Background: an optimization exercise with open tools, aiming at small area. Do not read the settings as production practice.
Where RTL was checked, it was by simulation tests only, not by an equivalence proof against the original.
The series may have gaps, and a smaller design here may also do less where the tests do not look.
The RTL of runs 6 to 9 was laid out without a check of its function.

run_1/ff_map.png
Scale bar: 100 um. Other sequential cells in the stronger gray, the rest of the logic in the fainter gray.
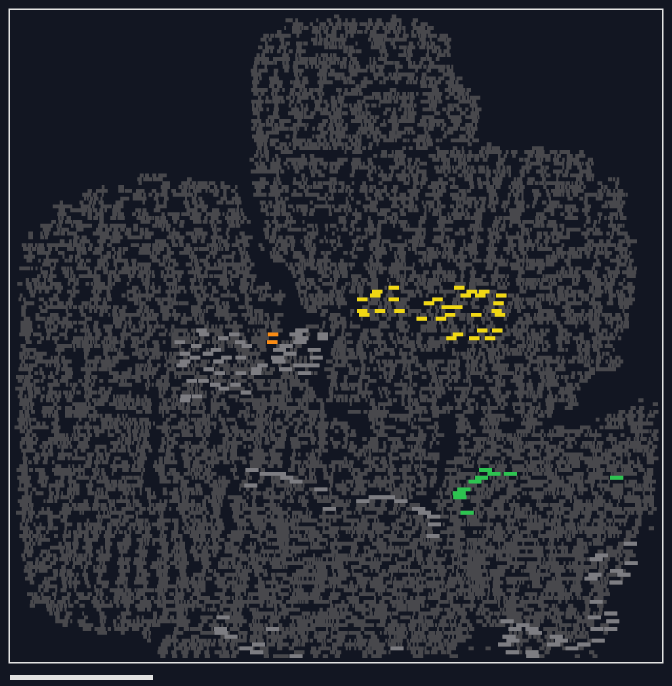
run_1/closeup.png
Scale bar: 10 um. Window x 216 to 241, y 125 to 150 um. Cells in gray, sequential cells in the stronger gray; small squares are vias.
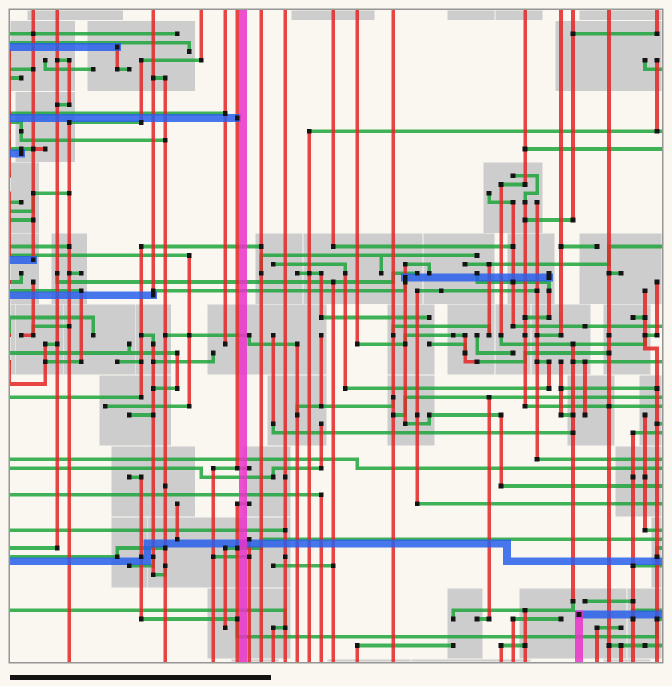
run_1/floorplan.png
Pins as bars on the die edge.
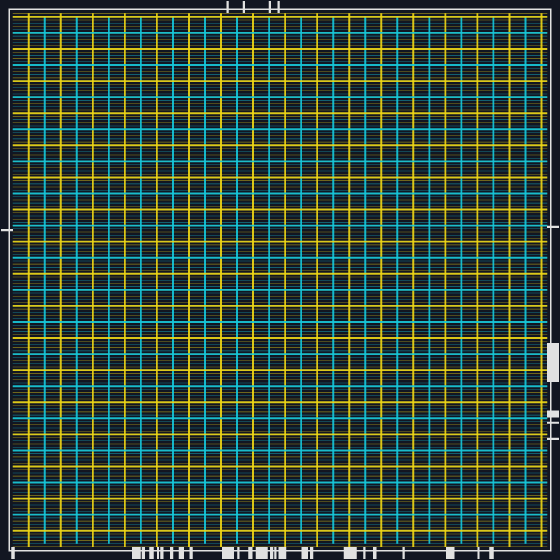
run_1/top_view.png
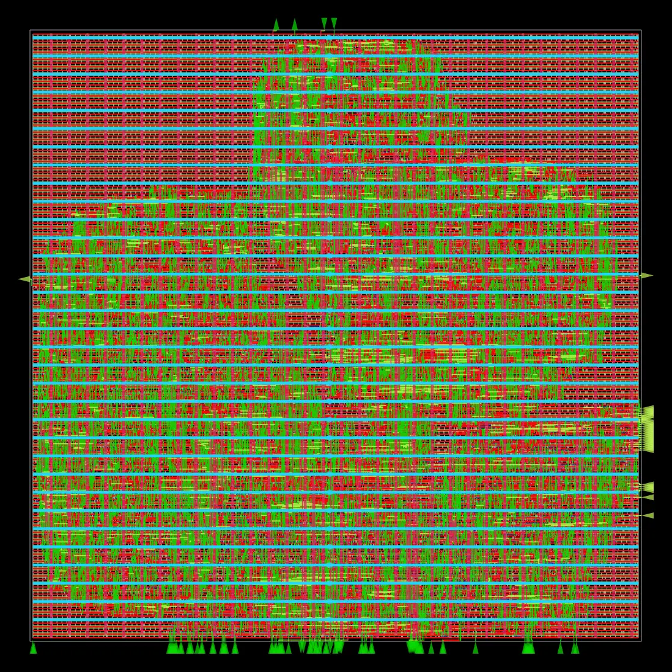
### flow/run.sh
#!/bin/bash
# synth_recipe.tcl (not shown) runs the flow's synth.tcl, then flattens the netlist and writes it again
# the make line also repeats each setting of config.mk as NAME=value (left out here)
make -C /OpenROAD-flow-scripts/flow DESIGN_CONFIG=/design/flow/config.mk WORK_HOME=/design/flow/orfs CLKGATE_MAP_FILE= SYNTH_SCRIPT=/design/flow/synth_recipe.tcl finish
### flow/config.mk
export PLATFORM = sky130hd
export DESIGN_NAME = bb8_drive
export DESIGN_NICKNAME = bb8_drive
export VERILOG_FILES = /design/flow/design.v
export SDC_FILE = /design/flow/constraint.sdc
export NUM_CORES = 4
export LEC_CHECK = 0
export CAP_MARGIN = 20
export CORE_MARGIN = 2
export CORE_UTILIZATION = 40
export SLEW_MARGIN = 20
### flow/constraint.sdc
create_clock -name core_clock -period 130.0 [get_ports {clock}]
set_input_delay 26.0000 -clock core_clock [delete_from_list [all_inputs] [get_ports {clock}]]
set_output_delay 26.0000 -clock core_clock [all_outputs]
set_load 0.01 [all_outputs]
### flow/design.v
module ControlLoop(
    input  logic       clock, reset, start, 
	input  logic signed [8:0] pitch_kP, pitch_kI, pitch_kD,  
    input  logic signed [8:0] yaw_kP, yaw_kI, yaw_kD,  
	input  logic signed [9:0] mpu_pitch, mpu_yaw,   
	input  logic signed [8:0] set_pitch, set_yaw,  
  	output logic signed [9:0] target_speed_left, target_speed_right
);
  logic [9:0] P, I, D;  
  logic starting;  
	logic signed [9:0] pitch_correction;
    logic signed [9:0] yaw_correction;
	PID pitch_pid(.clock(clock), 
				  .reset(reset), 
				  .set_point(set_pitch), 
				  .process_point(mpu_pitch), 
				  .out(pitch_correction), 
				  .KP(pitch_kP), 
				  .KI(pitch_kI),
				  .KD(pitch_kD));
	PID yaw_pid(.clock(clock), 
				.reset(reset), 
				.set_point(set_yaw), 
				.process_point(mpu_yaw), 
				.out(yaw_correction), 
				.KP(yaw_kP),  
				.KI(yaw_kI),
				.KD(yaw_kD));
	logic signed [11:0] full_left, full_right;
    always_comb begin
        full_left  = pitch_correction + yaw_correction;
        full_right = pitch_correction - yaw_correction;
		if (full_left > 10'sd511)  target_speed_left = 10'sd511;
    	else if (full_left < -10'sd511) target_speed_left = -10'sd511;
    	else target_speed_left = full_left[9:0];
		if (full_right > 10'sd511)  target_speed_right = 10'sd511;
    	else if (full_right < -10'sd511) target_speed_right = -10'sd511;
    	else target_speed_right = full_right[9:0];
    end
	always_ff @(posedge clock) begin
		if(reset) begin
			starting <= 1'd0;
		end
		else if(start) begin
			starting <= 1'd1;
		end
	end
endmodule
module PID
#(parameter WIDTH = 9)
(
	input  logic signed [8:0] KP, KI, KD,
	input  logic clock, reset,
	input  logic signed [8:0] set_point, process_point,
	output logic signed [9:0] out
);
logic [WIDTH:0] error, prev_error;
logic signed [31:0] P, I, D;
logic signed [31:0] integral;
assign error = set_point - process_point;
always_ff @(posedge clock, posedge reset) begin
        if (reset) begin
            prev_error <= 0;
            integral   <= 0;
        end else begin
            prev_error <= error;
            if (integral < 32'sd100000 && integral > -32'sd100000) 
                integral <= integral + error;
        end
end
assign P = error * KP;
assign I = integral * KI;
assign D = (error - prev_error) * KD;
assign out = (P + I + D) >>> 8;
endmodule
module MotorDriver(
    input logic clock, 
    input logic reset_n, 
    input logic dir_in,   
    input logic [9:0] speed,  
    input logic run_en, 
    output logic dir,
    output logic step, 
    output logic en_n, 
    output logic ms1, ms2, ms3
);
localparam PULSE_WIDTH = 32'd500;
logic [31:0] speed_period;
always_comb begin
    if (speed <= 10'd0) begin 
        speed_period = 32'd0;
    end
    else begin
        speed_period = 32'd100000000 / speed ;
        if (speed_period < 32'd100000)
            speed_period = 32'd100000;  
    end
end
logic [31:0] count;
logic reset_count;
logic count_en;
always_ff @ (posedge clock) begin
   if (~reset_n || reset_count)
      count <= 32'd0;
   else if (count_en) 
      count <= count + 32'd1;    
end
enum logic [1:0] {IDLE, HIGH, LOW} state, nextState;
always_ff @ (posedge clock) begin
  if (~reset_n) 
    state <= IDLE;
  else 
    state <= nextState;
end
always_comb begin
    count_en = 1'b0; 
    reset_count = 1'b0;
    case(state)
        IDLE: begin
            if (run_en && speed_period > 32'd0)
                nextState = HIGH;
            else
                nextState = IDLE;
        end
        HIGH: begin
            count_en = 1'b1;
            if (count >= (PULSE_WIDTH-1'b1))  
                nextState = LOW;
            else 
                nextState = HIGH;
        end
        LOW: begin
            if (~run_en || speed_period == 32'd0 )begin
                reset_count = 1'b1;
                nextState = IDLE;
            end
            else if (count >= (speed_period-1'b1)) begin
                reset_count = 1'b1;
                nextState = HIGH;
            end
            else begin
                count_en = 1'b1;
                nextState = LOW;
            end
        end
        default: nextState = IDLE;
    endcase 
end
assign step = (state == HIGH);
assign dir = dir_in;
assign en_n = ~run_en;
assign ms1 = 1'b0;
assign ms2 = 1'b0;
assign ms3 = 1'b0;
endmodule
module bb8_drive (
  input  logic              clock,
  input  logic              reset,    
  input  logic              run_en,
  input  logic signed [8:0] pitch_kP, pitch_kI, pitch_kD,
  input  logic signed [8:0] yaw_kP, yaw_kI, yaw_kD,
  input  logic signed [9:0] mpu_pitch, mpu_yaw,
  input  logic signed [8:0] set_pitch, set_yaw,
  output logic signed [9:0] target_speed_left, target_speed_right,
  output logic              step_l, dir_l,
  output logic              step_r, dir_r,
  output logic              en_n
);
  logic reset_n;
  assign reset_n = ~reset;
  ControlLoop controlloop (.clock(clock), .reset(reset), .start(1'b0),
                           .pitch_kP(pitch_kP), .pitch_kI(pitch_kI), .pitch_kD(pitch_kD),
                           .yaw_kP(yaw_kP), .yaw_kI(yaw_kI), .yaw_kD(yaw_kD),
                           .mpu_pitch(mpu_pitch), .mpu_yaw(mpu_yaw),
                           .set_pitch(set_pitch), .set_yaw(set_yaw),
                           .target_speed_left(target_speed_left),
                           .target_speed_right(target_speed_right));
  logic       motor_dir_x, motor_dir_y;
  logic [9:0] motor_speed_x, motor_speed_y;
  always_comb begin
    motor_dir_x   = (target_speed_left < 0) ? 1'b0 : 1'b1;
    motor_speed_x = (target_speed_left < 0) ? -target_speed_left : target_speed_left;
    motor_dir_y   = (target_speed_right < 0) ? 1'b0 : 1'b1;
    motor_speed_y = (target_speed_right < 0) ? -target_speed_right : target_speed_right;
  end
  logic en_n_x, en_n_y;
  logic ms1_x, ms2_x, ms3_x, ms1_y, ms2_y, ms3_y;
  MotorDriver motor_x (.clock(clock), .reset_n(reset_n),
                       .dir_in(motor_dir_x), .speed(motor_speed_x), .run_en(run_en),
                       .step(step_l), .dir(dir_l), .en_n(en_n_x),
                       .ms1(ms1_x), .ms2(ms2_x), .ms3(ms3_x));
  MotorDriver motor_y (.clock(clock), .reset_n(reset_n),
                       .dir_in(motor_dir_y), .speed(motor_speed_y), .run_en(run_en),
                       .step(step_r), .dir(dir_r), .en_n(en_n_y),
                       .ms1(ms1_y), .ms2(ms2_y), .ms3(ms3_y));
  assign en_n = en_n_x;
endmodule
==> impl_metrics.py, run 1 <==
metrics = {
    "outcome": {
        "status": "no timing/DRC/antenna violations",
    },
    "drt": {
        "drc": 0,
        "vias_per_cell": 5.846,
        "num_vias": 80798,
        "ant_nets": 0,
        "drt-initial-drc-count": 5541,
        "detail_route.wl_per_cell_um": 18.52,
        "drt_pass1_iterations": 6,
        "wl_met1_um": 117200,
    },
    "clock_tree": {
        "cts_sinks": 152,
        "cts_buffers": 17,
        "insertion_delay_ns": 0.51,
        "cts_resized": 0,
        "clk_path_buf_depth": 2,
        "cts_tree": "done",
    },
    "min_path": {
        "hold_path.class": "reg -> reg",
        "whs_endpoint": "motor_x.count[1]",
        "worstHoldStart": "motor_x.count[1]",
        "worstHoldPathCells": 2,
    },
    "sta": {
        "fin_crit_ns": 122.63,
        "period_share_pct": 94.33,
        "tns_ns": 0,
        "hold_violations": 0,
        "whs_ns": 0.5086,
        "fin_skew_ns": 0.02723,
        "maxSlewViolCount": 0,
        "fin_ws_ns": 7.374,
    },
    "setup_path": {
        "crit_fanout": 22,
        "critPathMaxStageDelay_ns": 0.61,
        "slowest_stage": "or4_4",
        "r2r_slack_ns": 33.79,
        "critPathKind": "in -> reg",
        "crit_path_end_kind": "register",
        "crit_path_frequent_cell": "a21oi_1",
        "critPathLaunchType": "primary input",
        "cp.depth": 499,
        "worst-path-buf-inv": 42,
        "crit_path_start": "mpu_yaw[0]",
        "crit_arrival_ns": 123.02,
        "reg2reg_from": "controlloop.yaw_pid.prev_error[1]",
        "critPathCapture": "motor_y.count[23]",
    },
    "synthesis": {
        "netlist_area_mm2": 0.08220,
        "ys_types": 210,
        "async_reset_ff_share_pct": 55.26,
        "synth_flop_cell": "dfrtp_1",
        "synth_cells": 10827,
        "synth_edf_count": 0,
        "avgSynthCellArea_um2": 7.592,
    },
    "grt": {
        "grt_max_degree": 68,
        "grtUsageMet2_pct": 40.25,
        "grt_pass1_wl_um": 416400,
        "grt_overflow": 0,
        "grtUsageTotal_pct": 23.74,
        "use_met1_pct": 31.96,
    },
    "cells_and_area": {
        "nets": 12549,
        "layout_common_cells": "inv_1, nand2_1, nor2_1",
        "drive_gt1_share_pct": 13.58,
        "syn_to_final_growth_pct": 8.930,
    },
    "flow_run": {
        "cap_violations": 0,
    },
    "placement": {
        "place_ws_ns": 0.1190,
        "dp_hpwl_um": 206800,
        "port_buffers": 117,
        "gp_congestion": 0.9117,
        "post-place-cells": 13723,
    },
    "floorplanning": {
        "io-pin-count": 120,
        "fp.dieW_um": 457.3,
        "core_mm2": 0.2044,
    },
}
## Picture notes: ff_map.png
[motor_y.count] yellow | sequential cells: 32
[controlloop.pitch_pid.prev_error] green | sequential cells: 10 | where: south-east
[motor_x.state] orange | sequential cells: 2

## Picture notes: closeup.png
[M4] magenta
[M2] red
[M1] green
[M3] blue
cells with their middle in the window: 35
sequential cells in the window: 0
most frequent: nand2_1 (5), a21oi_1 (5)

## Picture notes: floorplan.png
[VSS] yellow
[VDD] cyan
met5 straps: 33
rows: 166
signal pins: 120
met1 rails: 167
die height: 457.3 um

## Picture notes: top_view.png
post-layout util: 43.81%
Row Count: 166
final non-filler cell area: 0.08954 mm^2
Final Non-Filler Cells: 13821

==> run 1: worst max path at each step <==
stage	start	end	slack, ns	cells past startpoint
global placement	mpu_yaw[0]	motor_y.count[29]	1.49	496
floorplan	set_yaw[0]	motor_y.count[23]	7.21	534
==> run 1: sequential cells by signal (all words and copies together) (netlist names) <==
signal and count:
motor_y.count 32, motor_x.count 32, controlloop.yaw_pid.prev_error 10, motor_y.state 2, controlloop.pitch_pid.prev_error 10, controlloop.pitch_pid.integral 32, controlloop.yaw_pid.integral 32, motor_x.state 2
==> run 1: logic make-up (layout without fill, tap and decap cells) <==
group / after synthesis / after routing / share of synthesized area (%)
buf+inv: 1381 / 1638 / 7.714
simple gates: 4004 / 4005 / 26.10
xor+xnor: 753 / 753 / 8.141
fa+ha+maj: 1337 / 1337 / 25.28
flops: 152 / 152 / 4.213
compound gates: 2983 / 2983 / 25.66
mux: 215 / 215 / 2.880
other cells: 2 / 50 / 0.009136
==> run 1: area by class of cell <==
type	count	area (um^2)
clock buffers	18	450.4
fillers	20772	114800
inverters	1044	3929
flip-flops and latches	152	3463
repair buffers	562	4569
clock inverters	14	131.4
diodes	2	5.005
well taps	2688	3363
multi-input cells	9341	73630
==> run 1: Yosys cell counts, drive strengths merged (36+ instances only) <==
library cell | n | area [um^2]
nand2 | 950 | 3603
nor2b | 157 | 997.2
o22ai | 42 | 295.3
a2111oi | 50 | 625.6
fa | 540 | 10810
o21bai | 127 | 972.2
nand4 | 152 | 1062
dfrtp | 84 | 2102
xor2 | 265 | 2359
xnor2 | 487 | 4310
or2 | 90 | 563.0
mux2 | 129 | 1471
o21a | 157 | 1194
nor2 | 908 | 3498
a31oi | 110 | 721.9
and3 | 120 | 833.3
and4 | 36 | 334.1
a21o | 281 | 2193
o211ai | 98 | 808.3
nand2b | 209 | 1320
nand3 | 276 | 1429
mux2i | 86 | 895.9
nor3 | 280 | 1534
o21ai | 493 | 2509
a211oi | 93 | 820.8
nor4 | 133 | 1114
a21oi | 866 | 4409
clkbuf | 209 | 1252
or3 | 107 | 732.0
inv | 1044 | 3921
o31ai | 103 | 807.0
and2 | 353 | 2273
buf | 124 | 1126
dfxtp | 68 | 1361
ha | 796 | 9960
or4 | 45 | 375.4
==> run 2: changes to the inputs <==
==> flow/design.v (replaced) <==
module PID (
  input  logic       clock,
  input  logic       reset,
  input  logic [8:0] KP, KI, KD,
  input  logic [8:0] set_point, process_point,
  output logic [9:0] out
);
  logic [9:0]  e, prev_e;
  logic [16:0] integ;
  assign e = {set_point[8], set_point} - {process_point[8], process_point};
  always_ff @(posedge clock, posedge reset) begin
    if (reset) begin
      prev_e <= 10'd0;
      integ  <= 17'd0;
    end else begin
      prev_e <= e;
      if (integ < 17'd100000)
        integ <= integ + {7'd0, e};
    end
  end
  logic [17:0] P, I, D, sum;
  assign P   = {8'd0, e} * {9'd0, KP};
  assign I   = {1'b0, integ} * {{9{KI[8]}}, KI};
  assign D   = ({8'd0, e} - {8'd0, prev_e}) * {9'd0, KD};
  assign sum = P + I + D;
  assign out = sum[17:8];
endmodule
module ControlLoop (
  input  logic       clock, reset,
  input  logic [8:0] pitch_kP, pitch_kI, pitch_kD,
  input  logic [8:0] yaw_kP, yaw_kI, yaw_kD,
  input  logic [8:0] mpu_pitch, mpu_yaw,
  input  logic [8:0] set_pitch, set_yaw,
  output logic [9:0] target_speed_left, target_speed_right
);
  logic [9:0] p, y;
  PID pitch_pid (.clock(clock), .reset(reset), .KP(pitch_kP), .KI(pitch_kI), .KD(pitch_kD),
                 .set_point(set_pitch), .process_point(mpu_pitch), .out(p));
  PID yaw_pid   (.clock(clock), .reset(reset), .KP(yaw_kP), .KI(yaw_kI), .KD(yaw_kD),
                 .set_point(set_yaw), .process_point(mpu_yaw), .out(y));
  logic [10:0] l, r;
  assign l = {p[9], p} + {y[9], y};
  assign r = {p[9], p} - {y[9], y};
  function automatic logic [9:0] clamp(input logic [10:0] v);
    if (!v[10] && v[9])                   clamp = 10'd511;             
    else if (v[10] && (!v[9] || v[8:0] == 9'd0)) clamp = 10'b1000000001;  
    else                                  clamp = v[9:0];
  endfunction
  assign target_speed_left  = clamp(l);
  assign target_speed_right = clamp(r);
endmodule
module MotorDriver (
  input  logic       clock,
  input  logic       reset,
  input  logic       run_en,
  input  logic [8:0] speed,
  output logic       step
);
  localparam logic [26:0] R_INIT = 27'd99998978;    
  localparam logic [26:0] N_INIT = 27'd3;           
  logic        hi, lo;        
  logic [26:0] n;             
  logic [26:0] r;
  logic [8:0]  s;
  logic go, hend, gt, inc, borrow;
  logic [26:0] r_nx;
  assign go     = run_en & (|speed);
  assign hend   = (n == 27'd502);                   
  assign gt     = (speed > s);
  assign inc    = hi | (lo & go & ~gt);
  assign borrow = (r < {18'd0, s});
  assign r_nx   = borrow ? (r + n - {18'd0, s}) : (r - {18'd0, s});
  always_ff @(posedge clock) begin
    if (reset) begin
      hi <= 1'b0;
      lo <= 1'b0;
    end else begin
      hi <= (~hi & ~lo & go) | (hi & ~hend) | (lo & go & gt);
      lo <= (hi & hend) | (lo & go & ~gt);
    end
    if (reset || !inc) begin
      n <= N_INIT;
      r <= R_INIT;
      s <= 9'd511;
    end else begin
      n <= n + 27'd1;
      r <= r_nx;
      s <= s - {8'd0, borrow};
    end
  end
  assign step = hi;
endmodule
module bb8_drive (
  input  logic              clock,
  input  logic              reset,    
  input  logic              run_en,
  input  logic signed [8:0] pitch_kP, pitch_kI, pitch_kD,
  input  logic signed [8:0] yaw_kP, yaw_kI, yaw_kD,
  input  logic signed [9:0] mpu_pitch, mpu_yaw,
  input  logic signed [8:0] set_pitch, set_yaw,
  output logic signed [9:0] target_speed_left, target_speed_right,
  output logic              step_l, dir_l,
  output logic              step_r, dir_r,
  output logic              en_n
);
  ControlLoop controlloop (.clock(clock), .reset(reset),
                           .pitch_kP(pitch_kP), .pitch_kI(pitch_kI), .pitch_kD(pitch_kD),
                           .yaw_kP(yaw_kP), .yaw_kI(yaw_kI), .yaw_kD(yaw_kD),
                           .mpu_pitch(mpu_pitch[8:0]), .mpu_yaw(mpu_yaw[8:0]),
                           .set_pitch(set_pitch), .set_yaw(set_yaw),
                           .target_speed_left(target_speed_left),
                           .target_speed_right(target_speed_right));
  logic [8:0] speed_l, speed_r;
  assign dir_l   = ~target_speed_left[9];
  assign dir_r   = ~target_speed_right[9];
  assign speed_l = target_speed_left[9]  ? -target_speed_left[8:0]  : target_speed_left[8:0];
  assign speed_r = target_speed_right[9] ? -target_speed_right[8:0] : target_speed_right[8:0];
  MotorDriver motor_l (.clock(clock), .reset(reset), .run_en(run_en), .speed(speed_l), .step(step_l));
  MotorDriver motor_r (.clock(clock), .reset(reset), .run_en(run_en), .speed(speed_r), .step(step_r));
  assign en_n = ~run_en;
endmodule
run_2/ff_map.png
Scale bar: 100 um. Other sequential cells in the stronger gray, the rest of the logic in the fainter gray.
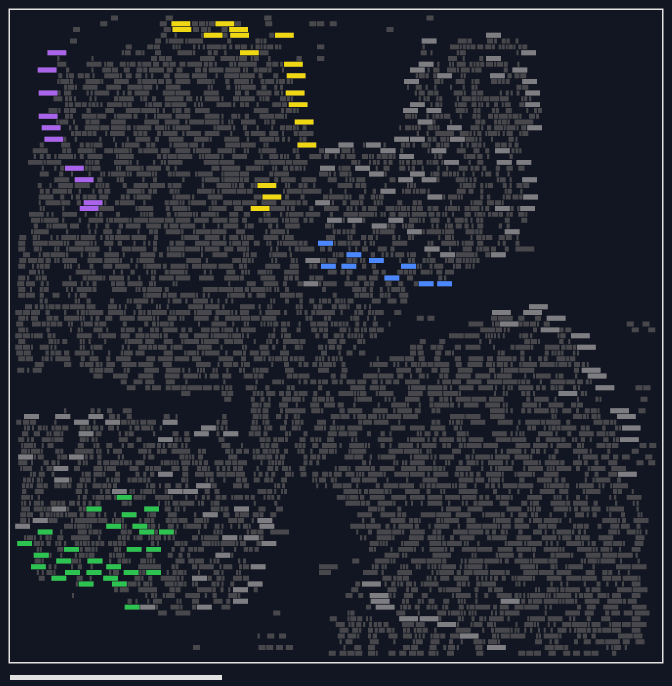
[motor_r.n] green | sequential cells: 27 | where: south-west
[controlloop.pitch_pid.prev_e] purple | sequential cells: 10 | where: north-west
[motor_l.s] blue | sequential cells: 9 | where: center
[controlloop.pitch_pid.integ] yellow | sequential cells: 17 | where: north
not colored: 121

run_2/top_view.png
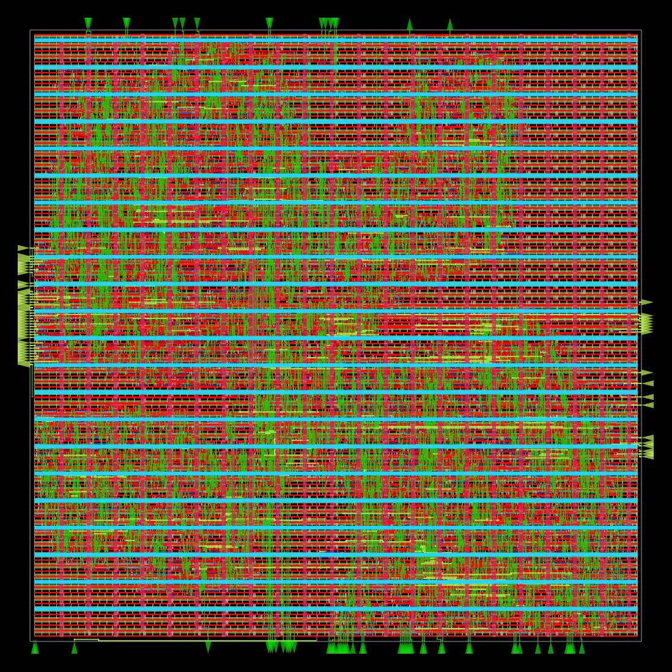
top-level I/O count: 120
die height: 307.0 um
WL final: 88110 um
final non-filler cell area: 0.03978 mm^2
die width: 307.0 um

run_2/m3.png
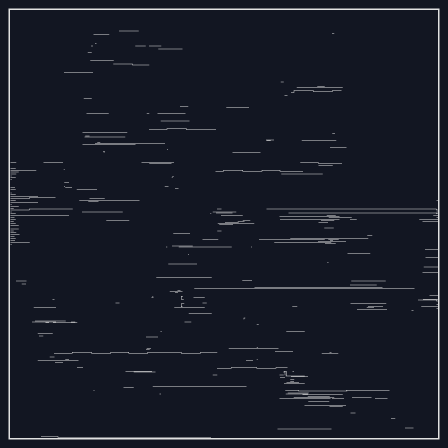
share of all routed wire: 4.1%
longest straight run: 158 um
wire length on this layer: 3590 um
main direction: horizontal
Vias: 27367
met3 Resource Use GR: 2.860%

==> run 2 against run 1 <==
Worst setup slack better by 57 ns. Clock skew down 0.0089 ns. Synthesized area down 55%. Register-to-register slack better by 82 ns. Sequential cell count up 32. Critical endpoint is now target_speed_left[8].
==> impl_metrics.py, run 2 <==
metrics = {
    "outcome": {
        "status": "no timing/DRC/antenna violations",
    },
    "sta": {
        "tightest_slew_ns": 0.9425,
        "relSlewSlack_pct": 36.72,
        "hold_violations": 0,
        "tns_ns": 0,
        "max_freq_mhz": 15.28,
        "rsz0062_at_grt": "false",
        "period_share_pct": 50.35,
        "maxSlewViolCount": 0,
        "fin_crit_ns": 65.46,
        "setup_violations": 0,
        "fin_skew_ns": 0.01832,
    },
    "synthesis": {
        "avgSynthCellArea_um2": 8.599,
        "seq_area_frac_synth_pct": 10.76,
        "ys_warn_count": 3,
        "synth-adder-area-share_pct": 44.58,
        "ys_seq_elements": 184,
        "synthTopCellsByCount": "inv_1, fa_1, ha_1",
        "synth_top_area_cell": "fa_1",
        "synth_flop_cell": "dfxtp_1",
        "synth_top_cell_area_share_pct": 30.63,
        "synth_top_family_by_area": "adder cells",
        "synth_compound_area_share_pct": 9.152,
        "synth_xor_area_share_pct": 6.843,
        "synth_area_leaders": "fa_1, ha_1, inv_1, dfxtp_1, xnor2_1",
        "netlist_area_mm2": 0.03673,
        "ys_types": 95,
        "synth_cells": 4272,
        "async_reset_ff_share_pct": 29.35,
        "yosys.area_share.simple_pct": 18.12,
        "muxShareOfSynthArea_pct": 0.2895,
        "synth_edf_count": 0,
        "synth.most_common_cell": "inv_1",
    },
    "setup_path": {
        "slowest_stage": "clkdlybuf4s50_1",
        "cp.depth": 49,
        "worst-path-buf-inv": 10,
        "r2r_cells": 54,
        "cp_top_family": "adder cells",
        "crit_path_end_kind": "output pin",
        "critPathMaxStageDelay_ns": 0.67,
        "critPathKind": "in -> out",
        "r2r-end": "motor_l.r[24]",
        "reg2reg_from": "controlloop.pitch_pid.prev_e[0]",
        "critPathLaunchType": "primary input",
        "r2r_slack_ns": 115.34,
        "crit_arrival_ns": 39.46,
        "crit_fanout": 17,
        "crit_required_ns": 104.00,
        "crit_path_frequent_cell": "xnor2_1",
    },
    "clock_tree": {
        "clk_pin_slew_ns": 0.08,
        "root_buffer": "clkbuf_16",
        "clk_path_buf_depth": 2,
        "cts_resized": 0,
        "postCtsHoldBufs": 0,
        "cts_sinks": 184,
        "cts_setup_buffers": 0,
        "h-tree-depth": 4,
        "cts_buffers": 17,
        "cts_tree": "done",
        "insertion_delay_ns": 0.53,
    },
    "floorplanning": {
        "dieArea_mm2": 0.09427,
        "initial_core_util_pct": 40.20,
        "core_mm2": 0.09139,
        "num_rows": 111,
    },
    "drt": {
        "drc": 0,
        "ant_nets": 0,
        "vias_per_cell": 4.959,
        "drt_pass1_iterations": 5,
        "detail_route.wl_per_cell_um": 15.96,
        "drt-initial-drc-count": 1281,
    },
    "grt": {
        "grt_pass1_vias": 28480,
        "grt_pass1_wl_um": 148300,
        "antenna_found_initial": 0,
        "grt_overflow": 0,
        "grtUsageTotal_pct": 19.70,
        "grt_max_degree": 64,
    },
    "cells_and_area": {
        "multi_input_area_mm2": 0.02902,
        "final_common_cell": "inv_1",
        "post-route-util_pct": 43.53,
        "drive_gt1_share_pct": 2.631,
        "nets": 5385,
        "register_area_mm2": 0.003954,
        "syn_to_final_growth_pct": 8.290,
        "antennaDiodeCount": 0,
        "fill_cells": 9107,
        "layout_common_cells": "inv_1, fa_1, ha_1",
    },
    "flow_run": {
        "cap_violations": 0,
    },
    "placement": {
        "dp_hpwl_um": 74010,
        "gp_congestion": 0.8398,
        "port_buffers": 117,
    },
    "min_path": {
        "worstHoldStart": "motor_r.n[0]",
        "whs_endpoint": "motor_r.n[0]",
        "worstHoldPathCells": 1,
        "hold_path.class": "reg -> reg",
    },
}
run 2: cell types whose count changed after synthesis, sizes merged, moves of 143 or more:
cell | before | now
a21o | 281 | 28
a21oi | 866 | 136
ha | 796 | 408
inv | 1044 | 876
nand2 | 950 | 404
nand2b | 209 | 66
nand3 | 276 | 53
nor2 | 908 | 216
nor3 | 280 | 72
o21ai | 493 | 111
xnor2 | 487 | 238
xor2 | 265 | 49
run 2: logic make-up (layout without fill, tap and decap cells):
family / after synthesis / in the layout
xor gates and xnor gates: 287 / 287
AOI/OAI and AO/OA: 503 / 503
adders and majority gates: 972 / 972
muxes: 10 / 10
and+or+nand+nor: 1321 / 1321
buffers and inverters: 995 / 1056
DFF: 184 / 184
run 2: layout make-up:
class / count / area share (%)
Timing Repair Buffer: 148 / 3.529
Sequential cell: 184 / 9.939
Inverter: 876 / 8.269
Clock inverter: 15 / 0.5095
Clock buffer: 17 / 1.069
Tap cell: 1186 / 3.730
Multi-Input combinational cell: 3093 / 72.95
run 2: how the worst max path moves through the flow:
stage	slack, ns	from	end
5_1_grt	63.59	set_pitch[0]	target_speed_left[8]
3_5_place_dp	64.46	set_pitch[0]	target_speed_left[8]
4_1_cts	64.45	set_pitch[0]	target_speed_left[8]
2_1_floorplan	67.30	set_pitch[0]	target_speed_right[2]
3_3_place_gp	64.52	set_pitch[0]	target_speed_left[8]
6_report	64.54	set_pitch[0]	target_speed_left[8]
run 2: metal layers:
| metal | vias to the layer above | part of all wire (%) | global-route usage, % |
|---|---|---|---|
| li1 | 13432 | - | - |
| met1 | 13467 | 47 | 26.78 |
| met2 | 400 | 47 | 33.10 |
| met3 | 68 | 4.1 | 2.860 |
| met4 | 0 | 1.6 | 4.663 |
| met5 | - | 0 | 0 |
run 2: stage by stage:
stage                     hold slack [ns]  std cells  instance area [um^2]  worst slack, ns
after global routing               0.4697       5519                 39780            63.59
after CTS                          0.4436       5519                 39780            64.45
after global placement             0.4181       5487                 39150            64.52
after detailed placement           0.4209       5487                 39150            64.46
final                              0.4373       5519                 39780            64.54
after floorplan                    0.3998       4272                 36730            67.30
==> run 3: too many edits to list; what changed since run 2 <==
flow/design.v: 121 -> 1119 lines; modules unchanged: 0
  PID: edited, 27 -> 963 lines
  FA: new, 4 lines
  ControlLoop: edited, 24 -> 33 lines
  MotorDriver: edited, 41 -> 77 lines
  HA: new, 4 lines
  bb8_drive: edited, 29 -> 38 lines
==> module MotorDriver as of run 3 <==
module MotorDriver (
  input  logic       clock,
  input  logic       reset,
  input  logic       run_en,
  input  logic [8:0] speed,
  output logic       step
);
  localparam logic [26:0] R_INIT = 27'd99998978;    
  localparam logic [26:0] N_INIT = 27'd3;           
  logic        hi, lo;        
  logic [26:0] n;             
  logic [26:0] r;
  logic [8:0]  s;
  logic go, hend, gt, inc;
  assign go   = run_en & (|speed);
  assign hend = n[8] & n[7] & n[6] & n[5] & n[4] & n[2] & n[1];    
  assign gt   = speed > s;
  assign inc  = hi | (lo & go & ~gt);
  logic [26:0] n1;
  logic [27:0] nc;
  assign nc[0] = 1'b1;
  genvar i;
  generate for (i = 0; i < 27; i = i + 1) begin : g_n
    HA ha (.a(n[i]), .b(nc[i]), .s(n1[i]), .co(nc[i+1]));
  end endgenerate
  logic [8:0] t;
  logic [9:0] tc;
  assign tc[0] = 1'b1;
  generate for (i = 0; i < 9; i = i + 1) begin : g_t
    FA fa (.a(r[i]), .b(~s[i]), .ci(tc[i]), .s(t[i]), .co(tc[i+1]));
  end endgenerate
  logic b9, borrow;
  assign b9     = ~tc[9];
  assign borrow = b9 & ~(|r[26:9]);             
  logic [8:0] u;
  logic [9:0] uc;
  assign uc[0] = 1'b0;
  generate for (i = 0; i < 9; i = i + 1) begin : g_u
    FA fa (.a(n[i]), .b(t[i]), .ci(uc[i]), .s(u[i]), .co(uc[i+1]));
  end endgenerate
  logic [17:0] x, y;
  logic [18:0] xb;
  assign x     = borrow ? n[26:9] : r[26:9];
  assign xb[0] = borrow ? ~uc[9] : b9;
  generate for (i = 0; i < 18; i = i + 1) begin : g_x
    assign y[i]    = x[i] ^ xb[i];
    assign xb[i+1] = ~x[i] & xb[i];
  end endgenerate
  logic [26:0] r_nx;
  assign r_nx = {y, borrow ? u : t};
  logic [8:0] s1;
  logic [9:0] sb;
  assign sb[0] = borrow;
  generate for (i = 0; i < 9; i = i + 1) begin : g_s
    assign s1[i]   = s[i] ^ sb[i];
    assign sb[i+1] = ~s[i] & sb[i];
  end endgenerate
  always_ff @(posedge clock) begin
    if (reset) begin
      hi <= 1'b0;
      lo <= 1'b0;
    end else begin
      hi <= (~hi & ~lo & go) | (hi & ~hend) | (lo & go & gt);
      lo <= (hi & hend) | (lo & go & ~gt);
    end
    if (reset || !inc) begin
      n <= N_INIT;
      r <= R_INIT;
      s <= 9'd511;
    end else begin
      n <= n1;
      r <= r_nx;
      s <= s1;
    end
  end
  assign step = hi;
endmodule
==> module ControlLoop as of run 3 <==
module ControlLoop (
  input  logic       clock, reset,
  input  logic [8:0] pitch_kP, pitch_kI, pitch_kD,
  input  logic [8:0] yaw_kP, yaw_kI, yaw_kD,
  input  logic [8:0] mpu_pitch, mpu_yaw,
  input  logic [8:0] set_pitch, set_yaw,
  output logic [9:0] target_speed_left, target_speed_right
);
  logic [9:0] p, y;
  PID pitch_pid (.clock(clock), .reset(reset), .KP(pitch_kP), .KI(pitch_kI), .KD(pitch_kD),
                 .set_point(set_pitch), .process_point(mpu_pitch), .out(p));
  PID yaw_pid   (.clock(clock), .reset(reset), .KP(yaw_kP), .KI(yaw_kI), .KD(yaw_kD),
                 .set_point(set_yaw), .process_point(mpu_yaw), .out(y));
  logic [10:0] l, r;
  logic [10:0] lc, rc;
  assign lc[0] = 1'b0;
  assign rc[0] = 1'b1;
  genvar i;
  generate for (i = 0; i < 10; i = i + 1) begin : g_mix
    FA fal (.a(p[i]), .b(y[i]), .ci(lc[i]), .s(l[i]), .co(lc[i+1]));
    FA far (.a(p[i]), .b(~y[i]), .ci(rc[i]), .s(r[i]), .co(rc[i+1]));
  end endgenerate
  assign l[10] = p[9] ^ y[9] ^ lc[10];
  assign r[10] = p[9] ^ ~y[9] ^ rc[10];
  always_comb begin
    if (!l[10] && l[9])                        target_speed_left = 10'd511;
    else if (l[10] && (!l[9] || l[8:0] == 9'd0)) target_speed_left = 10'b1000000001;
    else                                       target_speed_left = l[9:0];
    if (!r[10] && r[9])                        target_speed_right = 10'd511;
    else if (r[10] && (!r[9] || r[8:0] == 9'd0)) target_speed_right = 10'b1000000001;
    else                                       target_speed_right = r[9:0];
  end
endmodule
==> module FA as of run 3 <==
module FA (input logic a, b, ci, output logic s, co);
  assign s  = a ^ b ^ ci;
  assign co = (a & b) | (a & ci) | (b & ci);
endmodule
==> module HA as of run 3 <==
module HA (input logic a, b, output logic s, co);
  assign s  = a ^ b;
  assign co = a & b;
endmodule
==> module bb8_drive as of run 3 <==
module bb8_drive (
  input  logic              clock,
  input  logic              reset,    
  input  logic              run_en,
  input  logic signed [8:0] pitch_kP, pitch_kI, pitch_kD,
  input  logic signed [8:0] yaw_kP, yaw_kI, yaw_kD,
  input  logic signed [9:0] mpu_pitch, mpu_yaw,
  input  logic signed [8:0] set_pitch, set_yaw,
  output logic signed [9:0] target_speed_left, target_speed_right,
  output logic              step_l, dir_l,
  output logic              step_r, dir_r,
  output logic              en_n
);
  ControlLoop controlloop (.clock(clock), .reset(reset),
                           .pitch_kP(pitch_kP), .pitch_kI(pitch_kI), .pitch_kD(pitch_kD),
                           .yaw_kP(yaw_kP), .yaw_kI(yaw_kI), .yaw_kD(yaw_kD),
                           .mpu_pitch(mpu_pitch[8:0]), .mpu_yaw(mpu_yaw[8:0]),
                           .set_pitch(set_pitch), .set_yaw(set_yaw),
                           .target_speed_left(target_speed_left),
                           .target_speed_right(target_speed_right));
  logic [8:0] speed_l, speed_r;
  assign dir_l   = ~target_speed_left[9];
  assign dir_r   = ~target_speed_right[9];
  logic [8:0] xl, xr;
  logic [9:0] cl, cr;
  assign xl = target_speed_left[8:0]  ^ {9{target_speed_left[9]}};
  assign xr = target_speed_right[8:0] ^ {9{target_speed_right[9]}};
  assign cl[0] = target_speed_left[9];
  assign cr[0] = target_speed_right[9];
  genvar i;
  generate for (i = 0; i < 9; i = i + 1) begin : g_abs
    HA hal (.a(xl[i]), .b(cl[i]), .s(speed_l[i]), .co(cl[i+1]));
    HA har (.a(xr[i]), .b(cr[i]), .s(speed_r[i]), .co(cr[i+1]));
  end endgenerate
  MotorDriver motor_l (.clock(clock), .reset(reset), .run_en(run_en), .speed(speed_l), .step(step_l));
  MotorDriver motor_r (.clock(clock), .reset(reset), .run_en(run_en), .speed(speed_r), .step(step_r));
  assign en_n = ~run_en;
endmodule
--- a/flow/config.mk
+++ b/flow/config.mk
@@ -10,2 +10,3 @@
 export CORE_UTILIZATION = 40
 export SLEW_MARGIN = 20
+export SYNTH_HIERARCHICAL = 1
run_3/m3.png
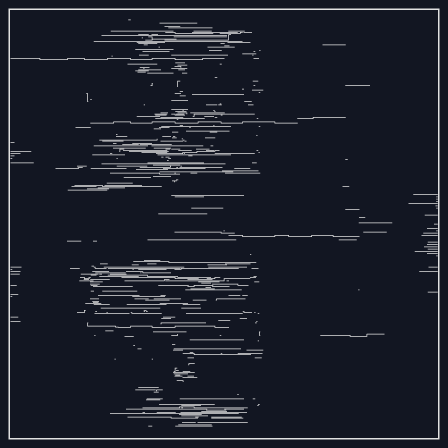
share of all routed wire: 8.0%
longest straight run: 88.8 um
met3 Resource Use GR: 5.417%
WL final: 65570 um
Vias: 16647

run_3/closeup.png
Scale bar: 10 um. Window x 116 to 141, y 64 to 89 um. Cells in gray, sequential cells in the stronger gray; small squares are vias.
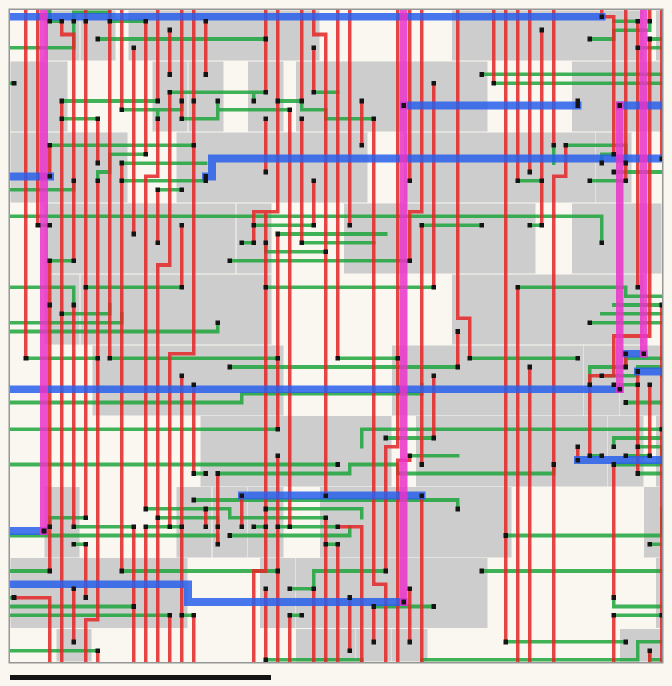
[M1] green
[M3] blue
[M4] magenta
[M2] red
most frequent: fa_1 (17), nand2_1 (15), inv_12 (1)
cells with their middle in the window: 33
sequential cells in the window: 0

run_3/ff_map.png
Scale bar: 100 um. Other sequential cells in the stronger gray, the rest of the logic in the fainter gray.
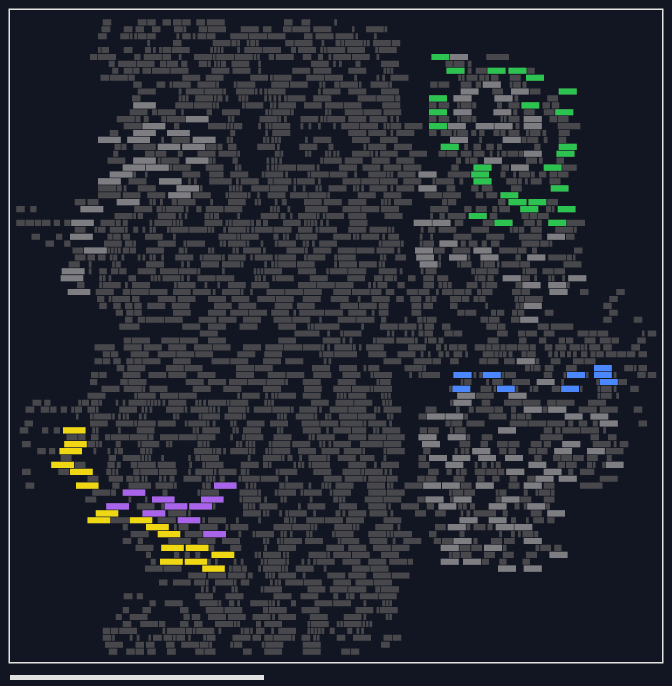
[motor_r.n] green | sequential cells: 27 | where: north-east
[controlloop.pitch_pid.prev_e] purple | sequential cells: 10 | where: south-west
[controlloop.pitch_pid.integ] yellow | sequential cells: 17 | where: south-west
[motor_l.s] blue | sequential cells: 9 | where: east
post-layout util: 44.27%
sequential share of cell area: 14.16%
storage element area: 0.003954 mm^2

==> run 3 against run 2 <==
Clock skew is 0.0073 ns lower. Still clean. First-iteration DRC count up 3.1%. Synthesized cell count down 46%. Via count fell by 39%. Non-clock buffer count up 1. Sequential share of layout area up 4.2 points. Sequential cell count did not move. Critical path depth up 16.
==> impl_metrics.py, run 3 <==
metrics = {
    "placement": {
        "gp_congestion": 0.8879,
        "place_ws_ns": 51.74,
        "port_buffers": 117,
        "dp_hpwl_um": 52640,
    },
    "sta": {
        "fin_ws_ns": 51.75,
        "setup_violations": 0,
        "max_freq_mhz": 12.78,
        "maxSlewViolCount": 0,
        "hold_violations": 0,
        "fin_crit_ns": 78.25,
        "tns_ns": 0,
        "relSlewSlack_pct": 34.58,
        "fin_skew_ns": 0.01104,
    },
    "clock_tree": {
        "postCtsHoldBufs": 0,
        "clk_path_buf_depth": 2,
        "cts_buffers": 17,
        "h-tree-depth": 4,
        "cts_setup_buffers": 0,
        "root_buffer": "clkbuf_16",
        "insertion_delay_ns": 0.50,
        "cts_resized": 0,
        "cts_sinks": 184,
        "cts_tree": "done",
    },
    "synthesis": {
        "async_reset_ff_share_pct": 29.35,
        "seq_area_frac_synth_pct": 15.51,
        "synth_flop_cell": "dfxtp_1",
        "ys_types": 50,
        "synth_cells": 2286,
        "synthTopCellsByCount": "fa_1, nand2_1, ha_1",
        "synth_edf_count": 0,
        "ys_warn_count": 9,
        "synth.most_common_cell": "fa_1",
        "ys_seq_elements": 184,
    },
    "drt": {
        "drt_pass1_iterations": 5,
        "wl_met1_um": 26590,
        "vias_per_cell": 5.250,
        "met2_length_um": 31760,
        "ant_nets": 0,
        "detail_route.wl_per_cell_um": 20.68,
        "drt-initial-drc-count": 1321,
    },
    "setup_path": {
        "crit_arrival_ns": 52.25,
        "cp_top_family": "adder cells",
        "crit_path_end_kind": "output pin",
        "crit_required_ns": 104.00,
        "crit_fanout": 12,
        "critPathLaunchType": "primary input",
        "r2r_slack_ns": 101.50,
        "crit_path_frequent_cell": "fa_1",
        "critPathMaxStageDelay_ns": 0.84,
        "critPathKind": "in -> out",
        "slowest_stage": "fa_1",
    },
    "cells_and_area": {
        "layout_common_cells": "fa_1, nand2_1, ha_1",
        "antennaDiodeCount": 0,
        "drive_gt1_share_pct": 6.624,
        "syn_to_final_growth_pct": 9.526,
        "finalInstanceArea_mm2": 0.02792,
        "nets": 3217,
    },
    "floorplanning": {
        "core_mm2": 0.06308,
        "initial_core_util_pct": 40.42,
        "fp.dieW_um": 256.5,
        "dieArea_mm2": 0.06577,
        "die_y_um": 256.5,
    },
    "min_path": {
        "hold_path.class": "reg -> reg",
    },
    "grt": {
        "grt_max_degree": 64,
        "grt_overflow": 0,
        "grt_pass1_vias": 19403,
        "grt_pass1_wl_um": 106500,
        "grtUsageTotal_pct": 21.12,
        "antenna_found_initial": 0,
        "grt.busiest_layer": "met2",
        "grtUsageMet2_pct": 34.48,
        "use_met1_pct": 27.44,
    },
    "flow_run": {
        "cap_violations": 0,
    },
    "outcome": {
        "status": "no timing/DRC/antenna violations",
    },
}
-- run 3: cell count changes in the layout (fill, tap and decap cells not counted), moves of 53 or more --
cell,previous run,this run
ha_1,408,166
nor2_1,215,8
inv_1,871,104
o21ai_0,102,6
xnor2_1,237,42
nand3_1,53,0
and2_1,288,18
fa_1,562,644
nor3_1,70,2
nand2_1,404,622
a21oi_1,134,48
-- run 3: final timing paths --
path / start / end / cells after the start
setup / recovery: set_yaw[0] / dir_r / 65
hold / removal: motor_l.s[8] / motor_l.s[8] / 2
setup reg to reg: controlloop.yaw_pid.prev_e[0] / motor_r.n[15] / 77
hold reg to reg: motor_l.s[8] / motor_l.s[8] / 2
max in group asynchronous: reset / controlloop.yaw_pid.prev_e[9] / 2
min in group asynchronous: reset / controlloop.pitch_pid.prev_e[1] / 2
-- run 3: kinds of logic (layout without fill, tap and decap cells) --
group                      Yosys count  in the layout  share of synthesized area (%)
DFF                                184            184                          15.51
adders and majority gates          830            830                          59.54
and+or+nand+nor                    840            840                          14.99
xor gates and xnor gates            79             79                          3.102
AOI/OAI and AO/OA                   74             74                          1.688
buffers and inverters              253            290                          4.304
muxes                               20             20                         0.7852
other                                6              8                        0.08833
-- run 3: area by class of cell --
type | instances | area (um^2) | share of cell area [%]
flip-flops and latches | 184 | 3954 | 14.16
clock inverters | 14 | 185.2 | 0.6631
well taps | 846 | 1059 | 3.791
multi-input cells | 1851 | 20450 | 73.25
repair buffers | 149 | 1424 | 5.099
inverters | 109 | 409.1 | 1.465
clock buffers | 18 | 439.2 | 1.573
-- run 3: metrics by stage --
step,instances,hold WS [ns]
floorplan,2288,0.4635
global placement,3138,0.4774
detailed placement,3139,0.4778
CTS,3171,0.5024
global route,3171,0.5498
finish,3171,0.5000
-- run 3: worst register-to-register path, delay by kind of cell, from the launching register on --
family | cells | cell delay (ns)
AO/OA/AOI/OAI | 3 | 0.51
XOR/XNOR | 6 | 1.60
adder cells (fa/ha/maj) | 53 | 22.13
buffers and inverters | 6 | 1.15
flip-flops | 1 | 0.33
AND/OR/NAND/NOR | 9 | 2.72
==> run 4: changes to the inputs <==
--- a/flow/config.mk
+++ b/flow/config.mk
@@ -6,4 +6,5 @@
 export NUM_CORES = 4
 export LEC_CHECK = 0
+export ABC_AREA = 1
 export CAP_MARGIN = 20
 export CORE_MARGIN = 2
run_4/top_view.png
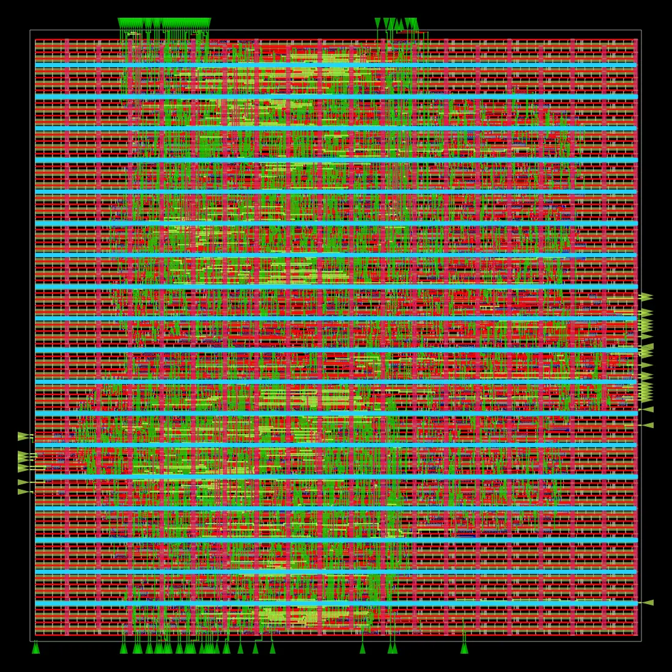
Final Non-Filler Cells: 3735
die width: 262.6 um

run_4/floorplan.png
Pins as bars on the die edge.
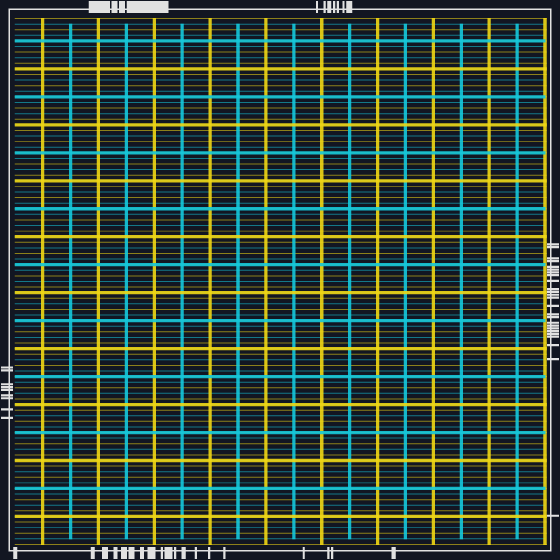
[VSS] yellow
[VDD] cyan
signal pins: 120
met4 straps: 19
met1 rails: 95

run_4/closeup.png
Scale bar: 10 um. Window x 119 to 144, y 66 to 91 um. Cells in gray, sequential cells in the stronger gray; small squares are vias.
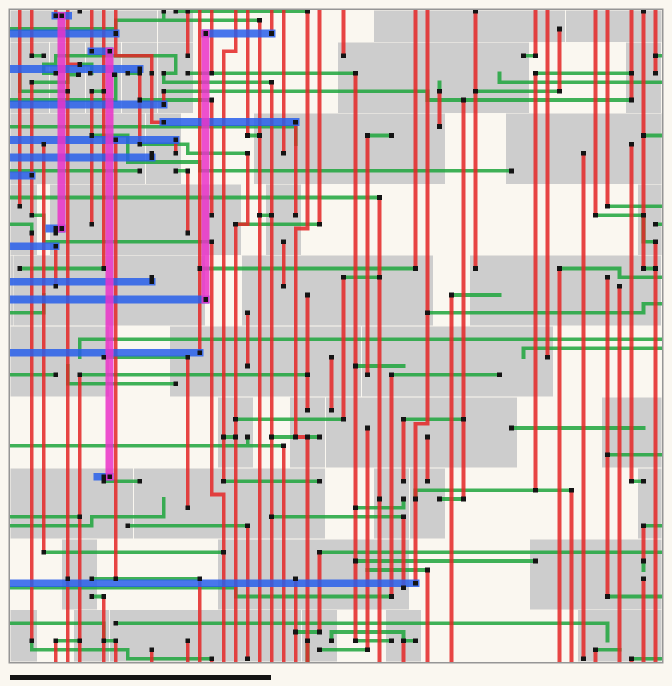
[M2] red
[M3] blue
[M1] green
[M4] magenta
most frequent: nand2_1 (18), fa_1 (17)
cells with their middle in the window: 35
sequential cells in the window: 0

==> run 4 against run 3 <==
Still clean. Wire length grew 4.3%. Sequential cell count is the same. Worst setup slack gained 0.47 ns. Final cell count grew 18%. Non-clock buffer count shrank 12. Clock skew grew 0.016 ns. Register-to-register slack gained 0.86 ns. Synthesized area grew 4.9%. Hold slack gained 0.0095 ns. Critical path type unchanged. Largest cell class unchanged.
==> impl_metrics.py, run 4 <==
metrics = {
    "outcome": {
        "status": "no timing/DRC/antenna violations",
    },
    "synthesis": {
        "netlist_area_mm2": 0.02674,
        "synth_top_cell_area_share_pct": 48.21,
        "ys_seq_elements": 184,
        "avgSynthCellArea_um2": 9.409,
        "async_reset_ff_share_pct": 29.35,
        "seq_area_frac_synth_pct": 14.79,
        "synth_top_area_cell": "fa_1",
        "synth_edf_count": 0,
        "ys_warn_count": 9,
    },
    "cells_and_area": {
        "register_area_mm2": 0.003954,
        "design.seq.count": 184,
        "largest_class": "multi-input combinational cells",
        "multi_input_gates": 2132,
        "buffer_area_share_pct": 4.558,
        "buffers": 137,
        "inv_count": 386,
        "drive_gt1_share_pct": 4.737,
        "multi_input_area_share_pct": 70.87,
        "multi_input_area_mm2": 0.02054,
        "seq_share_pct": 13.64,
    },
    "sta": {
        "fin_crit_ns": 77.78,
        "max_freq_mhz": 12.86,
        "fin_skew_ns": 0.02659,
        "tightest_slew_ns": 0.9394,
        "fin_ws_ns": 52.22,
        "hold_violations": 0,
        "setup_violations": 0,
    },
    "min_path": {
        "whs_endpoint": "motor_l.s[8]",
        "hold_path.class": "reg -> reg",
    },
    "clock_tree": {
        "cts_setup_buffers": 0,
        "cts_sinks": 184,
        "clk_pin_slew_ns": 0.07,
        "cts_resized": 0,
        "h-tree-depth": 4,
        "cts_tree": "done",
    },
    "setup_path": {
        "critPathMaxStageDelay_ns": 0.84,
        "r2r_cells": 91,
        "r2r_slack_ns": 102.36,
        "r2r-end": "motor_r.s[1]",
        "worst-path-buf-inv": 13,
        "crit_fanout": 13,
        "reg2reg_from": "controlloop.yaw_pid.prev_e[0]",
        "crit_path_end_kind": "output pin",
        "crit_path_frequent_cell": "fa_1",
        "critPathKind": "in -> out",
    },
    "drt": {
        "num_vias": 18554,
        "ant_nets": 0,
        "drt_pass1_iterations": 6,
        "drt-initial-drc-count": 1108,
        "detail_route.wl_per_cell_um": 18.32,
    },
    "flow_run": {
        "cap_violations": 0,
    },
    "placement": {
        "port_buffers": 117,
        "dp_hpwl_um": 54940,
        "post-place-cells": 3703,
        "gp_congestion": 0.8852,
        "place_ws_ns": 52.21,
    },
    "floorplanning": {
        "num_rows": 94,
        "io-pin-count": 120,
        "n_tap_cell": 864,
    },
    "grt": {
        "grt_overflow": 0,
        "grt_max_degree": 38,
        "grt_pass1_wl_um": 113100,
    },
}
## run 4: changes by cell type after synthesis, sizes merged, moves of 17 or more
| cell | delta |
|---|---|
| nor2b | -58 |
| xor2 | -17 |
| mux2i | -18 |
| nor2 | +148 |
| and2 | -68 |
| nand3 | +38 |
| nand2 | +382 |
| nand2b | -24 |
| xnor2 | -38 |
| inv | +273 |
## run 4: modules after synthesis, one instance, submodules excluded
module	cells inside	flip-flops and latches
ControlLoop	121	0
FA	1	0
HA	1	0
MotorDriver	356	65
PID	608	27
bb8_drive	77	0
## run 4: worst min-delay path: stages (launching register included)
cell and delay (ns):
dfxtp_1 0.35, xnor2_1 0.08, nand2_1 0.06
## run 4: cell families (layout without fill, tap and decap cells)
logic type | Yosys count | after routing | share of synthesized area [%]
AOI/OAI and AO/OA | 50 | 50 | 1.086
muxes | 2 | 2 | 0.07487
other | 6 | 8 | 0.08422
and+or+nand+nor | 1236 | 1236 | 18.65
buffers and inverters | 528 | 555 | 8.413
DFF | 184 | 184 | 14.79
adders and majority gates | 814 | 814 | 56.13
xor gates and xnor gates | 22 | 22 | 0.7767
## run 4: layer usage
| metal | track usage [%] | share of wire, % | vias up |
|---|---|---|---|
| met3 | 5.060 | 7.8 | 158 |
| met4 | 7.689 | 3.3 | 0 |
| li1 | - | - | 8337 |
| met2 | 34.90 | 48 | 711 |
| met1 | 27.17 | 41 | 9348 |
| met5 | 0 | 0 | - |
## run 4: through the flow
step           hold slack [ns]
6_report                0.5095
3_3_place_gp            0.4764
5_1_grt                 0.5379
4_1_cts                 0.5086
3_5_place_dp            0.4873
2_1_floorplan           0.4627
## run 4: how the worst max path moves through the flow
stage / start / to / slack [ns] / depth (start not counted)
6_report: set_yaw[0] / target_speed_right[6] / 52.22 / 76
2_1_floorplan: set_yaw[0] / dir_r / 54.95 / 75
3_3_place_gp: set_yaw[0] / target_speed_right[2] / 52.56 / 76
5_1_grt: set_yaw[0] / target_speed_right[4] / 51.11 / 76
3_5_place_dp: set_yaw[0] / target_speed_right[6] / 52.21 / 76
4_1_cts: set_pitch[0] / target_speed_right[6] / 52.19 / 74
==> run 5: changes to the inputs <==
==> flow/flow/run.sh (new file) <==
#!/bin/bash
# Own layout flow: the standard ORFS flow, with two changes:
#  - the port buffers that global placement inserts are the smallest buffer
#    (sky130_fd_sc_hd__buf_1) instead of the one buffer_ports picks itself;
#  - after global routing, cells on paths with positive slack are downsized
#    (RECOVER_POWER=100), which undoes the upsizing done by ABC in synthesis.
# Everything else (synthesis, floorplan, power grid, taps, CTS, routing) is
# the standard flow unchanged.  The make output goes to flow_make.log; each
# ORFS step keeps its own log under orfs/logs/.
set -euo pipefail
bash standard.sh "BUFFER_PORTS_ARGS=-buffer_cell sky130_fd_sc_hd__buf_1" RECOVER_POWER=100 finish > flow_make.log 2>&1
==> flow/standard.sh (new file) <==
#!/bin/bash
# synth_recipe.tcl (not shown) runs the flow's synth.tcl, then flattens the netlist and writes it again
# the make line also repeats each setting of config.mk as NAME=value (left out here)
make -C /OpenROAD-flow-scripts/flow DESIGN_CONFIG=/design/flow/config.mk WORK_HOME=/design/flow/orfs CLKGATE_MAP_FILE= SYNTH_SCRIPT=/design/flow/synth_recipe.tcl "${@:-finish}"
--- a/flow/config.mk
+++ b/flow/config.mk
@@ -6,5 +6,4 @@
 export NUM_CORES = 4
 export LEC_CHECK = 0
-export ABC_AREA = 1
 export CAP_MARGIN = 20
 export CORE_MARGIN = 2
removed: flow/run.sh
run_5/floorplan.png
Pins as bars on the die edge.
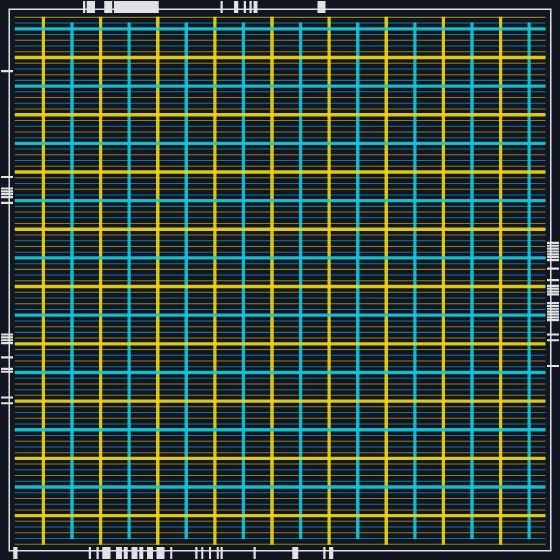
[VSS] yellow
[VDD] cyan
met5 straps: 18
signal pins: 120
rows: 92
met4 straps: 18
met1 rails: 93
die width: 256.5 um

run_5/top_view.png
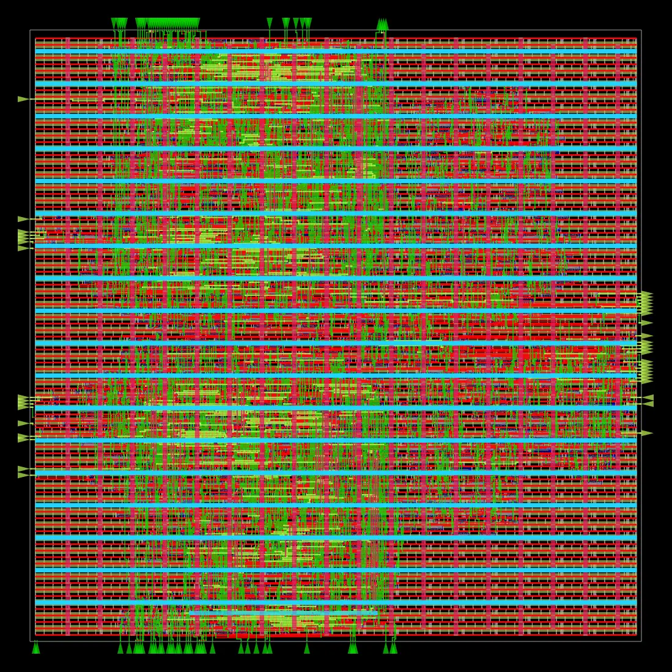
WL final: 65630 um
die area: 0.06577 mm^2

run_5/closeup.png
Scale bar: 10 um. Window x 116 to 141, y 64 to 89 um. Cells in gray, sequential cells in the stronger gray; small squares are vias.
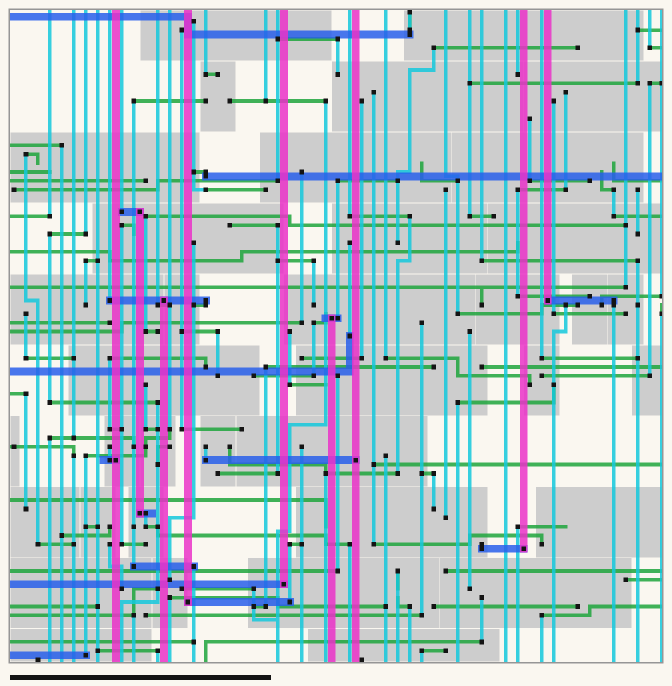
[M4] magenta
[M1] green
[M2] cyan
[M3] blue
sequential cells in the window: 0
cells with their middle in the window: 32
most frequent: fa_1 (18), nand2_1 (11)

==> run 5 against run 4 <==
The layout now fails its checks (capacitance limit, slew limit). First-iteration DRC count rose by 9.2%. Fmax fell by 0.34%. Die area fell by 4.6%. Synthesized cell count fell by 20%. Sequential cell count did not move. Critical path type unchanged. Global-route usage barely moved. Non-clock buffer count rose by 19. Clock skew fell by 0.012 ns. Critical path depth fell by 11. Wire length fell by 4.1%. Clock-buffer cell count rose by 1. Highest routed layer is now met5.
==> impl_metrics.py, run 5 <==
metrics = {
    "grt": {
        "use_met3_pct": 5.032,
        "grt_pass1_vias": 19268,
        "antenna_found_initial": 1,
        "grt.busiest_layer": "met2",
        "grt_max_degree": 64,
        "grtUsageTotal_pct": 21.15,
        "grt_pass1_wl_um": 106400,
        "grt_overflow": 0,
        "use_met1_pct": 27.91,
        "grtUsageMet2_pct": 33.92,
    },
    "cells_and_area": {
        "post-route-util_pct": 42.82,
        "final_common_cell": "fa_1",
        "layout_common_cells": "fa_1, nand2_1, ha_1",
        "syn_to_final_growth_pct": 5.953,
        "finalInstanceArea_mm2": 0.02701,
        "drive_gt1_share_pct": 5.575,
        "nets": 3224,
        "layout.cells.non_filler": 3179,
    },
    "sta": {
        "whs_ns": 0.5002,
        "period_share_pct": 60.03,
        "hold_violations": 0,
        "fin_crit_ns": 78.04,
        "fin_skew_ns": 0.01497,
        "max_freq_mhz": 12.81,
        "relSlewSlack_pct": -50.24,
        "fin_ws_ns": 51.96,
        "maxSlewViolCount": 64,
        "setup_violations": 0,
        "rsz0062_at_grt": "false",
        "tns_ns": 0,
        "tightest_slew_ns": 2.254,
    },
    "setup_path": {
        "critPathKind": "in -> out",
        "critPathLaunchType": "primary input",
        "critPathMaxStageDelay_ns": 1.02,
        "crit_path_end_kind": "output pin",
        "slowest_stage": "fa_1",
        "crit_path_frequent_cell": "fa_1",
        "crit_arrival_ns": 52.04,
        "crit_required_ns": 104.00,
        "crit_fanout": 12,
    },
    "synthesis": {
        "synth.most_common_cell": "fa_1",
        "synthTopCellsByCount": "fa_1, nand2_1, ha_1",
        "seq_area_frac_synth_pct": 15.51,
        "synth_top_cell_area_share_pct": 50.57,
        "synth_top_area_cell": "fa_1",
        "avgSynthCellArea_um2": 11.15,
        "synth_edf_count": 0,
        "netlist_area_mm2": 0.02550,
        "ys_warn_count": 9,
        "async_reset_ff_share_pct": 29.35,
        "synth_area_leaders": "fa_1, dfxtp_1, nand2_1, ha_1, dfrtp_1",
        "ys_seq_elements": 184,
        "synth_flop_cell": "dfxtp_1",
        "ys_types": 50,
        "synth_cells": 2286,
    },
    "floorplanning": {
        "initial_core_util_pct": 40.42,
        "num_rows": 92,
        "io-pin-count": 120,
        "core_mm2": 0.06308,
    },
    "drt": {
        "drt-initial-drc-count": 1210,
        "drc": 0,
        "wl_met3_um": 5352,
        "num_vias": 16736,
        "vias_per_cell": 5.265,
        "wl_met1_um": 26720,
        "top_layer": "met5",
        "met2_length_um": 31170,
        "drt_pass1_iterations": 11,
        "detail_route.wl_per_cell_um": 20.65,
        "ant_nets": 0,
    },
    "outcome": {
        "status": "failed layout checks",
        "violations": "capacitance limit, slew limit",
    },
    "placement": {
        "place_ws_ns": 52.51,
        "gp_congestion": 0.8737,
        "placed_cell_area_mm2": 0.02662,
        "port_buffers": 117,
        "dp_hpwl_um": 52170,
        "post-place-cells": 3146,
    },
    "clock_tree": {
        "clk_path_buf_depth": 2,
        "cts_sinks": 184,
        "cts_buffers": 17,
        "insertion_delay_ns": 0.50,
        "root_buffer": "clkbuf_16",
        "h-tree-depth": 4,
        "cts_setup_buffers": 0,
        "cts_tree": "done",
        "clk_pin_slew_ns": 0.07,
        "postCtsHoldBufs": 0,
        "cts_resized": 0,
    },
    "flow_run": {
        "cap_violations": 1,
    },
    "min_path": {
        "hold_path.class": "reg -> reg",
    },
}
-- run 5: cell types whose count changed in the layout (fill, tap and decap cells not counted), moves of 19 or more --
cell             delta
xor2_1             +19
clkdlybuf4s50_1   -117
and2_2             +49
nor2_1            -140
buf_1             +116
xnor2_1            +35
nor2b_1            +58
nand2_1           -348
nand2b_1           +24
nand3_1            -34
nand2_2            -21
inv_1             -257
-- run 5: worst paths after layout --
| check | startpoint | to | slack, ns | depth (start not counted) |
|---|---|---|---|---|
| max | set_yaw[0] | dir_r | 51.96 | 65 |
| min reg2reg | motor_r.s[8] | motor_r.s[8] | 0.50 | 2 |
| min | motor_r.s[8] | motor_r.s[8] | 0.50 | 2 |
| max in group asynchronous | reset | controlloop.yaw_pid.prev_e[0] | 103.09 | 3 |
| max reg2reg | controlloop.yaw_pid.prev_e[0] | motor_r.n[12] | 99.78 | 77 |
| min in group asynchronous | reset | controlloop.pitch_pid.prev_e[3] | 26.19 | 3 |
-- run 5: cell type report --
| type | instances | area [um^2] |
|---|---|---|
| Antenna cell | 1 | 2.502 |
| Clock buffer | 18 | 439.2 |
| Clock inverter | 14 | 136.4 |
| Fill cell | 6055 | 36070 |
| Inverter | 109 | 409.1 |
| Multi-Input combinational cell | 1851 | 20340 |
| Sequential cell | 184 | 3954 |
| Tap cell | 846 | 1059 |
| Timing Repair Buffer | 156 | 671.9 |
-- run 5: cell families (layout without fill, tap and decap cells) --
logic type | after synthesis | count (layout) | synth area share (%)
muxes | 20 | 20 | 0.7852
xor gates and xnor gates | 79 | 79 | 3.102
buffers and inverters | 253 | 297 | 4.304
and+or+nand+nor | 840 | 840 | 14.99
other | 6 | 9 | 0.08833
adders and majority gates | 830 | 830 | 59.54
AOI/OAI and AO/OA | 74 | 74 | 1.688
DFF | 184 | 184 | 15.51
-- run 5: Yosys stat by module, one instance, submodules excluded --
module / flip-flops and latches / cells / times used / cell area (um^2)
bb8_drive: 0 / 23 / 1 / 191.4
MotorDriver: 65 / 252 / 2 / 2696
HA: 0 / 1 / 72 / 12.51
ControlLoop: 0 / 47 / 1 / 387.9
PID: 27 / 498 / 2 / 2865
FA: 0 / 1 / 644 / 20.02
-- run 5: critical path: cells and delay by family --
kind,cells,cell delay (ns)
XOR/XNOR,5,1.76
adder cells (fa/ha/maj),44,20.86
AND/OR/NAND/NOR,7,1.98
buffers and inverters,9,1.43
==> run 6: changes to the inputs <==
--- a/flow/design.v
+++ b/flow/design.v
@@ -4,5 +4,5 @@
   input  logic [8:0] KP, KI, KD,
   input  logic [8:0] set_point, process_point,
-  output logic [9:0] out
+  output logic [9:0] out_n       
 );
   logic [9:0]  e, prev_e, ie;
@@ -960,5 +960,5 @@
   FA uc864 (.a(s859), .b(s861), .ci(s863), .s(s865), .co(c864));
   wire o866 = ~n90 ^ ~n180 ^ ~p188 ^ ~p278 ^ ~n286 ^ ~n293 ^ ~n299 ^ ~n304 ^ ~n308 ^ ~n311 ^ ~n313 ^ ~c836 ^ ~c838 ^ ~c840 ^ ~c842 ^ ~c844 ^ ~c846 ^ ~c848 ^ ~c850 ^ ~c852 ^ ~c854 ^ ~c856 ^ ~c858 ^ ~c860 ^ ~c862 ^ ~c864;
-  assign out = {o866, ~s865, ~s835, ~s801, ~s763, ~s721, ~s675, ~s625, ~s573, ~s523};
+  assign out_n = {~o866, s865, s835, s801, s763, s721, s675, s625, s573, s523};
 endmodule
 module FA (input logic a, b, ci, output logic s, co);
@@ -974,20 +974,22 @@
   output logic [9:0] target_speed_left, target_speed_right
 );
-  logic [9:0] p, y;
+  logic [9:0] pn, yn;     
   PID pitch_pid (.clock(clock), .reset(reset), .KP(pitch_kP), .KI(pitch_kI), .KD(pitch_kD),
-                 .set_point(set_pitch), .process_point(mpu_pitch), .out(p));
+                 .set_point(set_pitch), .process_point(mpu_pitch), .out_n(pn));
   PID yaw_pid   (.clock(clock), .reset(reset), .KP(yaw_kP), .KI(yaw_kI), .KD(yaw_kD),
-                 .set_point(set_yaw), .process_point(mpu_yaw), .out(y));
-  logic [10:0] l, r;
+                 .set_point(set_yaw), .process_point(mpu_yaw), .out_n(yn));
+  logic [10:0] l, r, ln, rn;
   logic [10:0] lc, rc;
-  assign lc[0] = 1'b0;
-  assign rc[0] = 1'b1;
+  assign lc[0] = 1'b1;
+  assign rc[0] = 1'b0;
   genvar i;
   generate for (i = 0; i < 10; i = i + 1) begin : g_mix
-    FA fal (.a(p[i]), .b(y[i]), .ci(lc[i]), .s(l[i]), .co(lc[i+1]));
-    FA far (.a(p[i]), .b(~y[i]), .ci(rc[i]), .s(r[i]), .co(rc[i+1]));
+    FA fal (.a(pn[i]), .b(yn[i]), .ci(lc[i]), .s(ln[i]), .co(lc[i+1]));
+    FA far (.a(pn[i]), .b(~yn[i]), .ci(rc[i]), .s(rn[i]), .co(rc[i+1]));
   end endgenerate
-  assign l[10] = p[9] ^ y[9] ^ lc[10];
-  assign r[10] = p[9] ^ ~y[9] ^ rc[10];
+  assign ln[10] = pn[9] ^ yn[9] ^ lc[10];
+  assign rn[10] = pn[9] ^ ~yn[9] ^ rc[10];
+  assign l = ~ln;
+  assign r = ~rn;
   always_comb begin
     if (!l[10] && l[9])                        target_speed_left = 10'd511;
@@ -1011,9 +1013,9 @@
   logic [26:0] n;             
   logic [26:0] r;
-  logic [8:0]  s;
+  logic [8:0]  sn;            
   logic go, hend, gt, inc;
   assign go   = run_en & (|speed);
   assign hend = n[8] & n[7] & n[6] & n[5] & n[4] & n[2] & n[1];    
-  assign gt   = speed > s;
+  assign gt   = speed > ~sn;
   assign inc  = hi | (lo & go & ~gt);
   logic [26:0] n1;
@@ -1028,5 +1030,5 @@
   assign tc[0] = 1'b1;
   generate for (i = 0; i < 9; i = i + 1) begin : g_t
-    FA fa (.a(r[i]), .b(~s[i]), .ci(tc[i]), .s(t[i]), .co(tc[i+1]));
+    FA fa (.a(r[i]), .b(sn[i]), .ci(tc[i]), .s(t[i]), .co(tc[i+1]));
   end endgenerate
   logic b9, borrow;
@@ -1041,5 +1043,5 @@
   logic [17:0] x, y;
   logic [18:0] xb;
-  assign x     = borrow ? n[26:9] : r[26:9];
+  assign x     = r[26:9] | ({18{borrow}} & n[26:9]);    
   assign xb[0] = borrow ? ~uc[9] : b9;
   generate for (i = 0; i < 18; i = i + 1) begin : g_x
@@ -1049,10 +1051,9 @@
   logic [26:0] r_nx;
   assign r_nx = {y, borrow ? u : t};
-  logic [8:0] s1;
+  logic [8:0] sn1;
   logic [9:0] sb;
   assign sb[0] = borrow;
   generate for (i = 0; i < 9; i = i + 1) begin : g_s
-    assign s1[i]   = s[i] ^ sb[i];
-    assign sb[i+1] = ~s[i] & sb[i];
+    HA ha (.a(sn[i]), .b(sb[i]), .s(sn1[i]), .co(sb[i+1]));
   end endgenerate
   always_ff @(posedge clock) begin
@@ -1067,9 +1068,9 @@
       n <= N_INIT;
       r <= R_INIT;
-      s <= 9'd511;
+      sn <= 9'd0;
     end else begin
       n <= n1;
       r <= r_nx;
-      s <= s1;
+      sn <= sn1;
     end
   end
==> flow/flow/run.sh (replaced) <==
#!/bin/bash
# Own layout flow: the standard ORFS flow (standard.sh) unchanged except
# that the buffers global placement puts on every input and output port are
# the smallest buffer, sky130_fd_sc_hd__buf_1, instead of the cell
# buffer_ports picks by itself (clkdlybuf4s50_1).  repair_design still runs
# after it and fixes any slew or capacitance the small buffers cause.
# make's output goes to flow_make.log; each ORFS step keeps its own log under
# orfs/logs/.
set -euo pipefail
bash standard.sh "BUFFER_PORTS_ARGS=-buffer_cell sky130_fd_sc_hd__buf_1" finish > flow_make.log 2>&1
run_6/m3.png
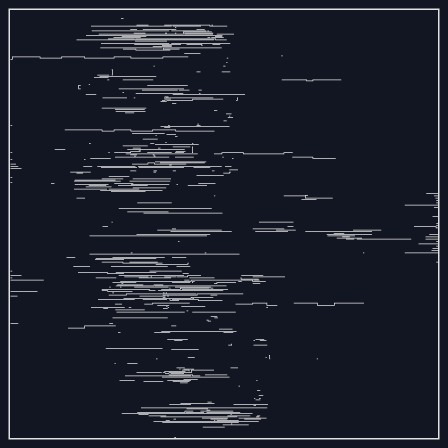
main direction: horizontal
nets with wire on the layer: 214
share of all routed wire: 9.0%
longest straight run: 89.2 um
Vias: 16546
WL final: 65630 um
met3 Resource Use GR: 5.823%

run_6/floorplan.png
Pins as bars on the die edge.
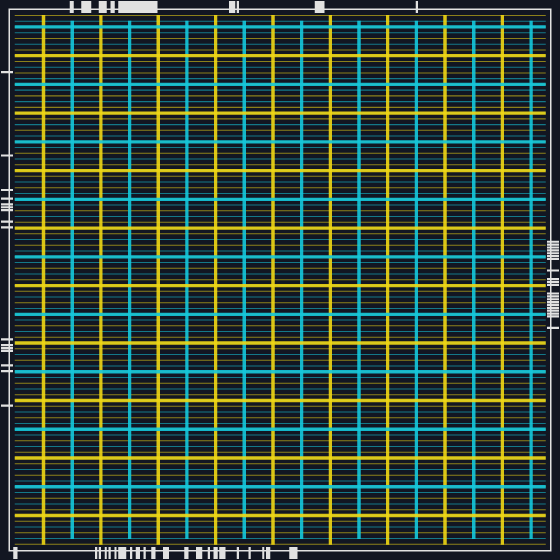
[VDD] cyan
[VSS] yellow
rows: 92
met4 straps: 18

run_6/closeup.png
Scale bar: 10 um. Window x 115 to 140, y 64 to 89 um. Cells in gray, sequential cells in the stronger gray; small squares are vias.
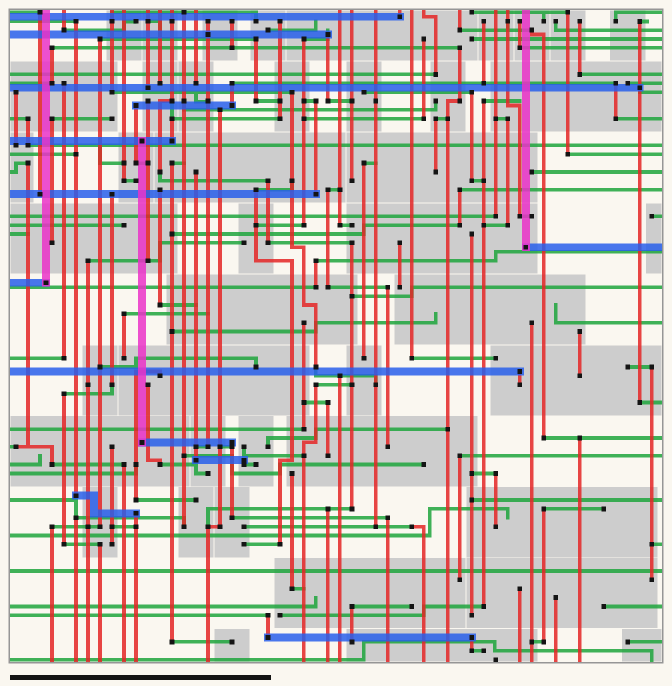
[M2] red
[M3] blue
[M4] magenta
[M1] green
sequential cells in the window: 0
most frequent: nand2_1 (23), fa_1 (16)
cells with their middle in the window: 39

==> run 6 against run 5 <==
Now clean on timing, DRC and antenna. Non-clock buffer count up 1. Global-route usage about the same. Cell area is essentially flat. Critical path depth unchanged. Via count is 1.1% lower. Critical endpoint is now target_speed_left[1]. Sequential share of layout area barely moved. Worst setup slack better by 0.25 ns. Critical path type unchanged.
==> impl_metrics.py, run 6 <==
metrics = {
    "outcome": {
        "status": "no timing/DRC/antenna violations",
    },
    "grt": {
        "grt_max_degree": 40,
        "grt_pass1_vias": 19423,
        "grt_pass1_wl_um": 106100,
        "grtUsageTotal_pct": 21.19,
        "grt_overflow": 0,
        "antenna_found_initial": 0,
    },
    "min_path": {
        "hold_path.class": "reg -> reg",
        "worstHoldPathCells": 1,
        "whs_endpoint": "controlloop.pitch_pid.integ[16]",
        "worstHoldStart": "controlloop.pitch_pid.integ[16]",
    },
    "sta": {
        "hold_violations": 0,
        "tightest_slew_ns": 1.040,
        "rsz0062_at_grt": "false",
        "maxSlewViolCount": 0,
        "tns_ns": 0,
        "fin_skew_ns": 0.01272,
        "relSlewSlack_pct": 30.65,
        "fin_crit_ns": 77.80,
        "period_share_pct": 59.84,
        "setup_violations": 0,
        "max_freq_mhz": 12.85,
    },
    "synthesis": {
        "synth_top_area_cell": "fa_1",
        "synth.most_common_cell": "fa_1",
        "async_reset_ff_share_pct": 29.35,
        "yosys.area_share.simple_pct": 14.58,
        "seq_area_frac_synth_pct": 15.63,
        "ys_seq_elements": 184,
        "ys_types": 47,
        "synth_cells": 2291,
        "muxShareOfSynthArea_pct": 0.7120,
        "synth_area_leaders": "fa_1, dfxtp_1, nand2_1, ha_1, dfrtp_1",
        "netlist_area_mm2": 0.02530,
        "ys_warn_count": 9,
        "synth_edf_count": 0,
        "synth_top_family_by_area": "adder cells",
        "synth-adder-area-share_pct": 59.41,
        "synth_flop_cell": "dfxtp_1",
        "synthTopCellsByCount": "fa_1, nand2_1, ha_1",
        "synth_top_cell_area_share_pct": 50.95,
        "synth_compound_area_share_pct": 2.462,
        "avgSynthCellArea_um2": 11.05,
        "synth_xor_area_share_pct": 2.863,
    },
    "cells_and_area": {
        "fill_cells": 5944,
        "register_area_mm2": 0.003954,
        "drive_gt1_share_pct": 4.134,
        "post-route-util_pct": 42.99,
        "final_common_cell": "fa_1",
        "multi_input_area_mm2": 0.02030,
        "syn_to_final_growth_pct": 6.774,
        "layout_common_cells": "fa_1, nand2_1, ha_1",
        "nets": 3216,
    },
    "drt": {
        "drc": 0,
        "drt-initial-drc-count": 1200,
        "detail_route.wl_per_cell_um": 20.71,
        "drt_pass1_iterations": 6,
        "vias_per_cell": 5.221,
        "ant_nets": 0,
    },
    "setup_path": {
        "r2r_cells": 81,
        "slowest_stage": "fa_1",
        "critPathMaxStageDelay_ns": 1.03,
        "crit_path_end_kind": "output pin",
        "crit_arrival_ns": 51.80,
        "critPathCapture": "target_speed_left[1]",
        "r2r-end": "motor_r.n[10]",
        "crit_path_start": "set_yaw[0]",
        "crit_path_frequent_cell": "fa_1",
        "r2r_slack_ns": 101.11,
        "critPathLaunchType": "primary input",
        "crit_required_ns": 104.00,
        "critPathKind": "in -> out",
        "crit_fanout": 30,
        "reg2reg_from": "controlloop.yaw_pid.prev_e[0]",
    },
    "placement": {
        "dp_hpwl_um": 52010,
        "gp_congestion": 0.8966,
        "port_buffers": 117,
    },
    "floorplanning": {
        "core_mm2": 0.06285,
        "dieArea_mm2": 0.06529,
        "die_y_um": 255.5,
        "io-pin-count": 120,
        "initial_core_util_pct": 40.26,
        "num_rows": 92,
        "fp.dieW_um": 255.5,
    },
    "clock_tree": {
        "insertion_delay_ns": 0.50,
        "cts_tree": "done",
        "root_buffer": "clkbuf_16",
        "clk_pin_slew_ns": 0.07,
        "h-tree-depth": 4,
        "cts_setup_buffers": 0,
        "cts_sinks": 184,
        "cts_resized": 0,
        "clk_path_buf_depth": 2,
        "cts_buffers": 17,
        "postCtsHoldBufs": 0,
    },
    "flow_run": {
        "cap_violations": 0,
    },
}
-- run 6: layout make-up --
| type | instances | area share (%) |
|---|---|---|
| Multi-Input combinational cell | 1868 | 75.13 |
| Sequential cell | 184 | 14.63 |
| Tap cell | 846 | 3.918 |
| Timing Repair Buffer | 157 | 2.885 |
| Clock buffer | 22 | 1.871 |
| Inverter | 81 | 1.125 |
| Clock inverter | 10 | 0.4307 |
| Antenna cell | 1 | 0.009262 |
-- run 6: metrics by stage --
stage | hold WS (ns) | cell area (um^2) | setup slack (ns) | cells
final | 0.5237 | 27020 | 52.20 | 3169
after global routing | 0.5386 | 27020 | 51.32 | 3168
after CTS | 0.5179 | 26960 | 52.25 | 3166
after detailed placement | 0.5049 | 26340 | 52.28 | 3134
after global placement | 0.5070 | 26340 | 52.63 | 3134
after floorplan | 0.4730 | 25310 | 54.45 | 2293
-- run 6: worst max-delay path: cells and delay by family --
family,cells,cell delay [ns]
adders and majority gates,44,20.88
and+or+nand+nor,7,1.99
xor gates and xnor gates,5,1.61
AOI/OAI and AO/OA,1,0.66
buffers and inverters,8,0.65
-- run 6: layer usage --
metal / up-vias / wire (um) / track usage [%]
met5: - / 0 / 0
met4: 0 / 2061 / 7.635
met3: 156 / 5923 / 5.823
met2: 721 / 31800 / 34.84
met1: 8599 / 25850 / 26.91
li1: 7070 / - / -
-- run 6: per-module statistics from Yosys (local to each module, per instance) --
module,flops+latches,cells,times used
PID,27,501,2
MotorDriver,65,235,2
ControlLoop,0,62,1
bb8_drive,0,23,1
FA,0,1,644
HA,0,1,90
-- run 6: kinds of logic after synthesis --
kind of cell	after synthesis
AND/OR/NAND/NOR	846
XOR/XNOR	76
buffers and inverters	241
adder cells (fa/ha/maj)	816
other	6
flip-flops	184
AO/OA/AOI/OAI	104
multiplexers	18
==> run 7: changes to the inputs <==
--- a/flow/config.mk
+++ b/flow/config.mk
@@ -9,4 +9,5 @@
 export CORE_MARGIN = 2
 export CORE_UTILIZATION = 40
+export CTS_BUF_LIST = sky130_fd_sc_hd__clkbuf_8
 export SLEW_MARGIN = 20
 export SYNTH_HIERARCHICAL = 1
run_7/top_view.png
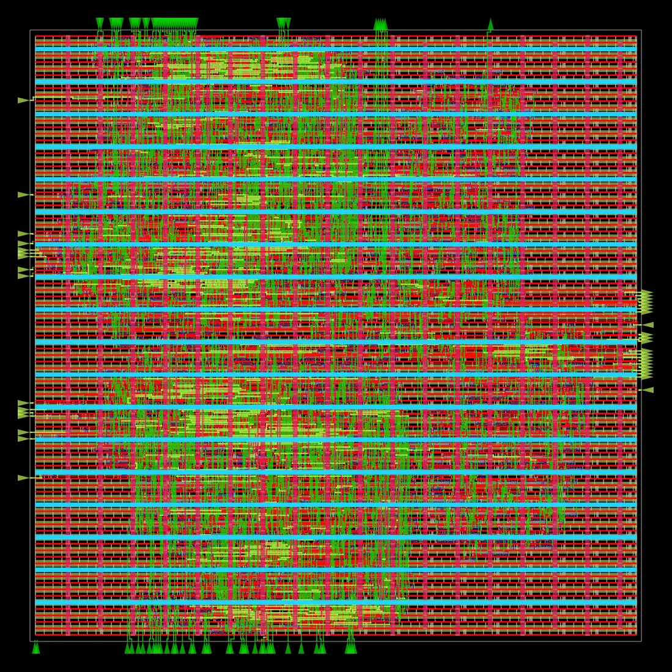
Row Count: 92
die area: 0.06529 mm^2
WL final: 65550 um

run_7/ff_map.png
Scale bar: 100 um. Other sequential cells in the stronger gray, the rest of the logic in the fainter gray.
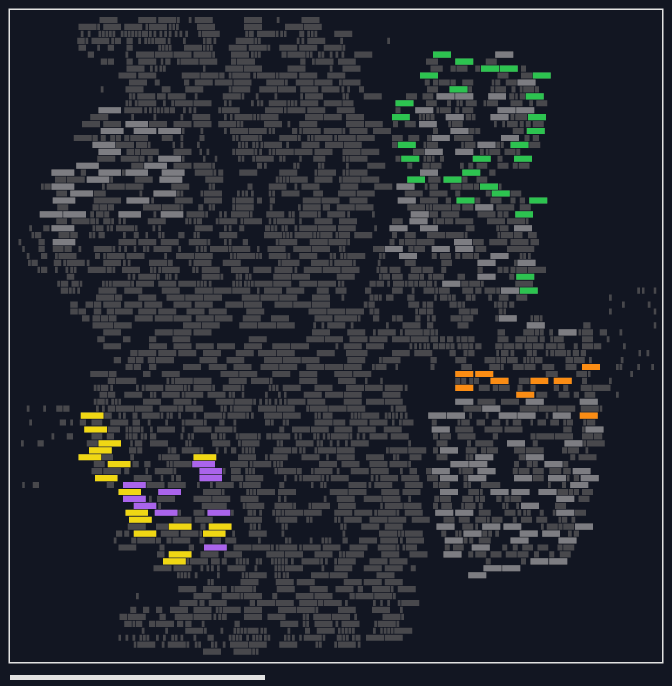
[controlloop.pitch_pid.integ] yellow | sequential cells: 17 | where: south-west
[motor_r.n] green | sequential cells: 27 | where: north-east
[controlloop.pitch_pid.prev_e] purple | sequential cells: 10 | where: south-west
[motor_l.sn] orange | sequential cells: 9 | where: east
post-layout util: 42.64%
sequential share of cell area: 14.75%

run_7/closeup.png
Scale bar: 10 um. Window x 115 to 140, y 64 to 89 um. Cells in gray, sequential cells in the stronger gray; small squares are vias.
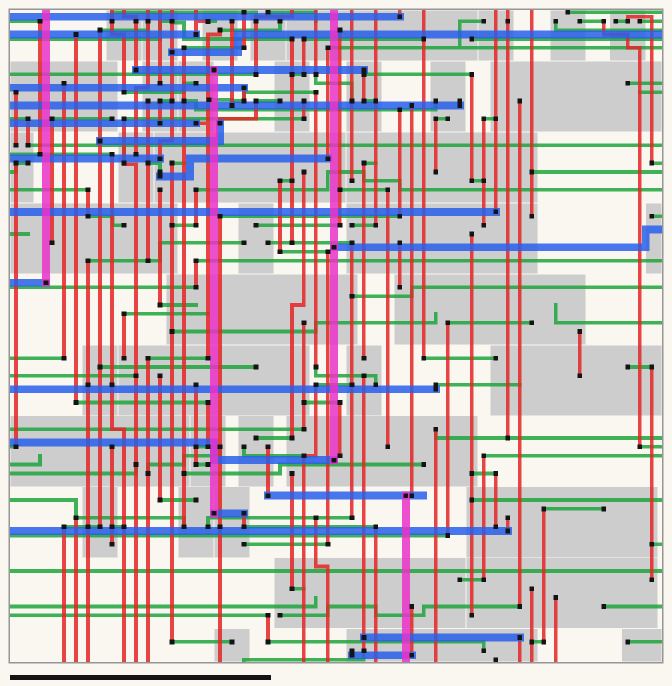
[M2] red
[M4] magenta
[M1] green
[M3] blue
most frequent: nand2_1 (22), fa_1 (16)
sequential cells in the window: 0
cells with their middle in the window: 38

==> run 7 against run 6 <==
Worst setup slack better by 0.038 ns. Die area unchanged. Global-route usage about the same. Non-clock buffer count down 1.
==> impl_metrics.py, run 7 <==
metrics = {
    "outcome": {
        "status": "no timing/DRC/antenna violations",
    },
    "cells_and_area": {
        "layout_common_cells": "fa_1, nand2_1, ha_1",
        "nets": 3215,
        "multi_input_area_share_pct": 75.73,
        "antennaDiodeCount": 0,
        "buffer_area_share_pct": 2.806,
        "final_common_cell": "fa_1",
        "largest_class": "multi-input combinational cells",
        "finalInstanceArea_mm2": 0.02680,
        "clockBufferCount": 21,
        "multi_input_gates": 1868,
        "multi_input_area_mm2": 0.02030,
        "buffers": 156,
        "design.seq.count": 184,
        "register_area_mm2": 0.003954,
        "syn_to_final_growth_pct": 5.919,
        "fill_cells": 5966,
        "drive_gt1_share_pct": 4.136,
        "clkCellAreaFrac_pct": 1.625,
        "inv_count": 81,
    },
    "grt": {
        "grt_pass1_wl_um": 106000,
        "use_met1_pct": 27.00,
        "use_met3_pct": 5.694,
        "grtUsageTotal_pct": 21.15,
        "grt_overflow": 0,
        "antenna_found_initial": 0,
        "grt_max_degree": 40,
        "grt.busiest_layer": "met2",
        "grt_pass1_vias": 19388,
        "grtUsageMet2_pct": 34.42,
    },
    "setup_path": {
        "critPathKind": "in -> out",
        "cp_top_family": "adder cells",
        "crit_path_frequent_cell": "fa_1",
        "worst-path-buf-inv": 8,
        "crit_fanout": 30,
        "crit_path_end_kind": "output pin",
        "critPathMaxStageDelay_ns": 1.03,
        "critPathLaunchType": "primary input",
        "crit_required_ns": 104.00,
        "crit_arrival_ns": 51.76,
        "slowest_stage": "fa_1",
    },
    "drt": {
        "wl_met3_um": 5917,
        "met2_length_um": 31760,
        "drt_pass1_iterations": 5,
        "drc": 0,
        "num_vias": 16588,
        "top_layer": "met4",
        "detail_route.wl_per_cell_um": 20.70,
        "drt-initial-drc-count": 1164,
        "wl_met1_um": 25640,
        "ant_nets": 0,
        "vias_per_cell": 5.238,
    },
    "sta": {
        "setup_violations": 0,
        "period_share_pct": 59.81,
        "rsz0062_at_grt": "false",
        "fin_crit_ns": 77.76,
        "tns_ns": 0,
        "max_freq_mhz": 12.86,
        "relSlewSlack_pct": 27.68,
        "fin_skew_ns": 0.02201,
        "tightest_slew_ns": 1.085,
        "maxSlewViolCount": 0,
        "hold_violations": 0,
    },
    "floorplanning": {
        "fp.dieW_um": 255.5,
        "io-pin-count": 120,
        "core_mm2": 0.06285,
        "initial_core_util_pct": 40.26,
        "die_y_um": 255.5,
        "n_tap_cell": 846,
    },
    "synthesis": {
        "synthTopCellsByCount": "fa_1, nand2_1, ha_1",
        "synth_top_area_cell": "fa_1",
        "async_reset_ff_share_pct": 29.35,
        "ys_seq_elements": 184,
        "avgSynthCellArea_um2": 11.05,
        "ys_warn_count": 9,
        "seq_area_frac_synth_pct": 15.63,
        "netlist_area_mm2": 0.02530,
        "synth.most_common_cell": "fa_1",
        "synth_edf_count": 0,
        "synth_flop_cell": "dfxtp_1",
        "synth_top_cell_area_share_pct": 50.95,
        "synth_cells": 2291,
        "synth_area_leaders": "fa_1, dfxtp_1, nand2_1, ha_1, dfrtp_1",
        "ys_types": 47,
    },
    "clock_tree": {
        "cts_sinks": 184,
        "cts_tree": "done",
        "insertion_delay_ns": 0.57,
        "clk_pin_slew_ns": 0.09,
        "cts_buffers": 17,
        "clk_path_buf_depth": 2,
        "root_buffer": "clkbuf_8",
        "h-tree-depth": 4,
        "cts_setup_buffers": 0,
        "cts_resized": 0,
        "postCtsHoldBufs": 0,
    },
    "placement": {
        "port_buffers": 117,
        "gp_congestion": 0.8966,
        "dp_hpwl_um": 52010,
        "placed_cell_area_mm2": 0.02634,
    },
    "min_path": {
        "hold_path.class": "reg -> reg",
    },
    "flow_run": {
        "cap_violations": 0,
    },
}
-- run 7: cell counts after synthesis --
Identical to the previous run, type by type.
-- run 7: path summary, 6_finish.rpt --
| check | start | end | slack [ns] | cells after the start |
|---|---|---|---|---|
| max in group asynchronous | reset | controlloop.yaw_pid.integ[1] | 103.75 | 2 |
| setup / recovery | set_yaw[0] | target_speed_left[2] | 52.24 | 65 |
| hold reg to reg | controlloop.pitch_pid.integ[16] | controlloop.pitch_pid.integ[16] | 0.52 | 1 |
| hold / removal | controlloop.pitch_pid.integ[16] | controlloop.pitch_pid.integ[16] | 0.52 | 1 |
| setup reg to reg | controlloop.yaw_pid.prev_e[0] | motor_r.n[10] | 101.16 | 81 |
| min in group asynchronous | reset | controlloop.pitch_pid.prev_e[0] | 25.75 | 2 |
-- run 7: through the flow --
stage / instances / setup slack (ns) / hold WS (ns)
final: 3167 / 52.24 / 0.5248
after global routing: 3167 / 51.32 / 0.5428
after CTS: 3166 / 52.25 / 0.5218
after detailed placement: 3134 / 52.28 / 0.5049
after global placement: 3134 / 52.63 / 0.5070
after floorplan: 2293 / 54.45 / 0.4730
-- run 7: worst reg2reg max path, delay by kind of cell, from the launching register on --
family / cells / cell delay [ns]
fa+ha+maj: 53 / 22.05
simple gates: 12 / 3.27
xor+xnor: 6 / 1.79
buf+inv: 7 / 0.83
compound gates: 3 / 0.52
flops: 1 / 0.34
-- run 7: kinds of logic (layout without fill, tap and decap cells) --
| kind of cell | count (synthesis) | count (layout) | share of synthesized area, % |
|---|---|---|---|
| DFF | 184 | 184 | 15.63 |
| xor gates and xnor gates | 76 | 76 | 2.863 |
| AOI/OAI and AO/OA | 104 | 104 | 2.462 |
| muxes | 18 | 18 | 0.7120 |
| and+or+nand+nor | 846 | 846 | 14.58 |
| buffers and inverters | 241 | 269 | 4.257 |
| adders and majority gates | 816 | 816 | 59.41 |
| other | 6 | 8 | 0.08900 |
==> run 8: changes to the inputs <==
--- a/flow/design.v
+++ b/flow/design.v
@@ -981,8 +981,10 @@
   logic [10:0] l, r, ln, rn;
   logic [10:0] lc, rc;
-  assign lc[0] = 1'b1;
-  assign rc[0] = 1'b0;
+  assign ln[0] = ~(pn[0] ^ yn[0]);
+  assign lc[1] = pn[0] | yn[0];
+  assign rn[0] = pn[0] ^ ~yn[0];
+  assign rc[1] = pn[0] & ~yn[0];
   genvar i;
-  generate for (i = 0; i < 10; i = i + 1) begin : g_mix
+  generate for (i = 1; i < 10; i = i + 1) begin : g_mix
     FA fal (.a(pn[i]), .b(yn[i]), .ci(lc[i]), .s(ln[i]), .co(lc[i+1]));
     FA far (.a(pn[i]), .b(~yn[i]), .ci(rc[i]), .s(rn[i]), .co(rc[i+1]));
@@ -1021,13 +1023,15 @@
   logic [26:0] n1;
   logic [27:0] nc;
-  assign nc[0] = 1'b1;
+  assign n1[0] = ~n[0];
+  assign nc[1] = n[0];
   genvar i;
-  generate for (i = 0; i < 27; i = i + 1) begin : g_n
+  generate for (i = 1; i < 27; i = i + 1) begin : g_n
     HA ha (.a(n[i]), .b(nc[i]), .s(n1[i]), .co(nc[i+1]));
   end endgenerate
   logic [8:0] t;
   logic [9:0] tc;
-  assign tc[0] = 1'b1;
-  generate for (i = 0; i < 9; i = i + 1) begin : g_t
+  assign t[0]  = ~(r[0] ^ sn[0]);
+  assign tc[1] = r[0] | sn[0];
+  generate for (i = 1; i < 9; i = i + 1) begin : g_t
     FA fa (.a(r[i]), .b(sn[i]), .ci(tc[i]), .s(t[i]), .co(tc[i+1]));
   end endgenerate
@@ -1037,6 +1041,7 @@
   logic [8:0] u;
   logic [9:0] uc;
-  assign uc[0] = 1'b0;
-  generate for (i = 0; i < 9; i = i + 1) begin : g_u
+  assign u[0]  = n[0] ^ t[0];
+  assign uc[1] = n[0] & t[0];
+  generate for (i = 1; i < 9; i = i + 1) begin : g_u
     FA fa (.a(n[i]), .b(t[i]), .ci(uc[i]), .s(u[i]), .co(uc[i+1]));
   end endgenerate
==> flow/flow/run.sh (replaced) <==
#!/bin/bash
# Own layout flow: the standard ORFS flow (standard.sh) with these
# settings changed, to keep the buffering the layout adds small:
#  - the buffer put on every input and output port is the smallest buffer,
#    sky130_fd_sc_hd__buf_1 (BUFFER_PORTS_ARGS); repair_design still fixes any
#    slew or capacitance it causes;
#  - the buffers ABC inserts are removed at floorplan (REMOVE_ABC_BUFFERS=1)
#    and global placement is not timing driven, so it keeps no buffers of its
#    own (the clock period leaves > 50 ns of slack);
#  - clock tree: clkbuf_8 buffers and no dummy loads (CTS_ARGS).
# Synthesis, floorplan, power grid, taps and routing are the standard flow.
# make's output goes to flow_make.log; each ORFS step keeps its own log under
# orfs/logs/.
set -euo pipefail
bash standard.sh \
  "BUFFER_PORTS_ARGS=-buffer_cell sky130_fd_sc_hd__buf_1" \
  REMOVE_ABC_BUFFERS=1 \
  GPL_TIMING_DRIVEN=0 \
  "CTS_ARGS=-sink_clustering_enable -repair_clock_nets -dont_use_dummy_load -buf_list sky130_fd_sc_hd__clkbuf_8" \
  finish > flow_make.log 2>&1
--- a/flow/config.mk
+++ b/flow/config.mk
@@ -9,5 +9,4 @@
 export CORE_MARGIN = 2
 export CORE_UTILIZATION = 40
-export CTS_BUF_LIST = sky130_fd_sc_hd__clkbuf_8
 export SLEW_MARGIN = 20
 export SYNTH_HIERARCHICAL = 1
run_8/top_view.png
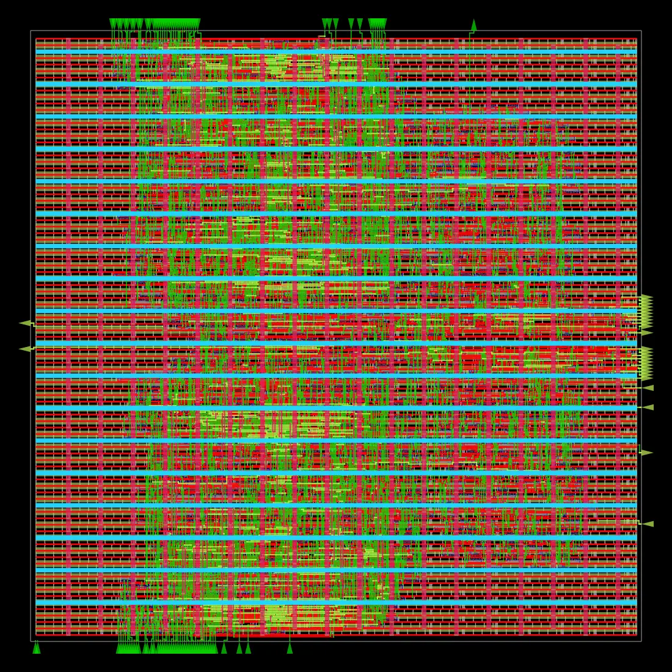
die width: 256.4 um
die height: 256.4 um
post-layout util: 41.92%
WL final: 66480 um

run_8/floorplan.png
Pins as bars on the die edge.
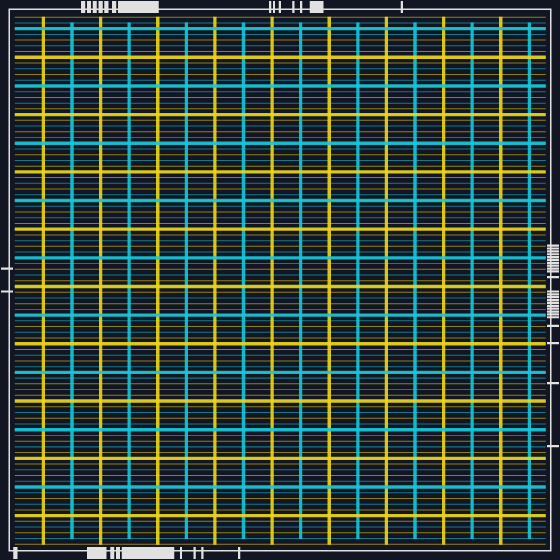
[VSS] yellow
[VDD] cyan
met1 rails: 93
met4 straps: 18
signal pins: 120
met5 straps: 18
rows: 92

run_8/ff_map.png
Scale bar: 100 um. Other sequential cells in the stronger gray, the rest of the logic in the fainter gray.
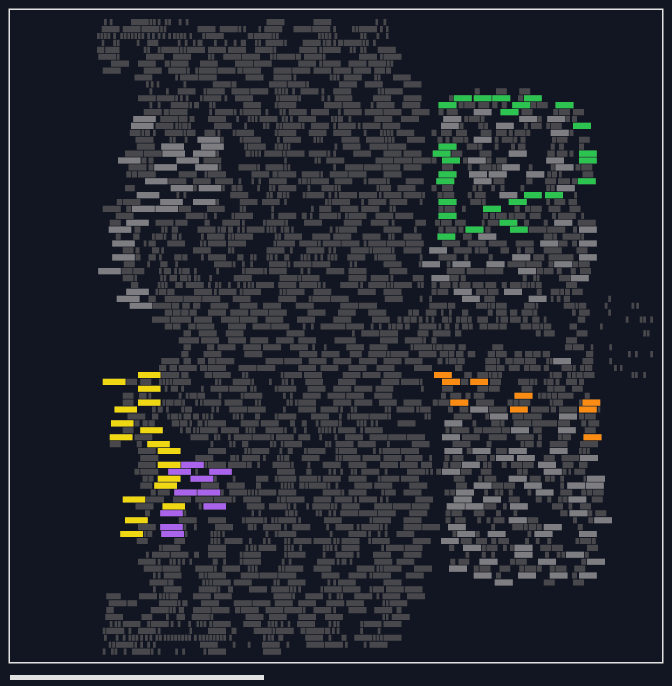
[motor_l.sn] orange | sequential cells: 9 | where: east
[controlloop.pitch_pid.integ] yellow | sequential cells: 17
[controlloop.pitch_pid.prev_e] purple | sequential cells: 10 | where: south-west
[motor_r.n] green | sequential cells: 27 | where: north-east
not colored: 121
sequential share of cell area: 14.95%

==> run 8 against run 7 <==
Still clean on timing, DRC and antenna. Clock-buffer cell count fell by 4. Sequential cell count did not move. Wire length rose by 1.4%. Critical path type unchanged. Largest cell class unchanged.
==> impl_metrics.py, run 8 <==
metrics = {
    "synthesis": {
        "avgSynthCellArea_um2": 11.05,
        "synthTopCellsByCount": "fa_1, nand2_1, ha_1",
        "netlist_area_mm2": 0.02548,
        "ys_seq_elements": 184,
        "synth_top_area_cell": "fa_1",
        "async_reset_ff_share_pct": 29.35,
        "synth_area_leaders": "fa_1, dfxtp_1, nand2_1, ha_1, dfrtp_1",
        "synth_cells": 2305,
        "synth_edf_count": 0,
        "synth_flop_cell": "dfxtp_1",
        "seq_area_frac_synth_pct": 15.52,
        "synth_top_cell_area_share_pct": 50.13,
        "synth.most_common_cell": "fa_1",
        "ys_types": 51,
        "ys_warn_count": 9,
    },
    "grt": {
        "antenna_found_initial": 1,
        "grt_pass1_vias": 19664,
        "grt_max_degree": 51,
        "grt_overflow": 0,
        "grtUsageTotal_pct": 21.15,
        "grt_pass1_wl_um": 107600,
    },
    "placement": {
        "port_buffers": 117,
        "gp_congestion": 0.8917,
        "post-place-cells": 3100,
        "dp_hpwl_um": 52200,
    },
    "clock_tree": {
        "cts_setup_buffers": 0,
        "h-tree-depth": 4,
        "cts_sinks": 184,
        "insertion_delay_ns": 0.53,
        "cts_resized": 0,
        "cts_tree": "done",
        "root_buffer": "clkbuf_8",
        "cts_buffers": 17,
        "clk_path_buf_depth": 2,
        "postCtsHoldBufs": 0,
        "clk_pin_slew_ns": 0.08,
    },
    "floorplanning": {
        "dieArea_mm2": 0.06573,
        "core_mm2": 0.06308,
        "io-pin-count": 120,
        "initial_core_util_pct": 40.39,
        "num_rows": 92,
    },
    "drt": {
        "vias_per_cell": 5.411,
        "num_vias": 16866,
        "ant_nets": 0,
        "top_layer": "met4",
        "drt-initial-drc-count": 1337,
        "drt_pass1_iterations": 5,
        "drc": 0,
        "wl_met1_um": 27000,
        "detail_route.wl_per_cell_um": 21.33,
        "met2_length_um": 31750,
        "wl_met3_um": 5916,
    },
    "setup_path": {
        "critPathLaunchType": "primary input",
        "crit_fanout": 30,
        "cp_top_family": "adder cells",
        "crit_path_frequent_cell": "fa_1",
        "worst-path-buf-inv": 6,
        "critPathMaxStageDelay_ns": 0.99,
        "crit_required_ns": 104.00,
        "critPathKind": "in -> out",
        "crit_arrival_ns": 51.57,
        "crit_path_end_kind": "output pin",
        "slowest_stage": "fa_1",
    },
    "cells_and_area": {
        "layout.cells.non_filler": 3117,
        "nets": 3178,
        "syn_to_final_growth_pct": 3.781,
        "layout_common_cells": "fa_1, nand2_1, ha_1",
        "drive_gt1_share_pct": 2.862,
        "multi_input_area_mm2": 0.02034,
        "final_common_cell": "fa_1",
        "fill_cells": 6060,
        "register_area_mm2": 0.003954,
        "antennaDiodeCount": 0,
    },
    "outcome": {
        "status": "no timing/DRC/antenna violations",
    },
    "sta": {
        "tightest_slew_ns": 1.147,
        "relSlewSlack_pct": 23.56,
        "tns_ns": 0,
        "setup_violations": 0,
        "fin_skew_ns": 0.03528,
        "whs_ns": 0.4309,
        "rsz0062_at_grt": "false",
        "hold_violations": 0,
        "period_share_pct": 59.67,
        "maxSlewViolCount": 0,
        "max_freq_mhz": 12.89,
        "fin_crit_ns": 77.57,
    },
    "flow_run": {
        "cap_violations": 0,
    },
    "min_path": {
        "hold_path.class": "reg -> reg",
    },
}
[run 8: cell types whose count changed after synthesis, sizes merged, moves of 6 or more]
cell,delta
and2,-65
and3,+66
a21o,-6
nor2,-18
inv,+8
conb,-6
fa,-6
buf,+8
nand2,-34
o21ai,-10
nor3,+30
nand3,+32
[run 8: layout make-up]
class / instances / area share, %
inverters: 89 / 1.263
multi-input cells: 1860 / 76.94
well taps: 846 / 4.003
flip-flops and latches: 184 / 14.95
clock buffers: 17 / 0.8849
repair buffers: 121 / 1.954
[run 8: metrics by stage]
stage          cell area, um^2  setup WS [ns]
4_1_cts                  26440          52.41
3_3_place_gp             26100          52.67
3_5_place_dp             26210          52.45
2_1_floorplan            24600          54.49
6_report                 26440          52.43
5_1_grt                  26440          51.50
[run 8: final timing paths]
path / slack, ns / cells past startpoint / startpoint / end
worst max-delay path: 52.43 / 63 / set_pitch[0] / target_speed_right[8]
worst min-delay path: 0.43 / 1 / motor_r.n[0] / motor_r.n[0]
worst max register to register: 101.72 / 75 / controlloop.pitch_pid.prev_e[0] / motor_l.r[7]
worst min register to register: 0.43 / 1 / motor_r.n[0] / motor_r.n[0]
max in group asynchronous: 103.51 / 2 / reset / controlloop.pitch_pid.prev_e[6]
min in group asynchronous: 26.08 / 2 / reset / controlloop.yaw_pid.prev_e[4]
[run 8: layer usage]
metal	vias up	global-route usage [%]
met5	-	0
met4	0	6.444
met3	159	5.417
met2	791	34.45
met1	8794	27.86
li1	7122	-
[run 8: cells by family after synthesis]
family | synth area share [%]
simple gates | 14.83
xor+xnor | 2.853
mux | 0.6286
buf+inv | 4.759
flops | 15.52
fa+ha+maj | 58.73
compound gates | 2.676
[run 8: Yosys stat by module (local to each module, per instance)]
| module | area, um^2 | flops+latches |
|---|---|---|
| ControlLoop | 422.9 | 0 |
| MotorDriver | 2605 | 65 |
| PID | 2890 | 27 |
| HA | 12.51 | 0 |
| FA | 20.02 | 0 |
| bb8_drive | 191.4 | 0 |
==> run 9: changes to the inputs <==
--- a/flow/config.mk
+++ b/flow/config.mk
@@ -6,7 +6,7 @@
 export NUM_CORES = 4
 export LEC_CHECK = 0
-export CAP_MARGIN = 20
+export CAP_MARGIN = 5
 export CORE_MARGIN = 2
 export CORE_UTILIZATION = 40
-export SLEW_MARGIN = 20
+export SLEW_MARGIN = 5
 export SYNTH_HIERARCHICAL = 1
run_9/closeup.png
Scale bar: 10 um. Window x 116 to 141, y 64 to 89 um. Cells in gray, sequential cells in the stronger gray; small squares are vias.
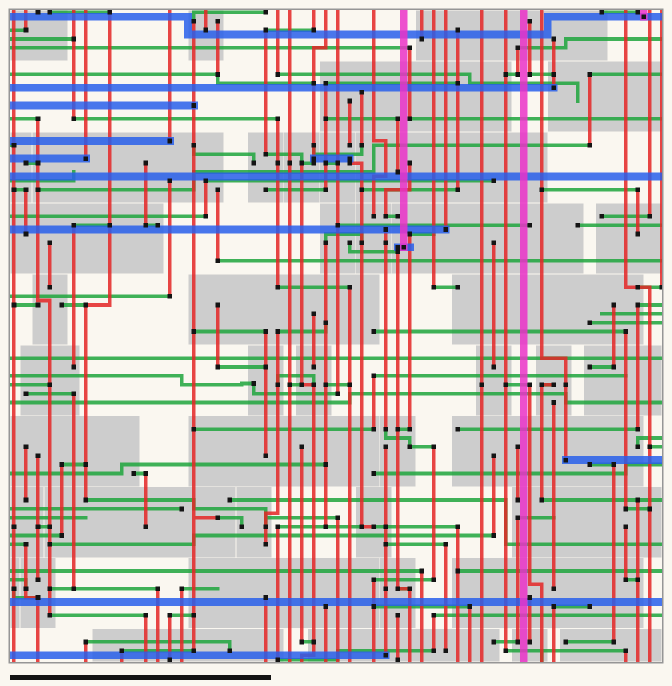
[M3] blue
[M2] red
[M1] green
[M4] magenta
sequential cells in the window: 0
cells with their middle in the window: 35
most frequent: nand2_1 (18), fa_1 (16), nor2b_1 (1)

run_9/ff_map.png
Scale bar: 100 um. Other sequential cells in the stronger gray, the rest of the logic in the fainter gray.
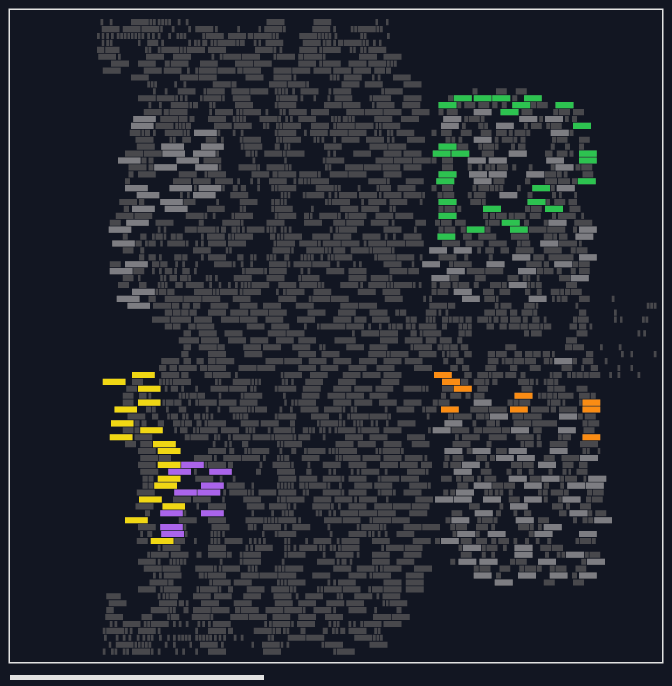
[controlloop.pitch_pid.prev_e] purple | sequential cells: 10 | where: south-west
[motor_l.sn] orange | sequential cells: 9 | where: east
[motor_r.n] green | sequential cells: 27 | where: north-east
[controlloop.pitch_pid.integ] yellow | sequential cells: 17
not colored: 121
sequential share of cell area: 14.96%
post-layout util: 41.89%

run_9/top_view.png
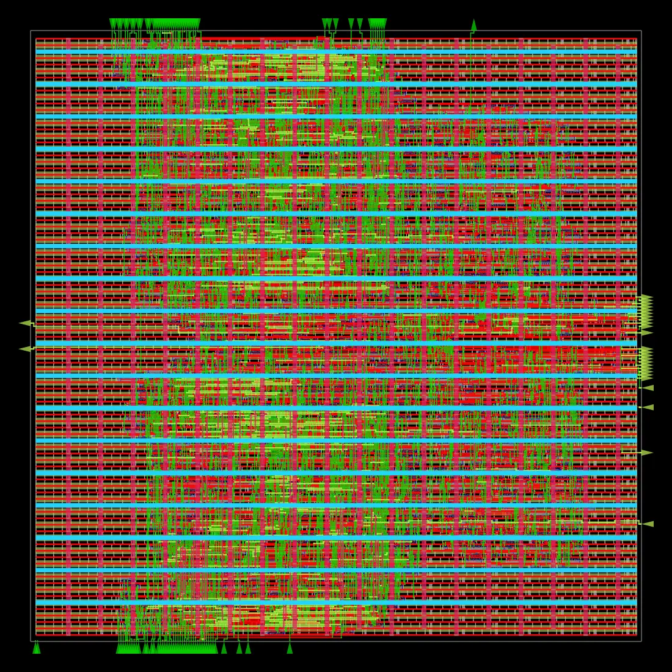
die area: 0.06573 mm^2
final non-filler cell area: 0.02642 mm^2

==> run 9 against run 8 <==
Still clean. Synthesized cell count unchanged. Worst setup slack got worse by 0.089 ns. Cell area hardly changed. Largest cell class unchanged.
==> impl_metrics.py, run 9 <==
metrics = {
    "outcome": {
        "status": "no timing/DRC/antenna violations",
    },
    "sta": {
        "period_share_pct": 59.74,
        "setup_violations": 0,
        "hold_violations": 0,
        "fin_skew_ns": 0.03376,
        "fin_ws_ns": 52.34,
        "tns_ns": 0,
        "fin_crit_ns": 77.66,
        "relSlewSlack_pct": 16.72,
        "whs_ns": 0.4294,
        "rsz0062_at_grt": "false",
        "maxSlewViolCount": 0,
        "max_freq_mhz": 12.88,
        "tightest_slew_ns": 1.249,
    },
    "cells_and_area": {
        "syn_to_final_growth_pct": 3.713,
        "nets": 3176,
        "layout_common_cells": "fa_1, nand2_1, ha_1",
        "final_common_cell": "fa_1",
        "drive_gt1_share_pct": 2.600,
        "layout.cells.non_filler": 3118,
    },
    "floorplanning": {
        "io-pin-count": 120,
        "die_y_um": 256.4,
        "core_mm2": 0.06308,
        "initial_core_util_pct": 40.39,
        "fp.dieW_um": 256.4,
        "num_rows": 92,
    },
    "setup_path": {
        "critPathMaxStageDelay_ns": 1.02,
        "crit_path_end_kind": "output pin",
        "critPathLaunchType": "primary input",
        "critPathKind": "in -> out",
        "crit_arrival_ns": 51.66,
        "crit_required_ns": 104.00,
        "r2r_slack_ns": 101.68,
        "crit_path_frequent_cell": "fa_1",
        "r2r-end": "motor_l.r[7]",
        "crit_fanout": 30,
        "reg2reg_from": "controlloop.pitch_pid.prev_e[0]",
        "crit_path_start": "set_pitch[0]",
        "slowest_stage": "fa_1",
        "r2r_cells": 75,
    },
    "synthesis": {
        "synth_flop_cell": "dfxtp_1",
        "synth_cells": 2305,
        "synthTopCellsByCount": "fa_1, nand2_1, ha_1",
        "synth_area_leaders": "fa_1, dfxtp_1, nand2_1, ha_1, dfrtp_1",
        "ys_seq_elements": 184,
        "synth.most_common_cell": "fa_1",
        "ys_warn_count": 9,
        "netlist_area_mm2": 0.02548,
        "synth_top_area_cell": "fa_1",
        "async_reset_ff_share_pct": 29.35,
        "avgSynthCellArea_um2": 11.05,
        "ys_types": 51,
        "synth_edf_count": 0,
        "synth_top_cell_area_share_pct": 50.13,
        "seq_area_frac_synth_pct": 15.52,
    },
    "placement": {
        "port_buffers": 117,
        "place_ws_ns": 52.42,
        "gp_congestion": 0.8917,
        "post-place-cells": 3098,
        "dp_hpwl_um": 52150,
    },
    "drt": {
        "wl_um": 66490,
        "ant_nets": 0,
        "drc": 0,
        "drt_pass1_iterations": 5,
        "num_vias": 16961,
        "vias_per_cell": 5.440,
        "detail_route.wl_per_cell_um": 21.32,
        "drt-initial-drc-count": 1290,
    },
    "clock_tree": {
        "cts_sinks": 184,
        "root_buffer": "clkbuf_8",
        "clk_path_buf_depth": 2,
        "h-tree-depth": 4,
        "postCtsHoldBufs": 0,
        "insertion_delay_ns": 0.52,
        "cts_buffers": 17,
        "clk_pin_slew_ns": 0.09,
        "cts_tree": "done",
        "cts_resized": 0,
        "cts_setup_buffers": 0,
    },
    "grt": {
        "grt_pass1_vias": 19708,
        "antenna_found_initial": 2,
        "grt_overflow": 0,
        "grt_pass1_wl_um": 107800,
        "grt_max_degree": 51,
        "grtUsageTotal_pct": 21.20,
    },
    "min_path": {
        "worstHoldStart": "motor_r.n[0]",
        "hold_path.class": "reg -> reg",
        "worstHoldPathCells": 1,
        "whs_endpoint": "motor_r.n[0]",
    },
    "flow_run": {
        "cap_violations": 0,
    },
}
[run 9: cell counts after synthesis]
Identical to the previous run, type by type.
[run 9: area by class of cell]
cell class	instances	area, um^2
Antenna cell	3	7.507
Clock buffer	17	234.0
Fill cell	6002	36660
Inverter	89	334.1
Multi-Input combinational cell	1860	20340
Sequential cell	184	3954
Tap cell	846	1059
Timing Repair Buffer	119	494.2
[run 9: critical path, delay by kind of cell]
family	cells	cell delay [ns]
adders and majority gates	44	20.91
xor gates and xnor gates	5	1.42
AOI/OAI and AO/OA	1	0.77
buffers and inverters	6	0.51
and+or+nand+nor	7	2.01
[run 9: per-module statistics from Yosys, one instance, submodules excluded]
module	cells	flops+latches	area, um^2
ControlLoop	58	0	422.9
PID	501	27	2890
FA	1	0	20.02
MotorDriver	248	65	2605
bb8_drive	23	0	191.4
HA	1	0	12.51
[run 9: layer usage]
metal | part of all wire, % | GRT usage (%)
met1 | 40 | 27.60
met2 | 48 | 34.30
met3 | 8.6 | 5.931
met4 | 3.3 | 6.961
met5 | 0 | 0
[run 9: worst max-delay path by stage]
| stage | end | slack (ns) |
|---|---|---|
| 2_1_floorplan | target_speed_left[1] | 54.49 |
| 3_3_place_gp | target_speed_right[8] | 52.67 |
| 3_5_place_dp | target_speed_right[8] | 52.42 |
| 4_1_cts | target_speed_right[8] | 52.40 |
| 5_1_grt | target_speed_right[8] | 51.52 |
| 6_report | target_speed_right[8] | 52.34 |
[run 9: cells by family (layout without fill, tap and decap cells)]
logic type	after synthesis	after routing	synth area share [%]
fa+ha+maj	814	814	58.73
compound gates	104	104	2.676
buf+inv	261	225	4.759
mux	16	16	0.6286
flops	184	184	15.52
simple gates	850	850	14.83
xor+xnor	76	76	2.853
other cells	0	3	0
[run 9: stage by stage]
stage,instance area [um^2]
3_3_place_gp,26100
5_1_grt,26420
3_5_place_dp,26180
6_report,26420
4_1_cts,26420
2_1_floorplan,24600

==> gallery <==
Sequential cells grouped by signal name.
Scale bar: 100 um. Other sequential cells in the stronger gray, the rest of the logic in the fainter gray.
panel A
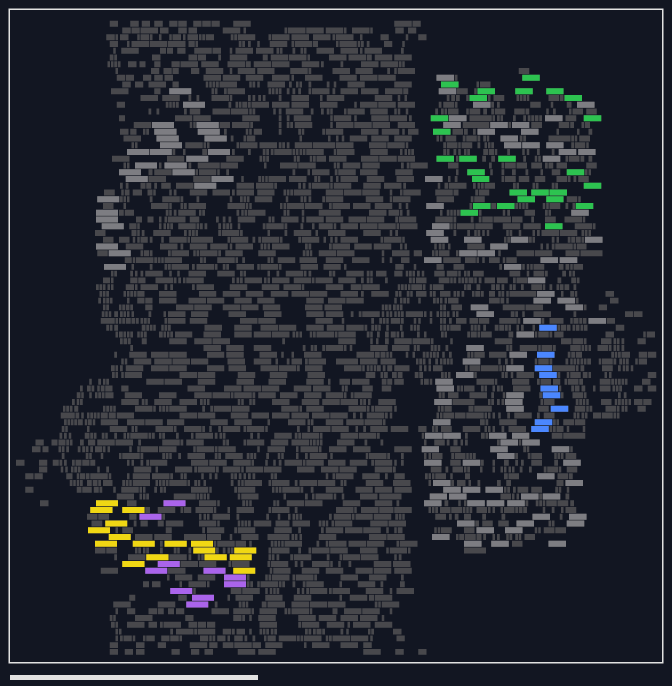
panel B
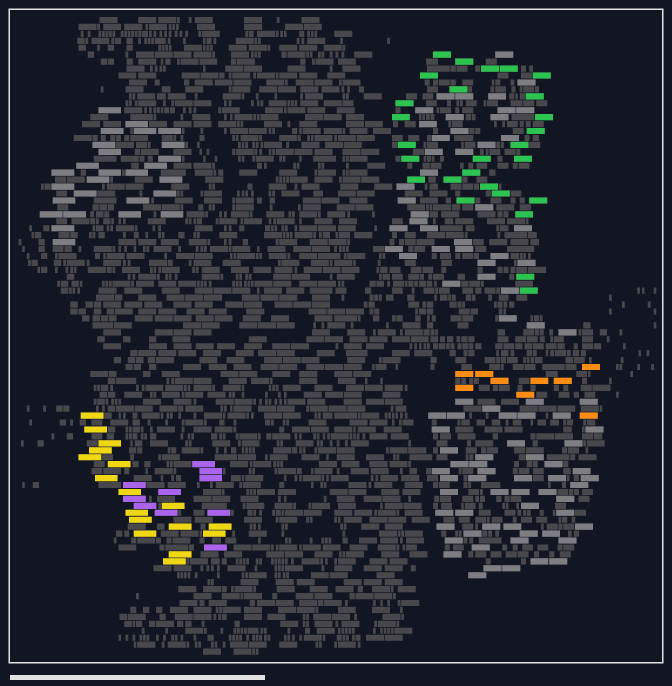
For run 4, see panel A.
For run 6, see panel B.
Of these, most cells: panel A


==> screenshots <==
Met3 routing.
picture 1
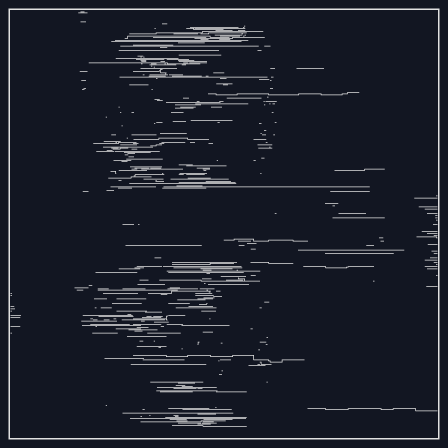
picture 2
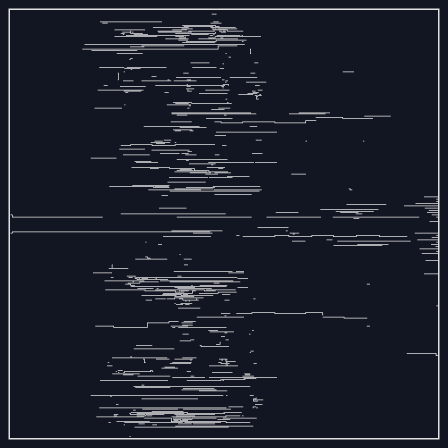
picture 3
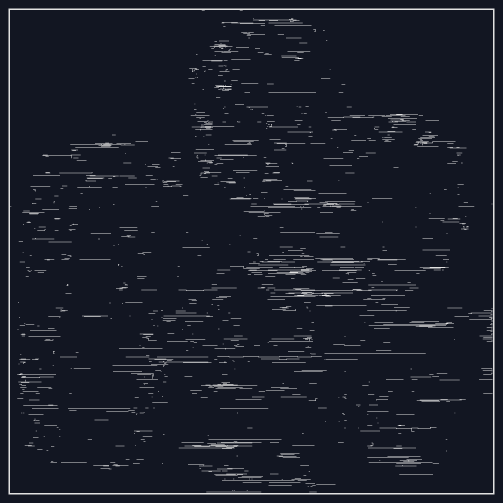
picture 4
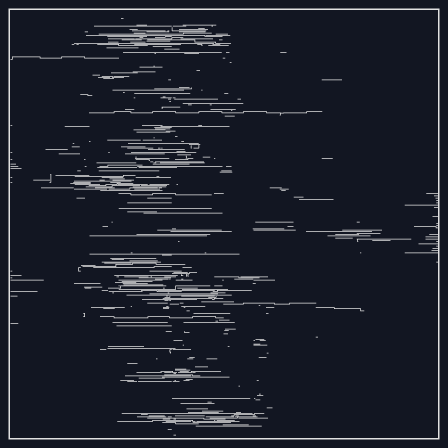
picture 5
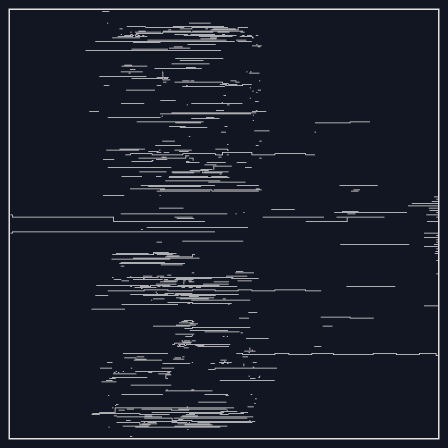
| picture | from |
|---|---|
| picture 5 | run 9 |
| picture 2 | run 8 |
| picture 1 | run 4 |
| picture 4 | run 7 |
| picture 3 | run 1 |

==> static timing again, ports no longer ideal <==
The results above use ideal ports. As a check the final layouts listed here were re-extracted and re-timed, cells and wires unchanged. Step 1 sets driving cells, clkbuf_16 on the clock port and buf_2 on the other inputs (assumed; they add their load-dependent delay and slew). Step 2 adds t to the input delays and takes it off the output delays; t is the mean of the earliest and latest rising clock arrival at the registers after step 1. Input paths then give back, and output paths get back, about the clock's delay inside the block. Slacks: ideal / step 1 / step 2; pairs: ideal / step 1.
run | t (ns) | slack for setup (ns) | worst setup path at the end | worst register clock-pin slew, ns | worst slew at a driven data input, ns
run 1 | 0.558 | 7.374 / 7.405 / 6.847 | input to register | 0.09 / 0.09 | 0.20
run 2 | 0.575 | 64.541 / 64.519 / 64.519 | input to output | 0.09 / 0.09 | 0.06
run 3 | 0.557 | 51.750 / 51.727 / 51.727 | input to output | 0.08 / 0.08 | 0.05
run 4 | 0.546 | 52.220 / 52.184 / 52.184 | input to output | 0.09 / 0.09 | 0.10
run 5 | 0.552 | 51.956 / 51.930 / 51.930 | input to output | 0.08 / 0.08 | 0.06
run 6 | 0.548 | 52.204 / 52.176 / 52.176 | input to output | 0.08 / 0.08 | 0.04
run 7 | 0.611 | 52.242 / 52.214 / 52.214 | input to output | 0.11 / 0.11 | 0.04
run 8 | 0.558 | 52.431 / 52.409 / 52.409 | input to output | 0.10 / 0.10 | 0.07
run 9 | 0.561 | 52.341 / 52.318 / 52.318 | input to output | 0.10 / 0.10 | 0.07
For run 1, which loses most, drivers alone change the setup slack by +0.031 ns; drivers and shift together by -0.527 ns.
